From an optimization exercise on the open Yosys and OpenROAD flow, aimed at small area; shortcuts taken in it are not production practice.
In this exercise RTL edits were held to simulation tests only and were not proved equivalent to the original.
Power figures rest on the tool's default switching activity, not on a simulated workload.

Signal wires on met1:
Supply wires on this layer in grey.
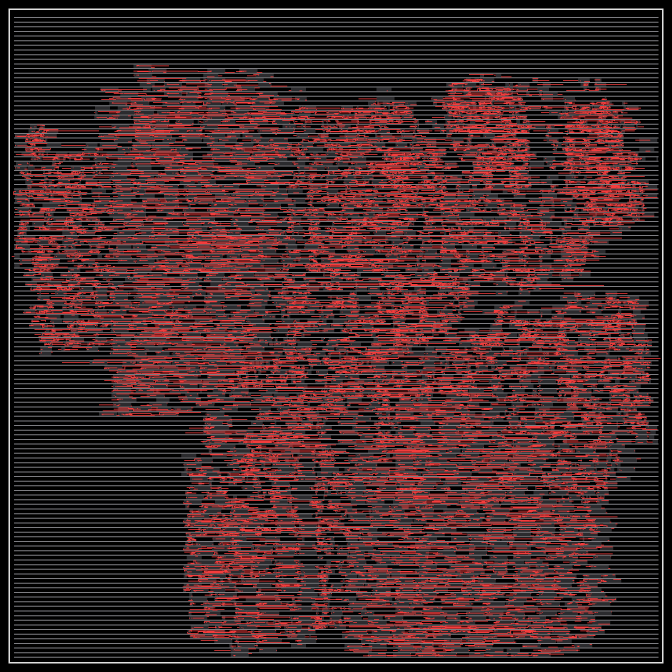
Signal wires on met2:
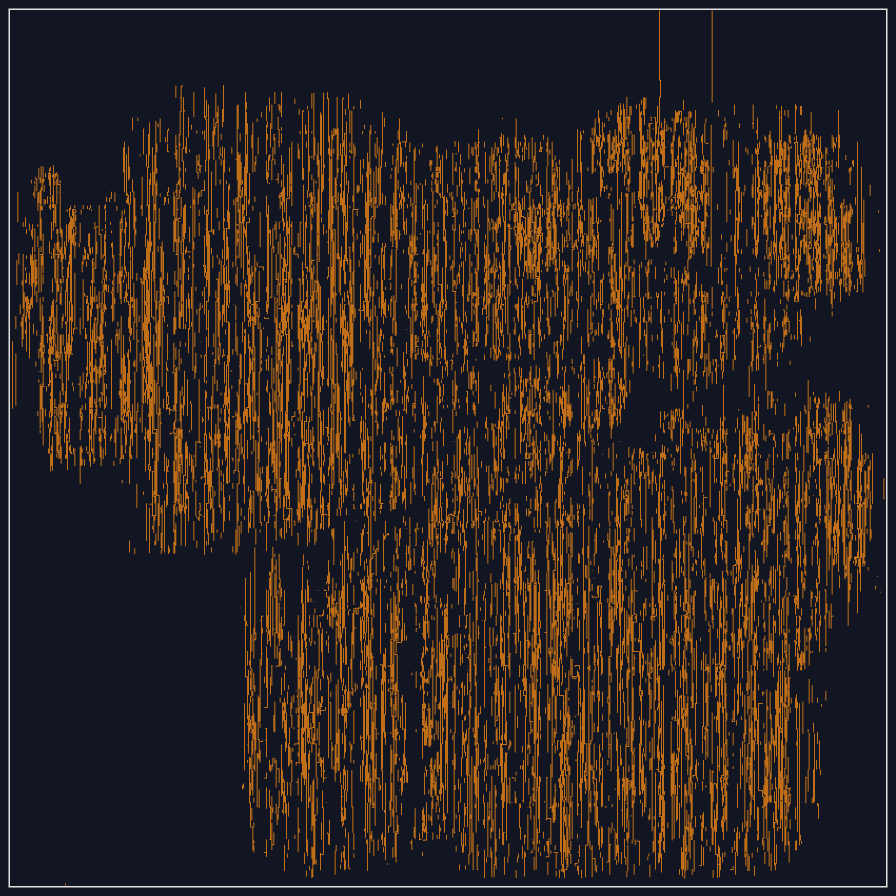
M3 wires:
The bar under the picture is 100 um long.
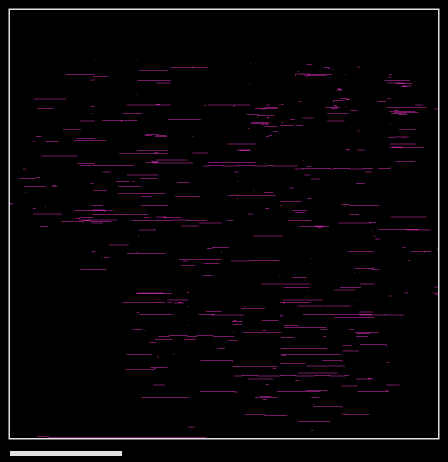
Metal 4:
The bar under the picture is 100 um long. Supply wires on this layer in grey.
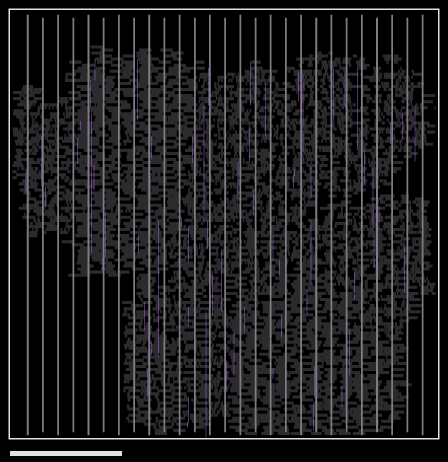
Congestion heat map:
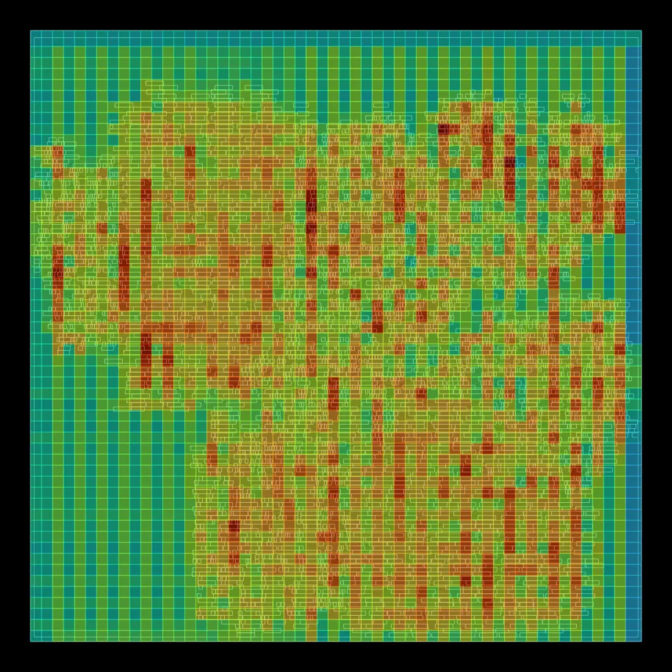
`design/flow/design.v`:
```
`timescale 1ns/100ps
module util_fifo_mem #(
    parameter FIFO_DEPTH = 1,
    parameter BYTE_WIDTH = 1,
    parameter ADDR_WIDTH = 1,
    parameter RAM_TYPE   = "block"
  )
  (
    input rd_clk,
    input rd_rstn,
    input rd_en,
    output reg [(BYTE_WIDTH*8)-1:0] rd_data,
    input [ADDR_WIDTH-1:0] rd_addr,
    input wr_clk,
    input wr_rstn,
    input wr_en,
    input [(BYTE_WIDTH*8)-1:0] wr_data,
    input [ADDR_WIDTH-1:0] wr_addr
  );
  reg [(BYTE_WIDTH*8)-1:0] fifo_ram[FIFO_DEPTH-1:0];
  always @(posedge wr_clk) begin
    if(wr_rstn != 1'b0) begin
      if(wr_en == 1'b1) begin
        fifo_ram[wr_addr] <= wr_data;
      end
    end
  end
  always @(posedge rd_clk) begin
    if(rd_rstn == 1'b0) begin
      rd_data <= 0;
    end else begin
      if(rd_en == 1'b1) begin
        rd_data <= fifo_ram[rd_addr];
      end
    end
  end
endmodule
`timescale 1ns/100ps
module util_fifo_ctrl #(
    parameter FIFO_DEPTH = 256,
    parameter BYTE_WIDTH = 1,
    parameter ADDR_WIDTH = 1,
    parameter COUNT_WIDTH= 1,
    parameter GREY_CODE  = 1,
    parameter COUNT_DELAY= 1,
    parameter COUNT_ENA  = 1,
    parameter ACK_ENA    = 0,
    parameter FWFT       = 0
  )
  (
    input rd_clk,
    input rd_rstn,
    input rd_en,
    output [ADDR_WIDTH-1:0] rd_addr,
    output reg rd_valid,
    output rd_mem_en,
    output rd_empty,
    input wr_clk,
    input wr_rstn,
    input wr_en,
    output [ADDR_WIDTH-1:0] wr_addr,
    output wr_ack,
    output wr_mem_en,
    output wr_full,
    input data_count_clk,
    input data_count_rstn,
    output reg[COUNT_WIDTH:0] data_count
  );
  localparam idle = 2'd0;
  localparam push = 2'd1;
  localparam ready= 2'd2;
  reg [1:0] read_state;
  reg [ADDR_WIDTH-1:0] head;
  reg [ADDR_WIDTH-1:0] tail;
  reg [ADDR_WIDTH-1:0] r_head;
  reg [ADDR_WIDTH-1:0] r_tail;
  reg [ADDR_WIDTH-1:0] r_gr_head;
  reg [ADDR_WIDTH-1:0] r_gr_tail;
  reg [ADDR_WIDTH-1:0] next_head;
  reg [ADDR_WIDTH-1:0] next_tail;
  reg [ADDR_WIDTH-1:0] r_next_head;
  reg [ADDR_WIDTH-1:0] r_next_tail;
  reg [ADDR_WIDTH-1:0] rd_head;
  reg [ADDR_WIDTH-1:0] wr_tail;
  reg [ADDR_WIDTH-1:0] r_dc_head;
  reg [ADDR_WIDTH-1:0] r_dc_tail;
  reg r_dc_fwft_count;
  reg rd_ctrl_mem;
  reg r_rd_empty;
  reg r_rd_rstn;
  reg r_wr_rstn;
  reg [ADDR_WIDTH-1:0] r_data_count;
  reg r_fwft_count;
  assign rd_mem_en = ((r_tail == rd_head) ? 0 : ((rd_ctrl_mem | rd_en) & r_rd_rstn));
  assign wr_mem_en = ((wr_tail-1 == r_head) ? 0 : (wr_en & r_wr_rstn));
  assign rd_addr = ((GREY_CODE == 0) ? r_tail : r_gr_tail);
  assign wr_addr = ((GREY_CODE == 0) ? r_head : r_gr_head);
  assign rd_empty = r_rd_empty;
  assign wr_full  = ((wr_tail-1 == r_head) ? 1'b1 : 1'b0);
  always @(*) begin
    next_head <= head + 1;
    next_tail <= tail + 1;
  end
  generate
  if(COUNT_WIDTH+1 <= ADDR_WIDTH) begin
    always @(*) begin
      data_count <= r_data_count[COUNT_WIDTH:0];
    end
  end else begin
    always @(*) begin
      data_count[COUNT_WIDTH:ADDR_WIDTH] <= ((r_data_count != 0) ? 0 : {{(COUNT_WIDTH-ADDR_WIDTH){1'b0}}, r_fwft_count});
      data_count[ADDR_WIDTH-1:0] <= r_data_count;
    end
  end
  if (FWFT > 0) begin
    always @(posedge rd_clk) begin
      if(rd_rstn == 1'b0) begin
        read_state  <= idle;
        rd_valid    <= 1'b0;
        r_rd_empty  <= 1'b1;
        rd_ctrl_mem <= 1'b0;
        r_fwft_count<= 0;
      end else begin
        case(read_state)
          idle: begin
            read_state  <= idle;
            r_rd_empty  <= 1'b1;
            rd_valid    <= 1'b0;
            rd_ctrl_mem <= 1'b0;
            if (rd_head != r_tail) begin
              read_state  <= push;
              rd_ctrl_mem <= 1'b1;
            end
          end
          push: begin
            read_state <= push;
            r_rd_empty <= 1'b0;
            rd_valid   <= 1'b1;
            rd_ctrl_mem<= 1'b0;
            r_fwft_count<= ~0;
            if(rd_en == 1'b1) begin
              read_state <= ready;
              if(rd_head == r_tail) begin
                read_state  <= idle;
                r_fwft_count<= 0;
                r_rd_empty  <= 1'b1;
                rd_valid    <= 1'b0;
                rd_ctrl_mem <= 1'b0;
              end
            end
          end
          ready: begin
            read_state <= ready;
            r_rd_empty <= 1'b0;
            rd_valid   <= 1'b1;
            rd_ctrl_mem<= 1'b0;
            if((rd_head == r_tail) && (rd_en == 1'b1)) begin
              read_state  <= idle;
              r_fwft_count<= 0;
              r_rd_empty  <= 1'b1;
              rd_valid    <= 1'b0;
              rd_ctrl_mem <= 1'b0;
            end
          end
        endcase
      end
    end
  end else begin
    always @(posedge rd_clk) begin
      if(rd_rstn == 1'b0) begin
        read_state  <= idle;
        rd_valid    <= 1'b0;
        r_rd_empty  <= 1'b1;
        rd_ctrl_mem <= 1'b0;
        r_fwft_count<= 0;
      end else begin
        read_state  <= ready;
        r_rd_empty  <= 1'b0;
        rd_ctrl_mem <= 1'b0;
        r_fwft_count<= 0;
        if ((rd_en == 1'b1) || (rd_ctrl_mem == 1'b1)) begin
          rd_valid <= ~r_rd_empty;
        end
        if (rd_head == r_tail) begin
          r_rd_empty <= 1'b1;
          rd_valid   <= 1'b0;
        end
      end
    end
  end
  if (ACK_ENA > 0) begin
    reg r_wr_ack;
    assign wr_ack = r_wr_ack;
    always @(posedge wr_clk) begin
      if(wr_rstn == 1'b0) begin
        r_wr_ack <= 1'b0;
      end else begin
        r_wr_ack <= wr_en;
        if (wr_tail-1 == r_head) begin
          r_wr_ack <= 1'b0;
        end
      end
    end
  end else begin
    assign wr_ack = 1'b0;
  end
  if (COUNT_ENA > 0) begin
    if (COUNT_DELAY > 0) begin
      always @(posedge data_count_clk) begin
        if(data_count_rstn == 1'b0) begin
          r_data_count   <= 0;
          r_dc_head      <= 0;
          r_dc_tail      <= 0;
          r_dc_fwft_count<= 0;
        end else begin
          r_dc_head <= r_head;
          r_dc_tail <= r_tail;
          r_dc_fwft_count <= r_fwft_count;
          r_data_count <= (r_dc_head - r_dc_tail + r_fwft_count);
          if(r_dc_tail > r_dc_head) begin
            r_data_count <= (r_dc_head - r_dc_tail - FIFO_DEPTH + r_fwft_count);
          end
        end
      end
    end else begin
      always @(*) begin
        r_data_count <= ((r_tail > r_head) ? (r_head - r_tail - FIFO_DEPTH + r_fwft_count) : (r_head - r_tail + r_fwft_count));
      end
    end
  end else begin
    always @(*) begin
      r_data_count <= 0;
    end
  end
  endgenerate
  always @(posedge rd_clk) begin
    if(rd_rstn == 1'b0) begin
      rd_head   <= 0;
      tail      <= 0;
      r_tail    <= 0;
      r_gr_tail <= 0;
      r_rd_rstn <= 1'b0;
    end else begin
      r_rd_rstn <= 1'b1;
      rd_head   <= head;
      if(read_state != idle) begin
        if((rd_ctrl_mem == 1'b1) || ((rd_head != r_tail) && (rd_en == 1'b1))) begin
          tail      <= next_tail;
          r_tail    <= next_tail;
          r_gr_tail <= next_tail ^ {1'b0, next_tail[ADDR_WIDTH-1:1]};
        end
      end
    end
  end
  always @(posedge wr_clk) begin
    if(wr_rstn == 1'b0) begin
      wr_tail    <= 0;
      head       <= 0;
      r_head     <= 0;
      r_gr_head  <= 0;
      r_wr_rstn  <= 1'b0;
    end else begin
      r_wr_rstn  <= 1'b1;
      wr_tail    <= tail;
      if ((wr_tail-1 != r_head) && (wr_en == 1'b1)) begin
        head      <= next_head;
        r_head    <= next_head;
        r_gr_head <= next_head ^ {1'b0, next_head[ADDR_WIDTH-1:1]};
      end
    end
  end
endmodule
`timescale 1ns/100ps
module util_fifo_pipe #(
    parameter RD_SYNC_DEPTH = 0,
    parameter WR_SYNC_DEPTH = 0,
    parameter DC_SYNC_DEPTH = 0,
    parameter BYTE_WIDTH = 1,
    parameter DATA_ZERO  = 0,
    parameter COUNT_WIDTH= 1
  )
  (
    input rd_clk,
    input rd_rstn,
    input rd_en,
    input rd_valid,
    input [(BYTE_WIDTH*8)-1:0] rd_data,
    input rd_empty,
    output r_rd_en,
    output r_rd_valid,
    output [(BYTE_WIDTH*8)-1:0] r_rd_data,
    output r_rd_empty,
    input wr_clk,
    input wr_rstn,
    input wr_en,
    input wr_ack,
    input [(BYTE_WIDTH*8)-1:0] wr_data,
    input wr_full,
    output r_wr_en,
    output r_wr_ack,
    output [(BYTE_WIDTH*8)-1:0] r_wr_data,
    output r_wr_full,
    input data_count_clk,
    input data_count_rstn,
    input  [COUNT_WIDTH:0] data_count,
    output [COUNT_WIDTH:0] r_data_count
  );
  integer index;
  reg [RD_SYNC_DEPTH-1:0]  reg_rd_valid;
  reg [RD_SYNC_DEPTH-1:0]  reg_rd_empty;
  reg [(BYTE_WIDTH*8)-1:0] reg_rd_data[RD_SYNC_DEPTH-1:0];
  reg [WR_SYNC_DEPTH-1:0]  reg_wr_ack;
  reg [WR_SYNC_DEPTH-1:0]  reg_wr_full;
  reg [(BYTE_WIDTH*8)-1:0] reg_wr_data[WR_SYNC_DEPTH-1:0];
  reg [COUNT_WIDTH:0] reg_data_count[DC_SYNC_DEPTH-1:0];
  generate
  if (RD_SYNC_DEPTH == 0) begin
    assign r_rd_en     = rd_en;
    assign r_rd_valid  = rd_valid;
    assign r_rd_data   = ((rd_valid != 1'b1) && (DATA_ZERO > 0) ? 0 : rd_data);
    assign r_rd_empty  = rd_empty;
  end
  if (WR_SYNC_DEPTH == 0) begin
    assign r_wr_en     = wr_en;
    assign r_wr_ack    = wr_ack;
    assign r_wr_data   = wr_data;
    assign r_wr_full   = wr_full;
  end
  if (DC_SYNC_DEPTH == 0) begin
    assign r_data_count = data_count;
  end
  if (RD_SYNC_DEPTH > 0) begin
    assign r_rd_en     = rd_en;
    assign r_rd_valid  = reg_rd_valid[RD_SYNC_DEPTH-1];
    assign r_rd_data   = ((rd_valid != 1'b1) && (DATA_ZERO > 0) ? 0 : reg_rd_data[RD_SYNC_DEPTH-1]);
    assign r_rd_empty  = reg_rd_empty[RD_SYNC_DEPTH-1];
    always @(posedge rd_clk) begin
      if(rd_rstn == 1'b0) begin
        reg_rd_valid <= 0;
        reg_rd_empty <= 0;
        for(index = 0; index < RD_SYNC_DEPTH; index = index + 1) begin
          reg_rd_data[index] <= 0;
        end
      end else begin
        reg_rd_valid[0] <= rd_valid;
        reg_rd_data[0]  <= rd_data;
        reg_rd_empty[0] <= rd_empty;
        for(index = 0; index < RD_SYNC_DEPTH; index = index + 1) begin
          reg_rd_valid[index] <= reg_rd_valid[index-1];
          reg_rd_data[index]  <= reg_rd_data[index-1];
          reg_rd_empty[index] <= reg_rd_empty[index-1];
        end
      end
    end
  end
  if (WR_SYNC_DEPTH > 0) begin
    assign r_wr_en   = wr_en;
    assign r_wr_ack  = reg_wr_ack[WR_SYNC_DEPTH-1];
    assign r_wr_data = reg_wr_data[WR_SYNC_DEPTH-1];
    assign r_wr_full = reg_wr_full[WR_SYNC_DEPTH-1];
    always @(posedge wr_clk) begin
      if(wr_rstn == 1'b0) begin
        reg_wr_ack  <= 0;
        reg_wr_full <= 0;
        for(index = 0; index < WR_SYNC_DEPTH; index = index + 1) begin
          reg_wr_data[index] <= 0;
        end
      end else begin
        reg_wr_ack[0]   <= wr_ack;
        reg_wr_data[0]  <= wr_data;
        reg_wr_full[0]  <= wr_full;
        for(index = 0; index < WR_SYNC_DEPTH; index = index + 1) begin
          reg_wr_ack[index] <= reg_wr_ack[index-1];
          reg_wr_data[index]  <= reg_wr_data[index-1];
          reg_wr_full[index] <= reg_wr_full[index-1];
        end
      end
    end
  end
  if (DC_SYNC_DEPTH > 0) begin
    assign r_data_count = reg_data_count[DC_SYNC_DEPTH-1];
    always @(posedge data_count_clk) begin
      if(data_count_rstn == 1'b0) begin
        for(index = 0; index < WR_SYNC_DEPTH; index = index + 1) begin
          reg_data_count[index] <= 0;
        end
      end else begin
        reg_data_count[0] <= data_count;
        for(index = 0; index < WR_SYNC_DEPTH; index = index + 1) begin
          reg_data_count[index] <= reg_data_count[index-1];
        end
      end
    end
  end
  endgenerate
endmodule
`timescale 1ns/100ps
module util_fifo #(
    parameter FIFO_DEPTH    = 256,
    parameter BYTE_WIDTH    = 1,
    parameter COUNT_WIDTH   = 8,
    parameter FWFT          = 0,
    parameter RD_SYNC_DEPTH = 0,
    parameter WR_SYNC_DEPTH = 0,
    parameter DC_SYNC_DEPTH = 0,
    parameter COUNT_DELAY   = 1,
    parameter COUNT_ENA     = 1,
    parameter DATA_ZERO     = 0,
    parameter ACK_ENA       = 0,
    parameter RAM_TYPE      = "block"
  )
  (
    input rd_clk,
    input rd_rstn,
    input rd_en,
    output rd_valid,
    output [(BYTE_WIDTH*8)-1:0] rd_data,
    output rd_empty,
    input wr_clk,
    input wr_rstn,
    input wr_en,
    output wr_ack,
    input [(BYTE_WIDTH*8)-1:0] wr_data,
    output wr_full,
    input data_count_clk,
    input data_count_rstn,
    output [COUNT_WIDTH:0] data_count
  );
  localparam c_PWR_FIFO   = clogb2(FIFO_DEPTH); 
  localparam c_FIFO_DEPTH = 2 ** c_PWR_FIFO;
  wire s_rd_valid;
  wire [(BYTE_WIDTH*8)-1:0] s_rd_data;
  wire s_rd_empty;
  wire s_rd_en;
  wire s_rd_mem_en;
  wire [c_PWR_FIFO-1:0] s_rd_addr;
  wire s_wr_ack;
  wire [(BYTE_WIDTH*8)-1:0] s_wr_data;
  wire s_wr_full;
  wire s_wr_en;
  wire s_wr_mem_en;
  wire [c_PWR_FIFO-1:0] s_wr_addr;
  wire [COUNT_WIDTH:0] s_data_count;
  util_fifo_pipe #(
    .RD_SYNC_DEPTH(RD_SYNC_DEPTH),
    .WR_SYNC_DEPTH(WR_SYNC_DEPTH),
    .DC_SYNC_DEPTH(DC_SYNC_DEPTH),
    .BYTE_WIDTH(BYTE_WIDTH),
    .DATA_ZERO(DATA_ZERO),
    .COUNT_WIDTH(COUNT_WIDTH)
  ) pipe (
    .rd_clk(rd_clk),
    .rd_rstn(rd_rstn),
    .rd_en(rd_en),
    .rd_valid(s_rd_valid),
    .rd_data(s_rd_data),
    .rd_empty(s_rd_empty),
    .r_rd_en(s_rd_en),
    .r_rd_valid(rd_valid),
    .r_rd_data(rd_data),
    .r_rd_empty(rd_empty),
    .wr_clk(wr_clk),
    .wr_rstn(wr_rstn),
    .wr_en(wr_en),
    .wr_ack(s_wr_ack),
    .wr_data(wr_data),
    .wr_full(s_wr_full),
    .r_wr_en(s_wr_en),
    .r_wr_ack(wr_ack),
    .r_wr_data(s_wr_data),
    .r_wr_full(wr_full),
    .data_count_clk(data_count_clk),
    .data_count_rstn(data_count_rstn),
    .r_data_count(data_count),
    .data_count(s_data_count)
  );
  util_fifo_ctrl #(
    .FIFO_DEPTH(c_FIFO_DEPTH),
    .BYTE_WIDTH(BYTE_WIDTH),
    .ADDR_WIDTH(c_PWR_FIFO),
    .COUNT_WIDTH(COUNT_WIDTH),
    .COUNT_DELAY(COUNT_DELAY),
    .COUNT_ENA(COUNT_ENA),
    .ACK_ENA(ACK_ENA),
    .FWFT(FWFT)
  ) control (
    .rd_clk(rd_clk),
    .rd_rstn(rd_rstn),
    .rd_en(s_rd_en),
    .rd_addr(s_rd_addr),
    .rd_valid(s_rd_valid),
    .rd_mem_en(s_rd_mem_en),
    .rd_empty(s_rd_empty),
    .wr_clk(wr_clk),
    .wr_rstn(wr_rstn),
    .wr_en(s_wr_en),
    .wr_addr(s_wr_addr),
    .wr_ack(s_wr_ack),
    .wr_mem_en(s_wr_mem_en),
    .wr_full(s_wr_full),
    .data_count_clk(data_count_clk),
    .data_count_rstn( data_count_rstn),
    .data_count(s_data_count)
  );
  util_fifo_mem #(
    .FIFO_DEPTH(c_FIFO_DEPTH),
    .BYTE_WIDTH(BYTE_WIDTH),
    .ADDR_WIDTH(c_PWR_FIFO),
    .RAM_TYPE(RAM_TYPE)
  ) memory (
    .rd_clk(rd_clk),
    .rd_rstn(rd_rstn),
    .rd_en(s_rd_mem_en),
    .rd_data(s_rd_data),
    .rd_addr(s_rd_addr),
    .wr_clk(wr_clk),
    .wr_rstn(wr_rstn),
    .wr_en(s_wr_mem_en),
    .wr_data(s_wr_data),
    .wr_addr(s_wr_addr)
  );
  function integer clogb2;
    input [31:0] value;
    begin
        value = value - 1;
        for (clogb2 = 0; value > 0; clogb2 = clogb2 + 1) begin
            value = value >> 1;
        end
    end
  endfunction
endmodule
`timescale 1ns/100ps
module util_axis_fifo_ctrl #(
    parameter BUS_WIDTH  = 1,
    parameter FIFO_WIDTH = 8,
    parameter FIFO_POWER = 8,
    parameter USER_WIDTH = 1,
    parameter DEST_WIDTH = 1,
    parameter PACKET_MODE= 0
  )
  (
    input  m_axis_aclk,
    input  m_axis_arstn,
    output m_axis_tvalid,
    input  m_axis_tready,
    output [(BUS_WIDTH*8)-1:0] m_axis_tdata,
    output [BUS_WIDTH-1:0] m_axis_tkeep,
    output m_axis_tlast,
    output [USER_WIDTH-1:0] m_axis_tuser,
    output [DEST_WIDTH-1:0] m_axis_tdest,
    input s_axis_tlast,
    output rd_en,
    input rd_valid,
    input [(FIFO_WIDTH*8)-1:0] rd_data,
    input rd_empty,
    input wr_full
  );
  localparam c_ARRAY_LENGTH = DEST_WIDTH + USER_WIDTH + BUS_WIDTH + (BUS_WIDTH*8) + 1;
  localparam c_TDATA_OFFSET = DEST_WIDTH + USER_WIDTH + BUS_WIDTH + 1;
  localparam c_TKEEP_OFFSET = DEST_WIDTH + USER_WIDTH + 1;
  localparam c_TUSER_OFFSET = DEST_WIDTH + 1;
  localparam c_TDEST_OFFSET = 1;
  localparam c_TLAST_OFFSET = 0;
  localparam c_FIFO_SIZE    = {FIFO_POWER{1'b1}};
  reg [FIFO_POWER-1:0] s_tlast_count;
  reg r_mclk_s_axis_tlast;
  reg rr_mclk_s_axis_tlast;
  reg r_mclk_w_full;
  reg rr_mclk_w_full;
  wire [(BUS_WIDTH*8)-1:0] s_m_axis_tdata;
  wire s_m_axis_tvalid;
  wire [BUS_WIDTH-1:0] s_m_axis_tkeep;
  wire s_m_axis_tlast;
  wire [USER_WIDTH-1:0] s_m_axis_tuser;
  wire [DEST_WIDTH-1:0] s_m_axis_tdest;
  reg r_rd_valid;
  reg s_tlast_full;
  generate
  if (PACKET_MODE == 0) begin
    assign m_axis_tdata  = s_m_axis_tdata;
    assign m_axis_tvalid = s_m_axis_tvalid;
    assign m_axis_tkeep  = s_m_axis_tkeep;
    assign m_axis_tdest  = s_m_axis_tdest;
    assign m_axis_tuser  = s_m_axis_tuser;
    assign m_axis_tlast  = s_m_axis_tlast;
    assign rd_en = m_axis_tready;
  end else begin
    assign m_axis_tdata = ((s_tlast_count > 0) ? s_m_axis_tdata : 0);
    assign m_axis_tvalid= ((s_tlast_count > 0) ? s_m_axis_tvalid : 1'b0);
    assign m_axis_tkeep = ((s_tlast_count > 0) ? s_m_axis_tkeep : 0);
    assign m_axis_tdest = ((s_tlast_count > 0) ? s_m_axis_tdest : 0);
    assign m_axis_tuser = ((s_tlast_count > 0) ? s_m_axis_tuser : 0);
    assign m_axis_tlast = ((s_tlast_count > 0) ? s_m_axis_tlast : 1'b0);
    assign rd_en = ((s_tlast_count > 0) ? m_axis_tready : 1'b0);
    always @(posedge m_axis_aclk) begin
      r_mclk_s_axis_tlast <= s_axis_tlast;
      rr_mclk_s_axis_tlast<= r_mclk_s_axis_tlast;
      r_mclk_w_full       <= wr_full;
      rr_mclk_w_full      <= r_mclk_w_full;
    end
    always @(posedge m_axis_aclk) begin
      if(m_axis_arstn == 1'b0) begin
        s_tlast_count <= 0;
        s_tlast_full  <= 1'b0;
      end else begin
        s_tlast_count <= s_tlast_count;
        s_tlast_full  <= s_tlast_full;
        if(c_FIFO_SIZE != s_tlast_count) begin
          if((r_mclk_s_axis_tlast == 1'b1) && (rr_mclk_s_axis_tlast == 1'b0)) begin
            s_tlast_count <= s_tlast_count + 1;
            if(s_tlast_full == 1'b1) begin
              s_tlast_count <= s_tlast_count;
            end
          end
          if((r_mclk_w_full == 1'b1) && (rr_mclk_w_full == 1'b0)) begin
            s_tlast_count <= s_tlast_count + 1;
            s_tlast_full  <= 1'b1;
          end
        end
        if((s_tlast_count > 0) && (m_axis_tready == 1'b1)) begin
          if(rd_data[c_TLAST_OFFSET] == 1'b1) begin
            s_tlast_count <= s_tlast_count - 1;
          end
          if((rd_empty == 1'b1) && (s_tlast_full == 1'b1)) begin
            s_tlast_count <= s_tlast_count - 1;
            s_tlast_full  <= 1'b0;
          end
        end
      end
    end
  end
  endgenerate
  assign s_m_axis_tdata  = (((rd_valid == 1'b1) || (r_rd_valid == 1'b1)) ? rd_data[((BUS_WIDTH*8)-1+c_TDATA_OFFSET):c_TDATA_OFFSET] : 0);
  assign s_m_axis_tkeep  = (((rd_valid == 1'b1) || (r_rd_valid == 1'b1)) ? rd_data[(BUS_WIDTH-1+c_TKEEP_OFFSET):c_TKEEP_OFFSET] : 0);
  assign s_m_axis_tdest  = (((rd_valid == 1'b1) || (r_rd_valid == 1'b1)) ? rd_data[(DEST_WIDTH-1+c_TDEST_OFFSET):c_TDEST_OFFSET] : 0);
  assign s_m_axis_tuser  = (((rd_valid == 1'b1) || (r_rd_valid == 1'b1)) ? rd_data[(USER_WIDTH-1 + c_TUSER_OFFSET):c_TUSER_OFFSET] : 0);
  assign s_m_axis_tlast  = (((rd_valid == 1'b1) || (r_rd_valid == 1'b1)) ? rd_data[c_TLAST_OFFSET] : 1'b0);
  assign s_m_axis_tvalid = rd_valid | r_rd_valid;
  always @(posedge m_axis_aclk) begin
    if(m_axis_arstn == 1'b0) begin
      r_rd_valid <= 1'b0;
    end else begin
      r_rd_valid <= rd_valid;
      if(m_axis_tready == 1'b1) begin
        r_rd_valid <= 1'b0;
      end
    end
  end
endmodule
`timescale 1ns/100ps
module util_axis_xfifo #(
    parameter FIFO_DEPTH  = 256,
    parameter COUNT_WIDTH = 8,
    parameter BUS_WIDTH   = 1,
    parameter USER_WIDTH  = 1,
    parameter DEST_WIDTH  = 1,
    parameter RAM_TYPE    = "block",
    parameter PACKET_MODE = 0,
    parameter COUNT_DELAY = 1,
    parameter COUNT_ENA   = 1
  )
  (
    input  m_axis_aclk,
    input  m_axis_arstn,
    output m_axis_tvalid,
    input  m_axis_tready,
    output [(BUS_WIDTH*8)-1:0] m_axis_tdata,
    output [BUS_WIDTH-1:0]     m_axis_tkeep,
    output m_axis_tlast,
    output [USER_WIDTH-1:0] m_axis_tuser,
    output [DEST_WIDTH-1:0] m_axis_tdest,
    input  s_axis_aclk,
    input  s_axis_arstn,
    input  s_axis_tvalid,
    output s_axis_tready,
    input  [(BUS_WIDTH*8)-1:0] s_axis_tdata,
    input  [BUS_WIDTH-1:0]     s_axis_tkeep,
    input  s_axis_tlast,
    input  [USER_WIDTH-1:0] s_axis_tuser,
    input  [DEST_WIDTH-1:0] s_axis_tdest,
    input  data_count_aclk,
    input  data_count_arstn,
    output [COUNT_WIDTH:0] data_count
  );
  localparam c_ARRAY_LENGTH = DEST_WIDTH + USER_WIDTH + BUS_WIDTH + (BUS_WIDTH*8) + 1;
  localparam c_TDATA_OFFSET = DEST_WIDTH + USER_WIDTH + BUS_WIDTH + 1;
  localparam c_TKEEP_OFFSET = DEST_WIDTH + USER_WIDTH + 1;
  localparam c_TUSER_OFFSET = DEST_WIDTH + 1;
  localparam c_TDEST_OFFSET = 1;
  localparam c_TLAST_OFFSET = 0;
  localparam c_PWR_FIFO   = clogb2(FIFO_DEPTH); 
  localparam c_FIFO_DEPTH = 2 ** c_PWR_FIFO;
  localparam c_FIFO_WIDTH = c_ARRAY_LENGTH/8 + ((c_ARRAY_LENGTH % 8) != 0 ? 1 : 0);
  wire [(c_FIFO_WIDTH*8)-1:0] s_axis_concat_data;
  wire s_wr_full;
  wire s_rd_valid;
  wire s_rd_empty;
  wire s_rd_en;
  wire [(c_FIFO_WIDTH*8)-1:0] s_rd_data;
  assign s_axis_tready = ~s_wr_full;
  assign s_axis_concat_data[(c_FIFO_WIDTH*8)-1:((BUS_WIDTH*8) + c_TDATA_OFFSET)] = 0;
  assign s_axis_concat_data[((BUS_WIDTH*8)-1+c_TDATA_OFFSET):c_TDATA_OFFSET]  = s_axis_tdata;
  assign s_axis_concat_data[(BUS_WIDTH-1+c_TKEEP_OFFSET):c_TKEEP_OFFSET]      = s_axis_tkeep;
  assign s_axis_concat_data[(DEST_WIDTH-1+c_TDEST_OFFSET):c_TDEST_OFFSET]     = s_axis_tdest;
  assign s_axis_concat_data[(USER_WIDTH-1+c_TUSER_OFFSET):c_TUSER_OFFSET]     = s_axis_tuser;
  assign s_axis_concat_data[c_TLAST_OFFSET]                                   = s_axis_tlast;
  util_fifo #(
      .FIFO_DEPTH    (c_FIFO_DEPTH),
      .BYTE_WIDTH    (c_FIFO_WIDTH),
      .COUNT_WIDTH   (COUNT_WIDTH),
      .FWFT          (1),
      .RD_SYNC_DEPTH (0),
      .WR_SYNC_DEPTH (0),
      .DC_SYNC_DEPTH (0),
      .COUNT_DELAY   (COUNT_DELAY),
      .COUNT_ENA     (COUNT_ENA),
      .DATA_ZERO     (1),
      .ACK_ENA       (0),
      .RAM_TYPE      (RAM_TYPE)
    ) axis_fifo (
      .rd_clk    (m_axis_aclk),
      .rd_rstn   (m_axis_arstn),
      .rd_en     (s_rd_en),
      .rd_valid  (s_rd_valid),
      .rd_data   (s_rd_data),
      .rd_empty  (s_rd_empty),
      .wr_clk    (s_axis_aclk),
      .wr_rstn   (s_axis_arstn),
      .wr_en     (s_axis_tvalid),
      .wr_ack    (open),
      .wr_data   (s_axis_concat_data),
      .wr_full   (s_wr_full),
      .data_count_clk  (data_count_aclk),
      .data_count_rstn (data_count_arstn),
      .data_count      (data_count)
    );
   util_axis_fifo_ctrl #(
      .BUS_WIDTH  (BUS_WIDTH),
      .FIFO_WIDTH (c_FIFO_WIDTH),
      .USER_WIDTH (USER_WIDTH),
      .DEST_WIDTH (DEST_WIDTH),
      .PACKET_MODE(PACKET_MODE)
    ) axis_control (
      .m_axis_aclk  (m_axis_aclk),
      .m_axis_arstn (m_axis_arstn),
      .m_axis_tvalid(m_axis_tvalid),
      .m_axis_tready(m_axis_tready),
      .m_axis_tdata (m_axis_tdata),
      .m_axis_tkeep (m_axis_tkeep),
      .m_axis_tlast (m_axis_tlast),
      .m_axis_tuser (m_axis_tuser),
      .m_axis_tdest (m_axis_tdest),
      .s_axis_tlast (s_axis_tlast),
      .rd_en        (s_rd_en),
      .rd_valid     (s_rd_valid),
      .rd_data      (s_rd_data),
      .rd_empty     (s_rd_empty),
      .wr_full      (s_wr_full)
    );
  function integer clogb2;
    input [31:0] value;
    begin
        value = value - 1;
        for (clogb2 = 0; value > 0; clogb2 = clogb2 + 1) begin
            value = value >> 1;
        end
    end
  endfunction
endmodule
`timescale 1ns/100ps
module util_axis_tiny_fifo #(
    parameter depth = 4,
    parameter width = 8
  )
  (
    input                   aclk,
    input                   arstn,
    output [width-1:0]  m_axis_tdata,
    output              m_axis_tvalid,
    input               m_axis_tready,
    input  [width-1:0]  s_axis_tdata,
    input               s_axis_tvalid,
    output              s_axis_tready
  );
  reg [clogb2(depth):0] index;
  reg [clogb2(depth):0] index_shift;
  reg [clogb2(depth):0] index_check;
  reg [width-1:0] reg_data_buffer[depth-1:0];
  reg [depth-1:0] reg_valid_buffer;
  assign s_axis_tready = ~&reg_valid_buffer || m_axis_tready;
  assign m_axis_tdata  = reg_data_buffer[0];
  assign m_axis_tvalid = reg_valid_buffer[0];
  always @(posedge aclk) begin
    if(arstn == 1'b0) begin
      reg_valid_buffer <= 0;
      for(index = 0; index < depth; index = index + 1) begin
        reg_data_buffer[index] <= 0;
      end
    end else begin
      reg_data_buffer[depth-1]  <= (~&reg_valid_buffer || m_axis_tready ? (s_axis_tvalid ? s_axis_tdata : 0) : reg_data_buffer[depth-1]);
      reg_valid_buffer[depth-1] <= (~&reg_valid_buffer || m_axis_tready ? s_axis_tvalid : reg_valid_buffer[depth-1]);
      for(index_shift = 1; index_shift < depth; index_shift = index_shift + 1) begin
        for(index_check = 0; index_check < index_shift; index_check = index_check + 1) begin
          if((m_axis_tready == 1'b1) || (reg_valid_buffer[index_check] == 1'b0)) begin
            reg_data_buffer[index_shift-1]  <= reg_data_buffer[index_shift];
            reg_valid_buffer[index_shift-1] <= reg_valid_buffer[index_shift];
          end
        end
      end
    end
  end
  function integer clogb2;
    input [31:0] value;
    begin
        value = value - 1;
        for (clogb2 = 0; value > 0; clogb2 = clogb2 + 1) begin
            value = value >> 1;
        end
    end
  endfunction
endmodule
`timescale 1ns/100ps
module util_axis_data_width_converter #(
    parameter slave_width = 1,
    parameter master_width = 1
  )
  (
    input                   aclk,
    input                   arstn,
    output [(master_width*8)-1:0] m_axis_tdata,
    output                        m_axis_tvalid,
    input                         m_axis_tready,
    input  [(slave_width*8)-1:0]  s_axis_tdata,
    input                         s_axis_tvalid,
    output                        s_axis_tready
  );
  genvar gen_index;
  generate
    if(slave_width == master_width) begin
      assign m_axis_tdata  = s_axis_tdata;
      assign m_axis_tvalid = s_axis_tvalid;
      assign s_axis_tready = m_axis_tready;
    end else if(slave_width < master_width) begin
      reg [(slave_width*8)-1:0]  reg_data_buffer[master_width/slave_width-1:0];
      reg         reg_data_valid;
      reg [clogb2(master_width):0] counter;
      reg [clogb2(master_width):0] index;
      reg p_m_axis_tready;
      assign s_axis_tready  = (m_axis_tready | ~p_m_axis_tready) & arstn;
      assign m_axis_tvalid  = reg_data_valid;
      for(gen_index = 0; gen_index < (master_width/slave_width); gen_index = gen_index + 1) begin
        assign m_axis_tdata[(8*slave_width*(gen_index+1))-1:8*slave_width*gen_index] = (reg_data_valid == 1'b1 ? reg_data_buffer[gen_index] : 0);
      end
      always @(posedge aclk) begin
        if(arstn == 1'b0) begin
          for(index = 0; index < (master_width/slave_width); index = index + 1) begin
            reg_data_buffer[index] <= 0;
          end
          reg_data_valid    <= 0;
          counter           <= (master_width/slave_width)-1;
          p_m_axis_tready   <= 0;
        end else begin
          if(m_axis_tready == 1'b1) begin
            reg_data_valid  <= 0;
            p_m_axis_tready <= 0;
          end
          if((s_axis_tvalid == 1'b1) && (~p_m_axis_tready || m_axis_tready)) begin
            reg_data_buffer[counter] <= s_axis_tdata;
            p_m_axis_tready <= 1'b1;
            counter <= counter - 1;
            if(counter == 0) begin
              counter         <= (master_width/slave_width)-1;
              reg_data_valid  <= 1;
            end
          end
        end
      end
    end else begin
      reg [(master_width*8)-1:0] reg_data_buffer[slave_width/master_width-1:0];
      reg                        reg_data_valid;
      reg [(master_width*8)-1:0] reg_m_axis_tdata;
      reg [clogb2(slave_width):0] counter;
      reg [clogb2(slave_width):0] index;
      wire [(master_width*8)-1:0] split_s_axis_tdata[slave_width/master_width-1:0];
      reg p_m_axis_tready;
      for(gen_index = 0; gen_index < (slave_width/master_width); gen_index = gen_index + 1) begin
        assign split_s_axis_tdata[gen_index] = s_axis_tdata[(8*master_width*(gen_index+1))-1:8*master_width*gen_index] ;
      end
      assign s_axis_tready = (counter == 0 ? (~p_m_axis_tready | m_axis_tready) & arstn : 1'b0);
      assign m_axis_tdata  = (reg_data_valid == 1'b1 ? reg_data_buffer[counter] : 0);
      assign m_axis_tvalid = reg_data_valid;
      always @(posedge aclk) begin
        if(arstn == 1'b0) begin
          for(index = 0; index < (slave_width/master_width); index = index + 1) begin
            reg_data_buffer[index] <= 0;
          end
          reg_data_valid    <= 0;
          reg_m_axis_tdata  <= 0;
          counter           <= 0;
          p_m_axis_tready   <= 0;
        end else begin
          if(m_axis_tready == 1'b1) begin
            reg_data_valid  <= 0;
            p_m_axis_tready <= 0;
          end
          if((s_axis_tvalid == 1'b1) && (counter == 0) && (~p_m_axis_tready || m_axis_tready)) begin
            for(index = 0; index < (slave_width/master_width); index = index + 1) begin
              reg_data_buffer[index] <= split_s_axis_tdata[index];
            end
            counter <= (slave_width/master_width)-1;
            reg_data_valid  <= 1'b1;
            p_m_axis_tready <= 1'b1;
          end
          if((counter != 0) && (m_axis_tready == 1'b1)) begin
            counter         <= counter - 1;
            reg_data_valid  <= 1'b1;
            p_m_axis_tready <= 1'b1;
          end         
        end
      end
    end
  endgenerate
  function integer clogb2;
    input [31:0] value;
    begin
        value = value - 1;
        for (clogb2 = 0; value > 0; clogb2 = clogb2 + 1) begin
            value = value >> 1;
        end
    end
  endfunction
endmodule
`timescale 1ns/100ps
module util_axis_char_to_string_converter #(
    parameter master_width = 1
  )
  (
    input                   aclk,
    input                   arstn,
    input  [ 7:0]                 s_axis_tdata,
    input                         s_axis_tvalid,
    output                        s_axis_tready,
    output [(master_width*8)-1:0] m_axis_tdata,
    output                        m_axis_tvalid,
    input                         m_axis_tready
  );
  reg [7:0] reg_data_buffer[master_width-1:0];
  reg       reg_data_valid;
  reg [clogb2(master_width):0] counter;
  reg [clogb2(master_width):0] index;
  reg p_m_axis_tready;
  assign s_axis_tready  = (m_axis_tready | ~p_m_axis_tready) & arstn;
  assign m_axis_tvalid  = reg_data_valid;
  genvar gen_index;
  generate
  for(gen_index = 0; gen_index < master_width; gen_index = gen_index + 1) begin
    assign m_axis_tdata[(8*(gen_index+1))-1:8*gen_index] = (reg_data_valid == 1'b1 ? reg_data_buffer[gen_index] : 0);
  end
  endgenerate
  always @(posedge aclk) begin
    if(arstn == 1'b0) begin
      for(index = 0; index < master_width; index = index + 1) begin
        reg_data_buffer[index] <= 0;
      end
      reg_data_valid    <= 0;
      counter           <= master_width-1;
      p_m_axis_tready   <= 0;
    end else begin
      if((m_axis_tready == 1'b1) && (reg_data_valid == 1'b1)) begin
        reg_data_valid  <= 0;
        p_m_axis_tready <= 0;
        for(index = 0; index < master_width; index = index + 1) begin
          reg_data_buffer[index] <= 0;
        end
      end
      if(s_axis_tvalid == 1'b1 && (~p_m_axis_tready || m_axis_tready)) begin
        reg_data_buffer[counter] <= s_axis_tdata;
        p_m_axis_tready <= 1'b1;
        counter <= counter - 1;
        if(s_axis_tdata == 8'h0D) begin
          counter <= master_width-1;
          reg_data_valid <= 1;
        end
        if(counter == 0) begin
          counter <= master_width-1;
          reg_data_valid <= 1;
        end
      end
    end
  end
  function integer clogb2;
    input [31:0] value;
    begin
        value = value - 1;
        for (clogb2 = 0; value > 0; clogb2 = clogb2 + 1) begin
            value = value >> 1;
        end
    end
  endfunction
endmodule
`timescale 1ns/100ps
module util_axis_1553_string_encoder #(
    parameter byte_swap = 0
  )
  (
    input        aclk,
    input        arstn,
    input   [15:0]  s_axis_tdata,
    input           s_axis_tvalid,
    input   [ 7:0]  s_axis_tuser,
    output          s_axis_tready,
    output      [167:0] m_axis_tdata,
    output  reg         m_axis_tvalid,
    output  reg         m_axis_tlast,
    output  reg [ 20:0] m_axis_tkeep,
    input               m_axis_tready
  );
  reg p_m_axis_tready;
  reg [167:0] r_m_axis_tdata;
  genvar byte_swap_index;
  generate
    if(byte_swap > 0) begin
      for(byte_swap_index = 0; byte_swap_index < 21; byte_swap_index = byte_swap_index + 1) begin
        assign m_axis_tdata[(8*(byte_swap_index+1))-1:8*byte_swap_index] = r_m_axis_tdata[167-(8*byte_swap_index):168-(8*(byte_swap_index+1))];
      end
    end else begin
      assign m_axis_tdata = r_m_axis_tdata;
    end
  endgenerate
  assign s_axis_tready = m_axis_tready;
  always @(posedge aclk) begin
    if(arstn == 1'b0) begin
      r_m_axis_tdata  <= 0;
      p_m_axis_tready <= 0;
      m_axis_tvalid   <= 0;
      m_axis_tkeep    <= 0;
      m_axis_tlast    <= 0;
    end else begin
        if(m_axis_tready == 1'b1) begin
          r_m_axis_tdata  <= 0;
          m_axis_tvalid   <= 0;
          m_axis_tkeep    <= 0;
          m_axis_tlast    <= 0;
          p_m_axis_tready <= 0;
        end
        if((s_axis_tvalid == 1'b1) && (~p_m_axis_tready || m_axis_tready)) begin
          p_m_axis_tready <= m_axis_tready;
          m_axis_tvalid <= 1'b1;
          m_axis_tlast  <= 1'b1;
          m_axis_tkeep  <= ~0;
          case(s_axis_tuser[7:5])
            3'b010: begin
              r_m_axis_tdata[167:136] <= "DATA";
            end
            3'b100: begin
              r_m_axis_tdata[167:136] <= "CMDS";
            end
            default: begin
              r_m_axis_tdata[167:136] <= "NANA";
            end
          endcase
          r_m_axis_tdata[135:128] <= ";";
          r_m_axis_tdata[127:112] <= "D0";
          if(s_axis_tuser[2] == 1'b1) begin
            r_m_axis_tdata[127:112] <= "D1";
          end
          r_m_axis_tdata[111:104] <= ";";
          r_m_axis_tdata[103:88] <= "P0";
          if(s_axis_tuser[0] == 1'b1) begin
            r_m_axis_tdata[103:88] <= "P1";
          end
          r_m_axis_tdata[87:80] <= ";";
          r_m_axis_tdata[79:64] <= "I0";
          if(s_axis_tuser[1] == 1'b1) begin
            r_m_axis_tdata[79:64] <= "I1";
          end
          r_m_axis_tdata[63:56] <= ";";
          r_m_axis_tdata[55:40] <= "Hx";
          r_m_axis_tdata[39:32] <= (s_axis_tdata[15:12] < 10 ? s_axis_tdata[15:12] + 48 : s_axis_tdata[15:12] + 55);
          r_m_axis_tdata[31:24] <= (s_axis_tdata[11: 8] < 10 ? s_axis_tdata[11: 8] + 48 : s_axis_tdata[11: 8] + 55);
          r_m_axis_tdata[23:16] <= (s_axis_tdata[ 7: 4] < 10 ? s_axis_tdata[ 7: 4] + 48 : s_axis_tdata[ 7: 4] + 55);
          r_m_axis_tdata[15: 8] <= (s_axis_tdata[ 3: 0] < 10 ? s_axis_tdata[ 3: 0] + 48 : s_axis_tdata[ 3: 0] + 55);
          r_m_axis_tdata[7:0] <= 8'h0D;
        end
    end
  end
endmodule
`timescale 1ns/100ps
module util_axis_1553_string_decoder #(
    parameter byte_swap = 0
  )
  (
    input        aclk,
    input        arstn,
    input   [167:0] s_axis_tdata,
    input           s_axis_tvalid,
    input   [ 20:0] s_axis_tkeep,
    input           s_axis_tlast,
    output          s_axis_tready,
    output  reg [15:0]  m_axis_tdata,
    output  reg         m_axis_tvalid,
    output  reg [ 7:0]  m_axis_tuser,
    input               m_axis_tready
  );
  reg p_m_axis_tready;
  reg force_s_axis_tready;
  wire [167:0] w_s_axis_tdata;
  genvar byte_swap_index;
  generate
    if(byte_swap > 0) begin
      for(byte_swap_index = 0; byte_swap_index < 21; byte_swap_index = byte_swap_index + 1) begin
        assign w_s_axis_tdata[(8*(byte_swap_index+1))-1:8*byte_swap_index] = s_axis_tdata[167-(8*byte_swap_index):168-(8*(byte_swap_index+1))];
      end
    end else begin
      assign w_s_axis_tdata = s_axis_tdata;
    end
  endgenerate
  assign s_axis_tready = m_axis_tready | force_s_axis_tready;
  always @(posedge aclk) begin
    if(arstn == 1'b0) begin
      m_axis_tdata    <= 0;
      m_axis_tvalid   <= 0;
      m_axis_tuser    <= 0;
      p_m_axis_tready <= 0;
      force_s_axis_tready <= 0;
    end else begin
        force_s_axis_tready <= 0;
        if(m_axis_tready == 1'b1) begin
          m_axis_tdata    <= 0;
          m_axis_tvalid   <= 0;
          m_axis_tuser    <= 0;
          p_m_axis_tready <= 0;
        end
        if((s_axis_tvalid == 1'b1) && (~p_m_axis_tready || m_axis_tready)) begin
          p_m_axis_tready <= m_axis_tready;
          m_axis_tvalid <= 1'b1;
          if(w_s_axis_tdata[7:0] != 8'h0D) begin
            m_axis_tvalid       <= 1'b0;
            force_s_axis_tready <= 1'b1;
          end
          case(w_s_axis_tdata[167:136])
            "DATA": begin
              m_axis_tuser[7:5] <= 3'b010;
            end
            "CMDS": begin
              m_axis_tuser[7:5] <= 3'b100;
            end
            default: begin
              m_axis_tuser[7:5] <= 3'b000;
            end
          endcase
          m_axis_tuser[2] <= 0;
          if(w_s_axis_tdata[127:112] == "D1") begin
            m_axis_tuser[2] <= 1;
          end
          m_axis_tuser[0] <= 0;
          if(w_s_axis_tdata[103:88] == "P1") begin
            m_axis_tuser[0] <= 1;
          end
          m_axis_tuser[1] <= 0;
          if(w_s_axis_tdata[79:64] == "I1") begin
            m_axis_tuser[1] <= 1;
          end
          m_axis_tdata[15:12] <= ((w_s_axis_tdata[39:32] - 48) < 10 ? (w_s_axis_tdata[39:32] - 48) : (w_s_axis_tdata[39:32] - 55));
          m_axis_tdata[11: 8] <= ((w_s_axis_tdata[31:24] - 48) < 10 ? (w_s_axis_tdata[31:24] - 48) : (w_s_axis_tdata[31:24] - 55));
          m_axis_tdata[ 7: 4] <= ((w_s_axis_tdata[23:16] - 48) < 10 ? (w_s_axis_tdata[23:16] - 48) : (w_s_axis_tdata[23:16] - 55));
          m_axis_tdata[ 3: 0] <= ((w_s_axis_tdata[15: 8] - 48) < 10 ? (w_s_axis_tdata[15: 8] - 48) : (w_s_axis_tdata[15: 8] - 55));
        end
    end
  end
endmodule
`timescale 1ns/100ps
module util_axis_1553_decoder #(
    parameter clock_speed = 20000000,
    parameter sample_rate = 2000000,
    parameter bit_slice_offset = 0,
    parameter invert_data = 0,
    parameter sample_select = 0
  ) 
  (
    input aclk,
    input arstn,
    output  reg[15:0] m_axis_tdata,
    output  reg       m_axis_tvalid,
    output  reg[7:0]  m_axis_tuser,
    input             m_axis_tready,
    input  [1:0] diff
  );
  localparam integer base_1553_clock_rate = 1000000;
  localparam integer samples_per_mhz = sample_rate / base_1553_clock_rate;
  localparam integer cycles_per_mhz = clock_speed / base_1553_clock_rate;
  localparam integer delay_time = cycles_per_mhz * 4;
  localparam integer samples_to_skip = ((cycles_per_mhz > samples_per_mhz) ? cycles_per_mhz / samples_per_mhz : 0);
  localparam integer round_sample_select = ((sample_select == 0) ? samples_to_skip/2 : sample_select % samples_to_skip);
  localparam integer bit_rate_per_mhz = samples_per_mhz;
  localparam integer round_bit_slice_offset = ((cycles_per_mhz > samples_per_mhz) ? ((bit_slice_offset == 0) ? bit_rate_per_mhz/4 : bit_slice_offset % bit_rate_per_mhz) : 0);
  localparam integer sync_pulse_len = bit_rate_per_mhz * 3;
  localparam integer bits_per_trans = 20;
  localparam integer synth_bits_per_trans = (bits_per_trans*bit_rate_per_mhz);
  localparam diff_wait    = 5'h01;
  localparam data_cap     = 5'h03;
  localparam data_reduce  = 5'h07;
  localparam parity_gen   = 5'h0F;
  localparam trans        = 5'h1F;
  localparam error        = 5'h00;
  localparam [sync_pulse_len-1:0]sync_cmd_stat = {{sync_pulse_len/2{1'b0}}, {sync_pulse_len/2{1'b1}}};
  localparam [sync_pulse_len-1:0]sync_data     = {{sync_pulse_len/2{1'b1}}, {sync_pulse_len/2{1'b0}}};
  localparam cmd_data = 3'b010;
  localparam cmd_cmnd = 3'b100;
  localparam [(bit_rate_per_mhz)-1:0]bit_pattern = {{bit_rate_per_mhz/2{1'b1}}, {bit_rate_per_mhz/2{1'b0}}};
  localparam [synth_bits_per_trans-1:0]synth_clk = {bits_per_trans{bit_pattern}};
  integer bit_slice_index;
  reg [synth_bits_per_trans-1:0] reg_data;
  reg parity_bit;
  reg delay_bit;
  reg [4:0]  state;
  reg [15:0] data;
  reg [7:0]  cmd;
  reg [1:0]  p_diff;
  reg [clogb2(samples_to_skip):0]        skip_counter;
  reg [clogb2(delay_time)-1:0]           pause_counter;
  reg [clogb2(synth_bits_per_trans)-1:0] trans_counter;
  always @(posedge aclk) begin
    if(arstn == 1'b0) begin
      pause_counter <= delay_time-1;
    end else begin
      case (state)
        data_cap, diff_wait: begin
          pause_counter <= delay_time-1;
          if(diff[0] == diff[1]) begin
            pause_counter <= pause_counter - 1;
            if(pause_counter == 0) begin
              pause_counter <= 0;
            end
          end
        end
        default:
          pause_counter <= delay_time-1;
      endcase
    end
  end
  always @(posedge aclk) begin
    if(arstn == 1'b0) begin
      m_axis_tdata  <= 0;
      m_axis_tvalid <= 0;
      m_axis_tuser  <= 0;
    end else begin
      m_axis_tdata <= m_axis_tdata;
      m_axis_tvalid<= m_axis_tvalid;
      m_axis_tuser <= m_axis_tuser;
      case (state)
        trans: begin
          m_axis_tdata  <= data;
          m_axis_tuser  <= cmd;
          m_axis_tvalid <= 1'b1;
        end
        default: begin
          if(m_axis_tready == 1'b1) begin
            m_axis_tdata  <= 0;
            m_axis_tvalid <= 0;
            m_axis_tuser  <= 0;
          end
        end
        endcase
    end
  end
  always @(posedge aclk) begin
    if(arstn == 1'b0) begin
      state           <= error;
      data            <= 0;
      cmd             <= 0;
      parity_bit      <= 0;
      delay_bit       <= 0;
      bit_slice_index <= 0;
    end else begin
      case (state)
        diff_wait: begin
          state <= diff_wait;
          cmd           <= 0;
          data          <= 0;
          parity_bit    <= 0;
          delay_bit     <= 0;
          if(pause_counter == 0) begin
            delay_bit <= 1'b1;
          end
          if((diff[0] ^ diff[1]) && (skip_counter == 0)) begin
            state <= data_cap;
          end
        end
        data_cap: begin
          state <= data_cap;
          if(trans_counter == 0) begin
            if(reg_data[synth_bits_per_trans-1:synth_bits_per_trans-sync_pulse_len] == sync_cmd_stat) begin
              state <= data_reduce;
              cmd[7:5] <= cmd_cmnd;
            end
            if(reg_data[synth_bits_per_trans-1:synth_bits_per_trans-sync_pulse_len] == sync_data) begin
              state <= data_reduce;
              cmd[7:5] <= cmd_data;
            end
          end
          if(pause_counter == 0) begin
            state <= diff_wait;
            cmd   <= 0;
          end
        end
        data_reduce: begin
          state <= parity_gen;
          for(bit_slice_index = 0; bit_slice_index < 16; bit_slice_index = bit_slice_index + 1) begin
            data[bit_slice_index] <= (invert_data > 0 ? ~reg_data[bit_rate_per_mhz*(bit_slice_index+1)+round_bit_slice_offset] : reg_data[bit_rate_per_mhz*(bit_slice_index+1)+round_bit_slice_offset]);
          end
          parity_bit <= (invert_data > 0 ? ~reg_data[round_bit_slice_offset] : reg_data[round_bit_slice_offset]);
          cmd[1] <= (invert_data > 0 ? 1'b1 : 1'b0);
          cmd[2] <= delay_bit;
        end
        parity_gen: begin
          state <= trans;
          cmd[0] <= ~(~(^data) ^ parity_bit);
        end
        trans:
          state <= diff_wait;
        default:
          state <= diff_wait;
      endcase
    end
  end
  always @(posedge aclk) begin
    if(arstn == 1'b0) begin
      p_diff        <= 2'b11;
      skip_counter  <= 0;
    end else begin
      p_diff <= diff;
      skip_counter <= (samples_to_skip == 0 ? 0 : (skip_counter + 1) % samples_to_skip);
      case (state)
        diff_wait, data_cap: begin
          if((state == diff_wait) && (diff[0] == diff[1])) begin
            skip_counter <= skip_counter;
          end
          if((pause_counter == 0) && (diff[0] == diff[1])) begin
            skip_counter <= 0;
          end
          if((p_diff[0] == 0) && (diff[0] == 1)) begin
            skip_counter <= 0;
          end
          if((p_diff[1] == 0) && (diff[1] == 1)) begin
            skip_counter <= 0;
          end
        end
        error: begin
          p_diff        <= 2'b11;
          skip_counter  <= 0;
        end
      endcase
    end
  end
  always @(posedge aclk) begin
    if(arstn == 1'b0) begin
      reg_data      <= synth_clk;
      trans_counter <= synth_bits_per_trans-1;
    end else begin
      case (state)
        data_cap: begin
          if(skip_counter == round_sample_select) begin
            reg_data <= {reg_data[synth_bits_per_trans-2:0], p_diff[0]};
            trans_counter <= trans_counter - 1;
          end
          if((pause_counter == 0) && (diff[0] == diff[1])) begin
            reg_data <= synth_clk;
          end
          if(trans_counter == 0) begin
            trans_counter <= 0;
          end
        end
        trans: begin
          reg_data      <= synth_clk;
          trans_counter <= synth_bits_per_trans-1;
        end
        error: begin
          reg_data      <= synth_clk;
          trans_counter <= synth_bits_per_trans-1;
        end
        default: begin
          trans_counter <= synth_bits_per_trans-1;
        end
      endcase
    end
  end
  function integer clogb2;
    input [31:0] value;
    begin
        value = value - 1;
        for (clogb2 = 0; value > 0; clogb2 = clogb2 + 1) begin
            value = value >> 1;
        end
    end
  endfunction
endmodule
`timescale 1ns/100ps
module util_axis_1553_encoder #(
    parameter clock_speed = 2000000,
    parameter sample_rate = 2000000
  ) 
  (
    input aclk,
    input arstn,
    input   [15:0]  s_axis_tdata,
    input           s_axis_tvalid,
    input   [7:0]   s_axis_tuser,
    output          s_axis_tready,
    output  reg [1:0]   diff,
    output  reg         en_diff
  );
  localparam integer base_1553_clock_rate = 1000000;
  localparam integer samples_per_mhz = sample_rate / base_1553_clock_rate;
  localparam integer cycles_per_mhz = clock_speed / base_1553_clock_rate;
  localparam integer samples_to_skip = ((cycles_per_mhz > samples_per_mhz) ? cycles_per_mhz / samples_per_mhz - 1 : 0);
  localparam integer bit_rate_per_mhz = samples_per_mhz;
  localparam integer delay_time = cycles_per_mhz * 4;
  localparam integer sync_pulse_len = bit_rate_per_mhz * 3;
  localparam integer bits_per_trans = 20;
  localparam integer synth_bits_per_trans = (bits_per_trans*bit_rate_per_mhz);
  localparam [(bit_rate_per_mhz)-1:0]bit_pattern = {{bit_rate_per_mhz/2{1'b1}}, {bit_rate_per_mhz/2{1'b0}}};
  localparam [synth_bits_per_trans-1:0]synth_clk = {bits_per_trans{bit_pattern}};
  localparam data_cap     = 3'd1;
  localparam data_invert  = 3'd2;
  localparam parity_gen   = 3'd3;
  localparam process      = 3'd4;
  localparam pause_ck     = 3'd5;
  localparam trans        = 3'd6;
  localparam error        = 3'd0;
  localparam [sync_pulse_len-1:0]sync_cmd_stat = {{sync_pulse_len/2{1'b0}}, {sync_pulse_len/2{1'b1}}};
  localparam [sync_pulse_len-1:0]sync_data     = {{sync_pulse_len/2{1'b1}}, {sync_pulse_len/2{1'b0}}};
  localparam cmd_data = 3'b010;
  localparam cmd_cmnd = 3'b100;
  localparam enable_diff_output = 1'b1;
  integer xor_index;
  integer cycle_index;
  reg [synth_bits_per_trans-1:0]reg_data;
  reg parity_bit;
  reg [2:0]  state;
  reg [15:0] data;
  reg [15:0] r_data;
  reg [7:0]  cmd;
  reg [clogb2(samples_to_skip):0]         skip_counter;
  reg [clogb2(delay_time)-1:0]            pause_counter;
  reg [clogb2(synth_bits_per_trans)-1:0]  trans_counter;
  reg [clogb2(synth_bits_per_trans)-1:0]  prev_trans_counter;
  assign s_axis_tready = (state == data_cap ? arstn : 0);
  always @(posedge aclk) begin
    if(arstn == 1'b0) begin
      pause_counter <= delay_time-1;
    end else begin
      case (state)
        trans:
          pause_counter <= delay_time-1;
        default: begin
          pause_counter <= pause_counter - 1;
          if(pause_counter == 0) begin
            pause_counter <= 0;
          end
        end
      endcase
    end
  end
  always @(posedge aclk) begin
    if(arstn == 1'b0) begin
      data        <= 0;
      cmd         <= 0;
    end else begin
      data <= data;
      cmd  <= cmd;
      case (state)
        data_cap: begin
          if(s_axis_tvalid == 1'b1) begin
            data <= s_axis_tdata;
            cmd  <= s_axis_tuser;
          end
        end
        trans: begin
          data <= 0;
          cmd  <= 0;
        end
      endcase
    end
  end
  always @(posedge aclk) begin
    if(arstn == 1'b0) begin
      state       <= error;
      parity_bit  <= 0;
      xor_index   <= 0;
      cycle_index <= 0;
      reg_data    <= synth_clk;
    end else begin
      case (state)
        data_cap: begin
          state <= data_cap;
          reg_data <= synth_clk;
          parity_bit <= 0;
          r_data     <= 0;
          if(s_axis_tvalid == 1'b1) begin
            state <= data_invert;
          end
        end
        data_invert: begin
          state <= parity_gen;
          r_data <= data;
          if(cmd[1] == 1'b1) begin
            r_data <= ~data;
          end
        end
        parity_gen: begin
          state <= process;
          parity_bit <= ^r_data;
        end
        process: begin
          state <= pause_ck;
          if(cmd[2] == 1'b0) begin
            state <= trans;
          end
          case (cmd[7:5])
            cmd_data:
              reg_data[synth_bits_per_trans-1:synth_bits_per_trans-sync_pulse_len] <= sync_data;
            cmd_cmnd:
              reg_data[synth_bits_per_trans-1:synth_bits_per_trans-sync_pulse_len] <= sync_cmd_stat;
            default:
              reg_data[synth_bits_per_trans-1:synth_bits_per_trans-sync_pulse_len] <= 0;
          endcase
          reg_data[bit_rate_per_mhz-1:0] <= reg_data[bit_rate_per_mhz-1:0] ^ {bit_rate_per_mhz{parity_bit}} ^ {bit_rate_per_mhz{cmd[0]}};
          for(xor_index = 0; xor_index < 16; xor_index = xor_index + 1) begin
            for(cycle_index = (bit_rate_per_mhz*xor_index)+(bit_rate_per_mhz); cycle_index < (bit_rate_per_mhz*xor_index)+(bit_rate_per_mhz*2); cycle_index = cycle_index + 1)
              reg_data[cycle_index] <= reg_data[cycle_index] ^ r_data[xor_index];
          end
        end
        pause_ck: begin
          state <= pause_ck;
          if(pause_counter == 0) begin
            state <= trans;
          end
        end
        trans: begin
          state <= trans;
          if((trans_counter == 0) && (prev_trans_counter == 0) && (skip_counter == samples_to_skip)) begin
            state <= data_cap;
          end
        end
        default:
          state <= data_cap;
      endcase
    end
  end
  always @(posedge aclk) begin
    if(arstn == 1'b0) begin
      diff                <= 0;
      en_diff             <= ~enable_diff_output;
      trans_counter       <= synth_bits_per_trans-1;
      prev_trans_counter  <= synth_bits_per_trans-1;
    end else begin
      prev_trans_counter <= trans_counter;
      case (state)
        trans: begin
          skip_counter <= skip_counter + 1;
          en_diff <= enable_diff_output;
          diff[0] <= reg_data[trans_counter];
          diff[1] <= ~reg_data[trans_counter];
          if(skip_counter == samples_to_skip) begin
            trans_counter <= trans_counter - 1;
            skip_counter <= 0;
          end
          if(trans_counter == 0) begin
            trans_counter <= 0;
          end
        end
        default: begin
          diff                <= 0;
          skip_counter        <= 0;
          en_diff             <= ~enable_diff_output;
          trans_counter       <= synth_bits_per_trans-1;
          prev_trans_counter  <= synth_bits_per_trans-1;
        end
        endcase
    end
  end
  function integer clogb2;
    input [31:0] value;
    begin
        value = value - 1;
        for (clogb2 = 0; value > 0; clogb2 = clogb2 + 1) begin
            value = value >> 1;
        end
    end
  endfunction
endmodule
`timescale 1ns/100ps
module util_uart_baud_gen #(
    parameter baud_clock_speed = 2000000,
    parameter baud_rate   = 115200,
    parameter delay       = 0
  ) 
  (
    input   uart_clk,
    input   uart_rstn,
    input   uart_hold,
    output uart_ena
  );
  reg [clogb2(baud_clock_speed):0] counter;
  reg r_uart_ena;
  always @(posedge uart_clk) begin
    if(uart_rstn == 1'b0) begin
      counter   <= (baud_clock_speed-baud_rate);
      r_uart_ena  <= 0;
    end else begin
      counter   <= (uart_hold == 1'b1 ? baud_clock_speed/2 : counter + baud_rate);
      r_uart_ena  <= 1'b0;
      if(counter >= (baud_clock_speed-baud_rate)) begin
        counter   <= counter % ((baud_clock_speed-baud_rate) == 0 ? 1 : (baud_clock_speed-baud_rate));
        r_uart_ena  <= 1'b1;
      end
    end
  end
  generate
    if(delay > 0) begin
      reg [delay:0] delay_uart_ena;
      assign uart_ena = delay_uart_ena[delay];
      always @(posedge uart_clk) begin
        if(uart_rstn == 1'b0) begin
          delay_uart_ena <= 0;
        end else begin
          delay_uart_ena <= {delay_uart_ena[delay-1:0], r_uart_ena};
        end
      end
    end else begin
      assign uart_ena = r_uart_ena;
    end
  endgenerate
  function integer clogb2;
    input [31:0] value;
    begin
        value = value - 1;
        for (clogb2 = 0; value > 0; clogb2 = clogb2 + 1) begin
            value = value >> 1;
        end
    end
  endfunction
endmodule
`timescale 1ns/100ps
module util_axis_uart_rx #(
    parameter parity_ena  = 0,
    parameter parity_type = 0,
    parameter stop_bits   = 1,
    parameter data_bits   = 8,
    parameter delay       = 0
  ) 
  (
    input aclk,
    input arstn,
    output  reg[data_bits-1:0]  m_axis_tdata,
    output  reg                 m_axis_tvalid,
    input                       m_axis_tready,
    input         uart_clk,
    input         uart_rstn,
    input         uart_ena,
    output  reg   uart_hold,
    input         rxd
  );
  localparam integer start_bit = 1;
  localparam integer bits_per_trans = start_bit + data_bits + parity_ena + stop_bits;
  localparam data_cap     = 3'd1;
  localparam data_reduce  = 3'd2;
  localparam parity_gen   = 3'd3;
  localparam trans        = 3'd4;
  localparam error        = 0;
  localparam start_wait   = 2'd1;
  localparam data_at_baud = 2'd3;
  reg [bits_per_trans-1:0]reg_data;
  reg parity_bit;
  reg [2:0]  state;
  reg [1:0]  uart_state;
  reg [data_bits-1:0] data;
  reg [clogb2(bits_per_trans)-1:0]  trans_counter;
  reg [clogb2(bits_per_trans)-1:0]  prev_trans_counter;
  reg p_rxd;
  reg trans_fin;
  wire wire_rxd;
  always @(posedge aclk) begin
    if(arstn == 1'b0) begin
      m_axis_tdata  <= 0;
      m_axis_tvalid <= 0;
    end else begin
      m_axis_tdata <= m_axis_tdata;
      m_axis_tvalid<= m_axis_tvalid;
      case (state)
        trans: begin
          m_axis_tdata  <= data;
          m_axis_tvalid <= 1'b1;
        end
        default: begin
          if(m_axis_tready == 1'b1) begin
            m_axis_tdata  <= 0;
            m_axis_tvalid <= 0;
          end
        end
        endcase
    end
  end
  always @(posedge aclk) begin
    if(arstn == 1'b0) begin
      state           <= error;
      data            <= 0;
      parity_bit      <= 0;
    end else begin
      case (state)
        data_cap: begin
          state         <= data_cap;
          data          <= 0;
          parity_bit    <= 0;
          if(trans_fin == 1'b1) begin
            state <= data_reduce;
          end
        end
        data_reduce: begin
          state <= (parity_ena == 1'b1 ? parity_gen : trans);
          data <= reg_data[start_bit+data_bits-1:start_bit];
          parity_bit <= reg_data[bits_per_trans-stop_bits-1];
        end
        parity_gen: begin
          state <= trans;
          case (parity_type)
            1:
              if(^data ^ 1'b1 ^ parity_bit)
                state <= data_cap;
            2:
              if(parity_bit != 1'b1)
                state <= data_cap;
            3:
              if(parity_bit != 1'b0)
                state <= data_cap;
            default:
              if(^data ^ parity_bit)
                state <= data_cap;
          endcase
        end
        trans:
          state <= data_cap;
        default:
          state <= data_cap;
      endcase
    end
  end
  generate
    if(delay > 0) begin
      reg [delay:0] delay_rx;
      assign wire_rxd = delay_rx[delay];
      always @(posedge uart_clk) begin
        if(uart_rstn == 1'b0) begin
          delay_rx <= 0;
        end else begin
          delay_rx <= {delay_rx[delay-1:0], rxd};
        end
      end
    end else begin
      assign wire_rxd = rxd;
    end
  endgenerate
  always @(posedge uart_clk) begin
    if(uart_rstn == 1'b0) begin
      reg_data            <= 0;
      uart_state          <= error;
      p_rxd               <= 1;
      trans_counter       <= 0;
      prev_trans_counter  <= 0;
      trans_fin           <= 0;
      uart_hold           <= 1;
    end else begin
      p_rxd <= wire_rxd;
      uart_hold <= 1'b1;
      case (state)
        data_cap: begin
          case (uart_state)
            start_wait: begin
              uart_state <= start_wait;
              if((p_rxd == 1'b1) && (wire_rxd == 1'b0)) begin
                uart_state <= data_at_baud;
                uart_hold  <= 1'b0;
              end
            end
            data_at_baud: begin
              uart_state <= data_at_baud;
              uart_hold  <= 1'b0;
              if(uart_ena == 1'b1) begin
                reg_data[trans_counter] <= wire_rxd;
                trans_counter <= trans_counter + 1;
                prev_trans_counter <= trans_counter;
              end
              if((trans_counter == bits_per_trans-1) && (prev_trans_counter == bits_per_trans-1)) begin
                trans_fin <= 1'b1;
              end
              if(trans_counter == bits_per_trans-1) begin
                trans_counter <= bits_per_trans-1;
              end
            end
            default:
              uart_state <= start_wait;
          endcase
        end
        trans: begin
          reg_data <= 0;
        end
        default: begin
          uart_state          <= start_wait;
          trans_fin           <= 0;
          trans_counter       <= 0;
          prev_trans_counter  <= 0;
        end
        endcase
    end
  end
  function integer clogb2;
    input [31:0] value;
    begin
        value = value - 1;
        for (clogb2 = 0; value > 0; clogb2 = clogb2 + 1) begin
            value = value >> 1;
        end
    end
  endfunction
endmodule
`timescale 1ns/100ps
module util_axis_uart_tx #(
    parameter parity_ena  = 0,
    parameter parity_type = 1,
    parameter stop_bits   = 1,
    parameter data_bits   = 8,
    parameter delay       = 0
  ) 
  (
    input aclk,
    input arstn,
    input   [data_bits-1:0] s_axis_tdata,
    input                   s_axis_tvalid,
    output                  s_axis_tready,
    input           uart_clk,
    input           uart_rstn,
    input           uart_ena,
    output          txd
  );
  localparam integer start_bit = 1;
  localparam integer bits_per_trans = start_bit + data_bits + parity_ena + stop_bits;
  localparam data_cap     = 3'd1;
  localparam parity_gen   = 3'd2;
  localparam process      = 3'd3;
  localparam trans        = 3'd4;
  localparam error        = 3'd0;
  reg [bits_per_trans-1:0]reg_data;
  reg parity_bit;
  reg [2:0]  state;
  reg [data_bits-1:0] data;
  reg [clogb2(bits_per_trans)-1:0]  trans_counter;
  reg [clogb2(bits_per_trans)-1:0]  prev_trans_counter;
  reg trans_fin;
  reg reg_txd;
  assign s_axis_tready = (state == data_cap ? arstn : 0);
  always @(posedge aclk) begin
    if(arstn == 1'b0) begin
      data <= 0;
    end else begin
      data <= data;
      case (state)
        data_cap:
          if(s_axis_tvalid == 1'b1)
            data <= s_axis_tdata;
        trans:
          data <= 0;
      endcase
    end
  end
  always @(posedge aclk) begin
    if(arstn == 1'b0) begin
      state       <= error;
      parity_bit  <= 0;
      reg_data    <= 0;
    end else begin
      case (state)
        data_cap: begin
          state       <= data_cap;
          reg_data    <= 0;
          parity_bit  <= 0;
          if(s_axis_tvalid == 1'b1) begin
            state <= (parity_ena >= 1 ? parity_gen : process);
          end
        end
        parity_gen: begin
          state <= process;
          case (parity_type)
            1:
              reg_data[bits_per_trans-stop_bits-1] <= ^data ^ 1'b1;
            2:
              reg_data[bits_per_trans-stop_bits-1] <= 1'b1;
            3:
              reg_data[bits_per_trans-stop_bits-1] <= 1'b0;
            default:
              reg_data[bits_per_trans-stop_bits-1] <= ^data;
          endcase
        end
        process: begin
          state <= trans;
          reg_data[start_bit-1:0] <= 1'b0;
          reg_data[bits_per_trans-1:bits_per_trans-stop_bits] <= {stop_bits{1'b1}};
          reg_data[bits_per_trans-stop_bits-parity_ena-1:bits_per_trans-stop_bits-parity_ena-data_bits] <= data;
        end
        trans: begin
          state <= trans;
          if(trans_fin == 1'b1) begin
            state <= data_cap;
          end
        end
        default:
          state <= data_cap;
      endcase
    end
  end
  generate
    if(delay > 0) begin
      reg [delay:0] delay_data;
      assign txd = delay_data[delay];
      always @(posedge uart_clk) begin
        if(uart_rstn == 1'b0) begin
          delay_data <= 0;
        end else begin
          delay_data <= {delay_data[delay-1:0], reg_txd};
        end
      end
    end else begin
      assign txd = reg_txd;
    end
  endgenerate
  always @(posedge uart_clk) begin
    if(uart_rstn == 1'b0) begin
      trans_fin           <= 0;
      reg_txd             <= 1;
      trans_counter       <= 0;
      prev_trans_counter  <= 0;
    end else begin
      case (state)
        trans: begin
          if(uart_ena == 1'b1) begin
            reg_txd <= reg_data[trans_counter];
            trans_counter <= trans_counter + 1;
            prev_trans_counter  <= trans_counter;
          end
          if((trans_counter == bits_per_trans-1) && (prev_trans_counter == bits_per_trans-1)) begin
            trans_fin <= 1'b1;
          end
          if(trans_counter == bits_per_trans-1) begin
            trans_counter <= bits_per_trans-1;
          end
        end
        default: begin
          reg_txd             <= 1;
          trans_fin           <= 0;
          trans_counter       <= 0;
          prev_trans_counter  <= 0;
        end
        endcase
    end
  end
  function integer clogb2;
    input [31:0] value;
    begin
        value = value - 1;
        for (clogb2 = 0; value > 0; clogb2 = clogb2 + 1) begin
            value = value >> 1;
        end
    end
  endfunction
endmodule
`timescale 1ns/100ps
module util_axis_uart #(
    parameter baud_clock_speed  = 2000000,
    parameter baud_rate   = 2000000,
    parameter parity_ena  = 0,
    parameter parity_type = 0,
    parameter stop_bits   = 1,
    parameter data_bits   = 8,
    parameter rx_delay    = 0,
    parameter rx_baud_delay = 0,
    parameter tx_delay    = 0,
    parameter tx_baud_delay = 0
  ) 
  (
    input aclk,
    input arstn,
    input  [data_bits-1:0]  s_axis_tdata,
    input                   s_axis_tvalid,
    output                  s_axis_tready,
    output [data_bits-1:0]  m_axis_tdata,
    output                  m_axis_tvalid,
    input                   m_axis_tready,
    input   uart_clk,
    input   uart_rstn,
    output  tx,
    input   rx,
    output  rts,
    input   cts
  );
  wire uart_ena_tx;
  wire uart_ena_rx;
  wire uart_hold_rx;
  assign rts = 1'b1;
  util_uart_baud_gen #(
    .baud_clock_speed(baud_clock_speed),
    .baud_rate(baud_rate),
    .delay(tx_baud_delay)
  ) uart_baud_gen_tx (
    .uart_clk(uart_clk),
    .uart_rstn(uart_rstn),
    .uart_hold(1'b0),
    .uart_ena(uart_ena_tx)
  );
  util_uart_baud_gen #(
    .baud_clock_speed(baud_clock_speed),
    .baud_rate(baud_rate),
    .delay(rx_baud_delay)
  ) uart_baud_gen_rx (
    .uart_clk(uart_clk),
    .uart_rstn(uart_rstn),
    .uart_hold(uart_hold_rx),
    .uart_ena(uart_ena_rx)
  );
  util_axis_uart_tx #(
    .parity_ena(parity_ena),
    .parity_type(parity_type),
    .stop_bits(stop_bits),
    .data_bits(data_bits),
    .delay(tx_delay)
  ) uart_tx (
    .aclk(aclk),
    .arstn(arstn),
    .s_axis_tdata(s_axis_tdata),
    .s_axis_tvalid(s_axis_tvalid),
    .s_axis_tready(s_axis_tready),
    .uart_clk(uart_clk),
    .uart_rstn(uart_rstn),
    .uart_ena(uart_ena_tx),
    .txd(tx)
  );
  util_axis_uart_rx #(
    .parity_ena(parity_ena),
    .parity_type(parity_type),
    .stop_bits(stop_bits),
    .data_bits(data_bits),
    .delay(rx_delay)
  ) uart_rx (
    .aclk(aclk),
    .arstn(arstn),
    .m_axis_tdata(m_axis_tdata),
    .m_axis_tvalid(m_axis_tvalid),
    .m_axis_tready(m_axis_tready),
    .uart_clk(uart_clk),
    .uart_rstn(uart_rstn),
    .uart_ena(uart_ena_rx),
    .uart_hold(uart_hold_rx),
    .rxd(rx)
  );
endmodule
`timescale 1ns/100ps
module util_uart_1553_core #(
    parameter clock_speed = 2000000,
    parameter uart_baud_clock_speed  = 2000000,
    parameter uart_baud_rate   = 2000000,
    parameter uart_parity_ena  = 0,
    parameter uart_parity_type = 0,
    parameter uart_stop_bits   = 1,
    parameter uart_data_bits   = 8,
    parameter uart_rx_delay    = 0,
    parameter uart_tx_delay    = 0,
    parameter mil1553_sample_rate         = 2000000,
    parameter mil1553_rx_bit_slice_offset = 0,
    parameter mil1553_rx_invert_data      = 0,
    parameter mil1553_rx_sample_select    = 0
  )
  (
    input aclk,
    input arstn,
    input uart_clk,
    input uart_rstn,
    input   rx_UART,
    output  tx_UART,
    output  rts_UART,
    input   cts_UART,
    input   rx0_1553,
    input   rx1_1553,
    output  tx0_1553,
    output  tx1_1553,
    output  en_tx_1553
  );
  wire [1:0] rx_1553;
  wire [1:0] tx_1553;
  wire [15:0]   m1553_decoder_data;
  wire          m1553_decoder_valid;
  wire [ 7:0]   m1553_decoder_user;
  wire          m1553_decoder_ready;
  wire [15:0]   mfifo_decoder_data;
  wire          mfifo_decoder_valid;
  wire [ 7:0]   mfifo_decoder_user;
  wire          mfifo_decoder_ready;
  wire [167:0]  mstring_encoder_data;
  wire          mstring_encoder_valid;
  wire          mstring_encoder_ready;
  wire [ 7:0]   mstring_to_char_data;
  wire          mstring_to_char_valid;
  wire          mstring_to_char_ready;
  wire [ 7:0]   mout_char_fifo_data;
  wire          mout_char_fifo_valid;
  wire          mout_char_fifo_ready;
  wire [ 7:0]   muart_char_data;
  wire          muart_char_valid;
  wire          muart_char_ready;
  wire [ 7:0]   min_char_fifo_data;
  wire          min_char_fifo_valid;
  wire          min_char_fifo_ready;
  wire [167:0]  mchar_to_string_data;
  wire          mchar_to_string_valid;
  wire          mchar_to_string_ready;
  wire [15:0]   mstring_decoder_data;
  wire          mstring_decoder_valid;
  wire [ 7:0]   mstring_decoder_user;
  wire          mstring_decoder_ready;
  wire [15:0]   mfifo_encoder_data;
  wire          mfifo_encoder_valid;
  wire [ 7:0]   mfifo_encoder_user;
  wire          mfifo_encoder_ready;
  assign rx_1553[0] = rx0_1553;
  assign rx_1553[1] = rx1_1553;
  assign tx0_1553 = tx_1553[0];
  assign tx1_1553 = tx_1553[1];
  util_axis_1553_decoder #(
    .clock_speed(clock_speed),
    .sample_rate(mil1553_sample_rate),
    .bit_slice_offset(mil1553_rx_bit_slice_offset),
    .invert_data(mil1553_rx_invert_data),
    .sample_select(mil1553_rx_sample_select)
  ) mil1553_decoder (
    .aclk(aclk),
    .arstn(arstn),
    .m_axis_tdata(m1553_decoder_data),
    .m_axis_tvalid(m1553_decoder_valid),
    .m_axis_tuser(m1553_decoder_user),
    .m_axis_tready(m1553_decoder_ready),
    .diff(rx_1553)
  );
  util_axis_xfifo #(
    .FIFO_DEPTH  (16),
    .COUNT_WIDTH (0),
    .BUS_WIDTH   (2),
    .USER_WIDTH  (8),
    .DEST_WIDTH  (1),
    .RAM_TYPE    ("block"),
    .PACKET_MODE (0),
    .COUNT_DELAY (0),
    .COUNT_ENA   (0)
  ) decoder_fifo (
    .s_axis_aclk(aclk),
    .s_axis_arstn(arstn),
    .s_axis_tvalid(m1553_decoder_valid),
    .s_axis_tready(m1553_decoder_ready),
    .s_axis_tdata(m1553_decoder_data),
    .s_axis_tkeep(~0),
    .s_axis_tlast(0),
    .s_axis_tuser(m1553_decoder_user),
    .s_axis_tdest(0),
    .m_axis_aclk(aclk),
    .m_axis_arstn(arstn),
    .m_axis_tvalid(mfifo_decoder_valid),
    .m_axis_tready(mfifo_decoder_ready),
    .m_axis_tdata(mfifo_decoder_data),
    .m_axis_tkeep(),
    .m_axis_tlast(),
    .m_axis_tuser(mfifo_decoder_user),
    .m_axis_tdest(),
    .data_count_aclk(0),
    .data_count_arstn(0),
    .data_count()
  );
  util_axis_1553_string_encoder string_encoder
  (
    .aclk(aclk),
    .arstn(arstn),
    .s_axis_tdata(mfifo_decoder_data),
    .s_axis_tvalid(mfifo_decoder_valid),
    .s_axis_tuser(mfifo_decoder_user),
    .s_axis_tready(mfifo_decoder_ready),
    .m_axis_tdata(mstring_encoder_data),
    .m_axis_tvalid(mstring_encoder_valid),
    .m_axis_tready(mstring_encoder_ready)
  );
  util_axis_data_width_converter #(
    .slave_width(21),
    .master_width(1)
  ) string_to_char (
    .aclk(aclk),
    .arstn(arstn),
    .s_axis_tdata(mstring_encoder_data),
    .s_axis_tvalid(mstring_encoder_valid),
    .s_axis_tready(mstring_encoder_ready),
    .m_axis_tdata(mstring_to_char_data),
    .m_axis_tvalid(mstring_to_char_valid),
    .m_axis_tready(mstring_to_char_ready)
  );
  util_axis_tiny_fifo #(
    .depth(4),
    .width(8)
  ) outgoing_char_fifo (
    .aclk(aclk),
    .arstn(arstn),
    .s_axis_tdata(mstring_to_char_data),
    .s_axis_tvalid(mstring_to_char_valid),
    .s_axis_tready(mstring_to_char_ready),
    .m_axis_tdata(mout_char_fifo_data),
    .m_axis_tvalid(mout_char_fifo_valid),
    .m_axis_tready(mout_char_fifo_ready)
  );
  util_axis_uart #(
    .baud_clock_speed(uart_baud_clock_speed),
    .baud_rate(uart_baud_rate),
    .parity_ena(uart_parity_ena),
    .parity_type(uart_parity_type),
    .stop_bits(uart_stop_bits),
    .data_bits(uart_data_bits),
    .rx_delay(uart_rx_delay),
    .tx_delay(uart_tx_delay)
  ) axis_uart (
    .aclk(aclk),
    .arstn(arstn),
    .s_axis_tdata(mout_char_fifo_data),
    .s_axis_tvalid(mout_char_fifo_valid),
    .s_axis_tready(mout_char_fifo_ready),
    .m_axis_tdata(muart_char_data),
    .m_axis_tvalid(muart_char_valid),
    .m_axis_tready(muart_char_ready),
    .uart_clk(uart_clk),
    .uart_rstn(uart_rstn),
    .tx(tx_UART),
    .rx(rx_UART),
    .rts(rts_UART),
    .cts(cts_UART)
  );
  util_axis_tiny_fifo #(
    .depth(4),
    .width(8)
  ) incomming_char_fifo (
    .aclk(aclk),
    .arstn(arstn),
    .s_axis_tdata(muart_char_data),
    .s_axis_tvalid(muart_char_valid),
    .s_axis_tready(muart_char_ready),
    .m_axis_tdata(min_char_fifo_data),
    .m_axis_tvalid(min_char_fifo_valid),
    .m_axis_tready(min_char_fifo_ready)
  );
  util_axis_char_to_string_converter #(
    .master_width(21)
  ) char_to_string (
    .aclk(aclk),
    .arstn(arstn),
    .s_axis_tdata(min_char_fifo_data),
    .s_axis_tvalid(min_char_fifo_valid),
    .s_axis_tready(min_char_fifo_ready),
    .m_axis_tdata(mchar_to_string_data),
    .m_axis_tvalid(mchar_to_string_valid),
    .m_axis_tready(mchar_to_string_ready)
  );
  util_axis_1553_string_decoder string_decoder
  (
    .aclk(aclk),
    .arstn(arstn),
    .s_axis_tdata(mchar_to_string_data),
    .s_axis_tvalid(mchar_to_string_valid),
    .s_axis_tready(mchar_to_string_ready),
    .m_axis_tdata(mstring_decoder_data),
    .m_axis_tvalid(mstring_decoder_valid),
    .m_axis_tuser(mstring_decoder_user),
    .m_axis_tready(mstring_decoder_ready)
  );
  util_axis_xfifo #(
    .FIFO_DEPTH  (16),
    .COUNT_WIDTH (0),
    .BUS_WIDTH   (2),
    .USER_WIDTH  (8),
    .DEST_WIDTH  (1),
    .RAM_TYPE    ("block"),
    .PACKET_MODE (0),
    .COUNT_DELAY (0),
    .COUNT_ENA   (0)
  ) encoder_fifo (
    .s_axis_aclk(aclk),
    .s_axis_arstn(arstn),
    .s_axis_tvalid(mstring_decoder_valid),
    .s_axis_tready(mstring_decoder_ready),
    .s_axis_tdata(mstring_decoder_data),
    .s_axis_tkeep(~0),
    .s_axis_tlast(0),
    .s_axis_tuser(mstring_decoder_user),
    .s_axis_tdest(0),
    .m_axis_aclk(aclk),
    .m_axis_arstn(arstn),
    .m_axis_tvalid(mfifo_encoder_valid),
    .m_axis_tready(mfifo_encoder_ready),
    .m_axis_tdata(mfifo_encoder_data),
    .m_axis_tkeep(),
    .m_axis_tlast(),
    .m_axis_tuser(mfifo_encoder_user),
    .m_axis_tdest(),
    .data_count_aclk(0),
    .data_count_arstn(0),
    .data_count()
  );
  util_axis_1553_encoder #(
    .clock_speed(clock_speed),
    .sample_rate(mil1553_sample_rate)
  ) mil1553_encoder (
    .aclk(aclk),
    .arstn(arstn),
    .s_axis_tdata(mfifo_encoder_data),
    .s_axis_tvalid(mfifo_encoder_valid),
    .s_axis_tuser(mfifo_encoder_user),
    .s_axis_tready(mfifo_encoder_ready),
    .diff(tx_1553),
    .en_diff(en_tx_1553)
  );
endmodule
`timescale 1ns/100ps
module open1553_uart_bridge (
    input   aclk,
    input   arstn,
    input   rx_UART,
    output  tx_UART,
    output  rts_UART,
    input   cts_UART,
    input   rx0_1553,
    input   rx1_1553,
    output  tx0_1553,
    output  tx1_1553,
    output  en_tx_1553
  );
  util_uart_1553_core #(
    .clock_speed(8000000),
    .uart_baud_clock_speed(8000000),
    .uart_baud_rate(1000000),
    .uart_parity_ena(0),
    .uart_parity_type(0),
    .uart_stop_bits(1),
    .uart_data_bits(8),
    .uart_rx_delay(4),
    .uart_tx_delay(4),
    .mil1553_sample_rate(2000000),
    .mil1553_rx_bit_slice_offset(0),
    .mil1553_rx_invert_data(0),
    .mil1553_rx_sample_select(0)
  ) core (
    .aclk(aclk),
    .arstn(arstn),
    .uart_clk(aclk),
    .uart_rstn(arstn),
    .rx_UART(rx_UART),
    .tx_UART(tx_UART),
    .rts_UART(rts_UART),
    .cts_UART(cts_UART),
    .rx0_1553(rx0_1553),
    .rx1_1553(rx1_1553),
    .tx0_1553(tx0_1553),
    .tx1_1553(tx1_1553),
    .en_tx_1553(en_tx_1553)
  );
endmodule
```
`design/flow/run.sh`:
```
#!/bin/bash
# synth_recipe.tcl (not shown) runs the flow's synth.tcl, then flattens the netlist and writes it again
# the make line also repeats each setting of config.mk as NAME=value (left out here)
make -C /OpenROAD-flow-scripts/flow DESIGN_CONFIG=/design/flow/config.mk WORK_HOME=/design/flow/orfs CLKGATE_MAP_FILE= SYNTH_SCRIPT=/design/flow/synth_recipe.tcl finish
```
`design/flow/config.mk`:
```
export PLATFORM = sky130hd
export DESIGN_NAME = open1553_uart_bridge
export DESIGN_NICKNAME = open1553_uart_bridge
export VERILOG_FILES = /design/flow/design.v
export SDC_FILE = /design/flow/constraint.sdc
export NUM_CORES = 4
export LEC_CHECK = 0
export CAP_MARGIN = 20
export CORE_MARGIN = 2
export CORE_UTILIZATION = 40
export SLEW_MARGIN = 20
```
`design/flow/constraint.sdc`:
```
create_clock -name core_clock -period 10.0 [get_ports {aclk}]
set_input_delay 2.0000 -clock core_clock [delete_from_list [all_inputs] [get_ports {aclk}]]
set_output_delay 2.0000 -clock core_clock [all_outputs]
set_load 0.01 [all_outputs]
```
==> run summary <==
status=timing/DRC/antenna clean; Routed Antenna Nets=0; ys async rst share=0%; Non-clock inverters=53; buffering overhead=less than 1%; leakage=21.5 nW; Overflow after GRT=0; simple-gate share of the synthesized area=about an eighth; Setup crit start kind=input pin; worst-path cell chain=buf_4 -> nand2b_1 -> o2111ai_1 -> nor2_1 -> a21oi_1 -> and2_1 -> a21oi_1 -> nor2_1 -> nand4_1 -> xor2_1 -> nor2_1; placed cell areas=59200 um2; Worst EP required=between 10 and 15 ns; Slowest-stage cell, CP=a21oi_1; max-slew violations=0; multiplexer share of the synthesized area=under 10%; r2r setup slk=~5.6 ns; Top pwr grp=registers; Final period util=between 40% and 50%; Clock power frac=roughly two fifths; Syn Nets=~4.7k; Non-clock buffers=73; dpl cells=roughly 6.3k; area grow syn2layout=11.7%; fraction of layout instances using a drive strength above 1=12.7%; Layout clock area frac=around 7.5%; synth cell count leaders=795 x edfxtp_1, 580 x dfxtp_1, 541 x nand2_1; share of the synthesized area in the top cell type=between 40% and 50%; clock buffer depth=3; FF-to-FF Start=core.axis_uart.uart_baud_gen_tx.counter[7]; io pins=11; largest net degree at the start of global routing=approximately 180; DIE HEIGHT=roughly 380 um; row cnt=between 100 and 150; NetSw=~3.5 mW; Critical Path Max Stage Delay=between 0.7 and 0.8 ns; count of final hold-check violations=0; post-cts sizing count=0; critical path capture point type=flop; P_clk=approximately 5.4 mW; Detail Route met2 WL=around 60000 um; Die ar.=between 100000 and 150000 um2; largest family of logic cells by synthesized area=simple AND/OR/NAND/NOR gates; Synth Instances=about 4.7k; Seq Cell Count=1375; CTS tree=yes; Worst R2R Path Depth=12; FF+latch count, synth=roughly 1.4k; Hold Crit Class=reg -> reg; largest registers=core.encoder_fifo.axis_fifo.memory.fifo_ram (336), core.decoder_fifo.axis_fifo.memory.fifo_ram (320), core.char_to_string.reg_data_buffer (120); Largest register FFs=approximately 340; Seq/total area=~55%; class of the most critical setup path=in -> reg; synthesized area per cell=12.3 um2; Fin Clk Skew=~0.028 ns; max_cap viols=0; Seq pwr share=between 40% and 50%; dominant cell type by area after synthesis=edfxtp_1; Clock transition at path regs=roughly 0.060 ns; post-CTS setup buffer count=0; Initial Util=between 40% and 50%; Worst Path Buf+Inv=1; most frequent cell after synthesis=edfxtp_1; area fraction in compound gates after synthesis=under 10%; Hold Crit Depth=1; wire length per cell=between 15 and 20 um; post-synthesis xor/xnor area fraction=3.38%; Netlist cell types=95
Back to the opening pictures, 'signal wires on met1':
4455 nets have wire on it. The layer holds 46% of the routed length. The layer carries 55.8 mm of wire. The longest straight run is 55.7 um. The wires run mostly horizontal.
met1 Usage GRT: 22.9%
Via Count: 35.3k
Routed Wire Length: 123000 um

Back to the opening pictures, 'signal wires on met2':
The wires run mostly vertical. 3708 nets have wire on it. The layer holds 49% of the routed length. The longest straight run is 138 um.
met2 Resource Use GR: 27.8%

Back to the opening pictures, 'M3 wires':
The layer holds 4.1% of the routed length. The wires run mostly horizontal. 193 nets have wire on it.

Back to the opening pictures, 'metal 4':
29 nets have wire on it. The layer holds 1.8% of the routed length. The wires run mostly vertical. The longest straight run is 124 um. The layer carries 2200 um of wire.

Back to the opening pictures, 'congestion heat map':
GRT Total Usage: 16.7%
post-layout util: 45.1%

separate check: timing with driven ports:
The results above use ideal ports. As a check the final layout listed here was re-extracted and re-timed, cells and wires unchanged.
Step 1 sets driving cells, clkbuf_16 on the clock port and buf_2 on the other inputs (assumed; they add their load-dependent delay and slew).
Step 2, shift: input delay + t, output delay - t, t = (earliest + latest rising clock arrival at the registers) / 2. This alone moves slack from input paths to output paths.
Three values: ideal ports, drivers, drivers and shift; two values: the first two.
t (ns): 0.820
setup WS [ns]: 5.357 / 5.386 / 4.566
hold slack, ns: 0.431 / 0.431 / 0.431
worst setup path at the end: input to register
After both steps setup and hold are still met in this run. The setup slack of this run moves by +0.029 ns with the drivers and by -0.791 ns with both steps.
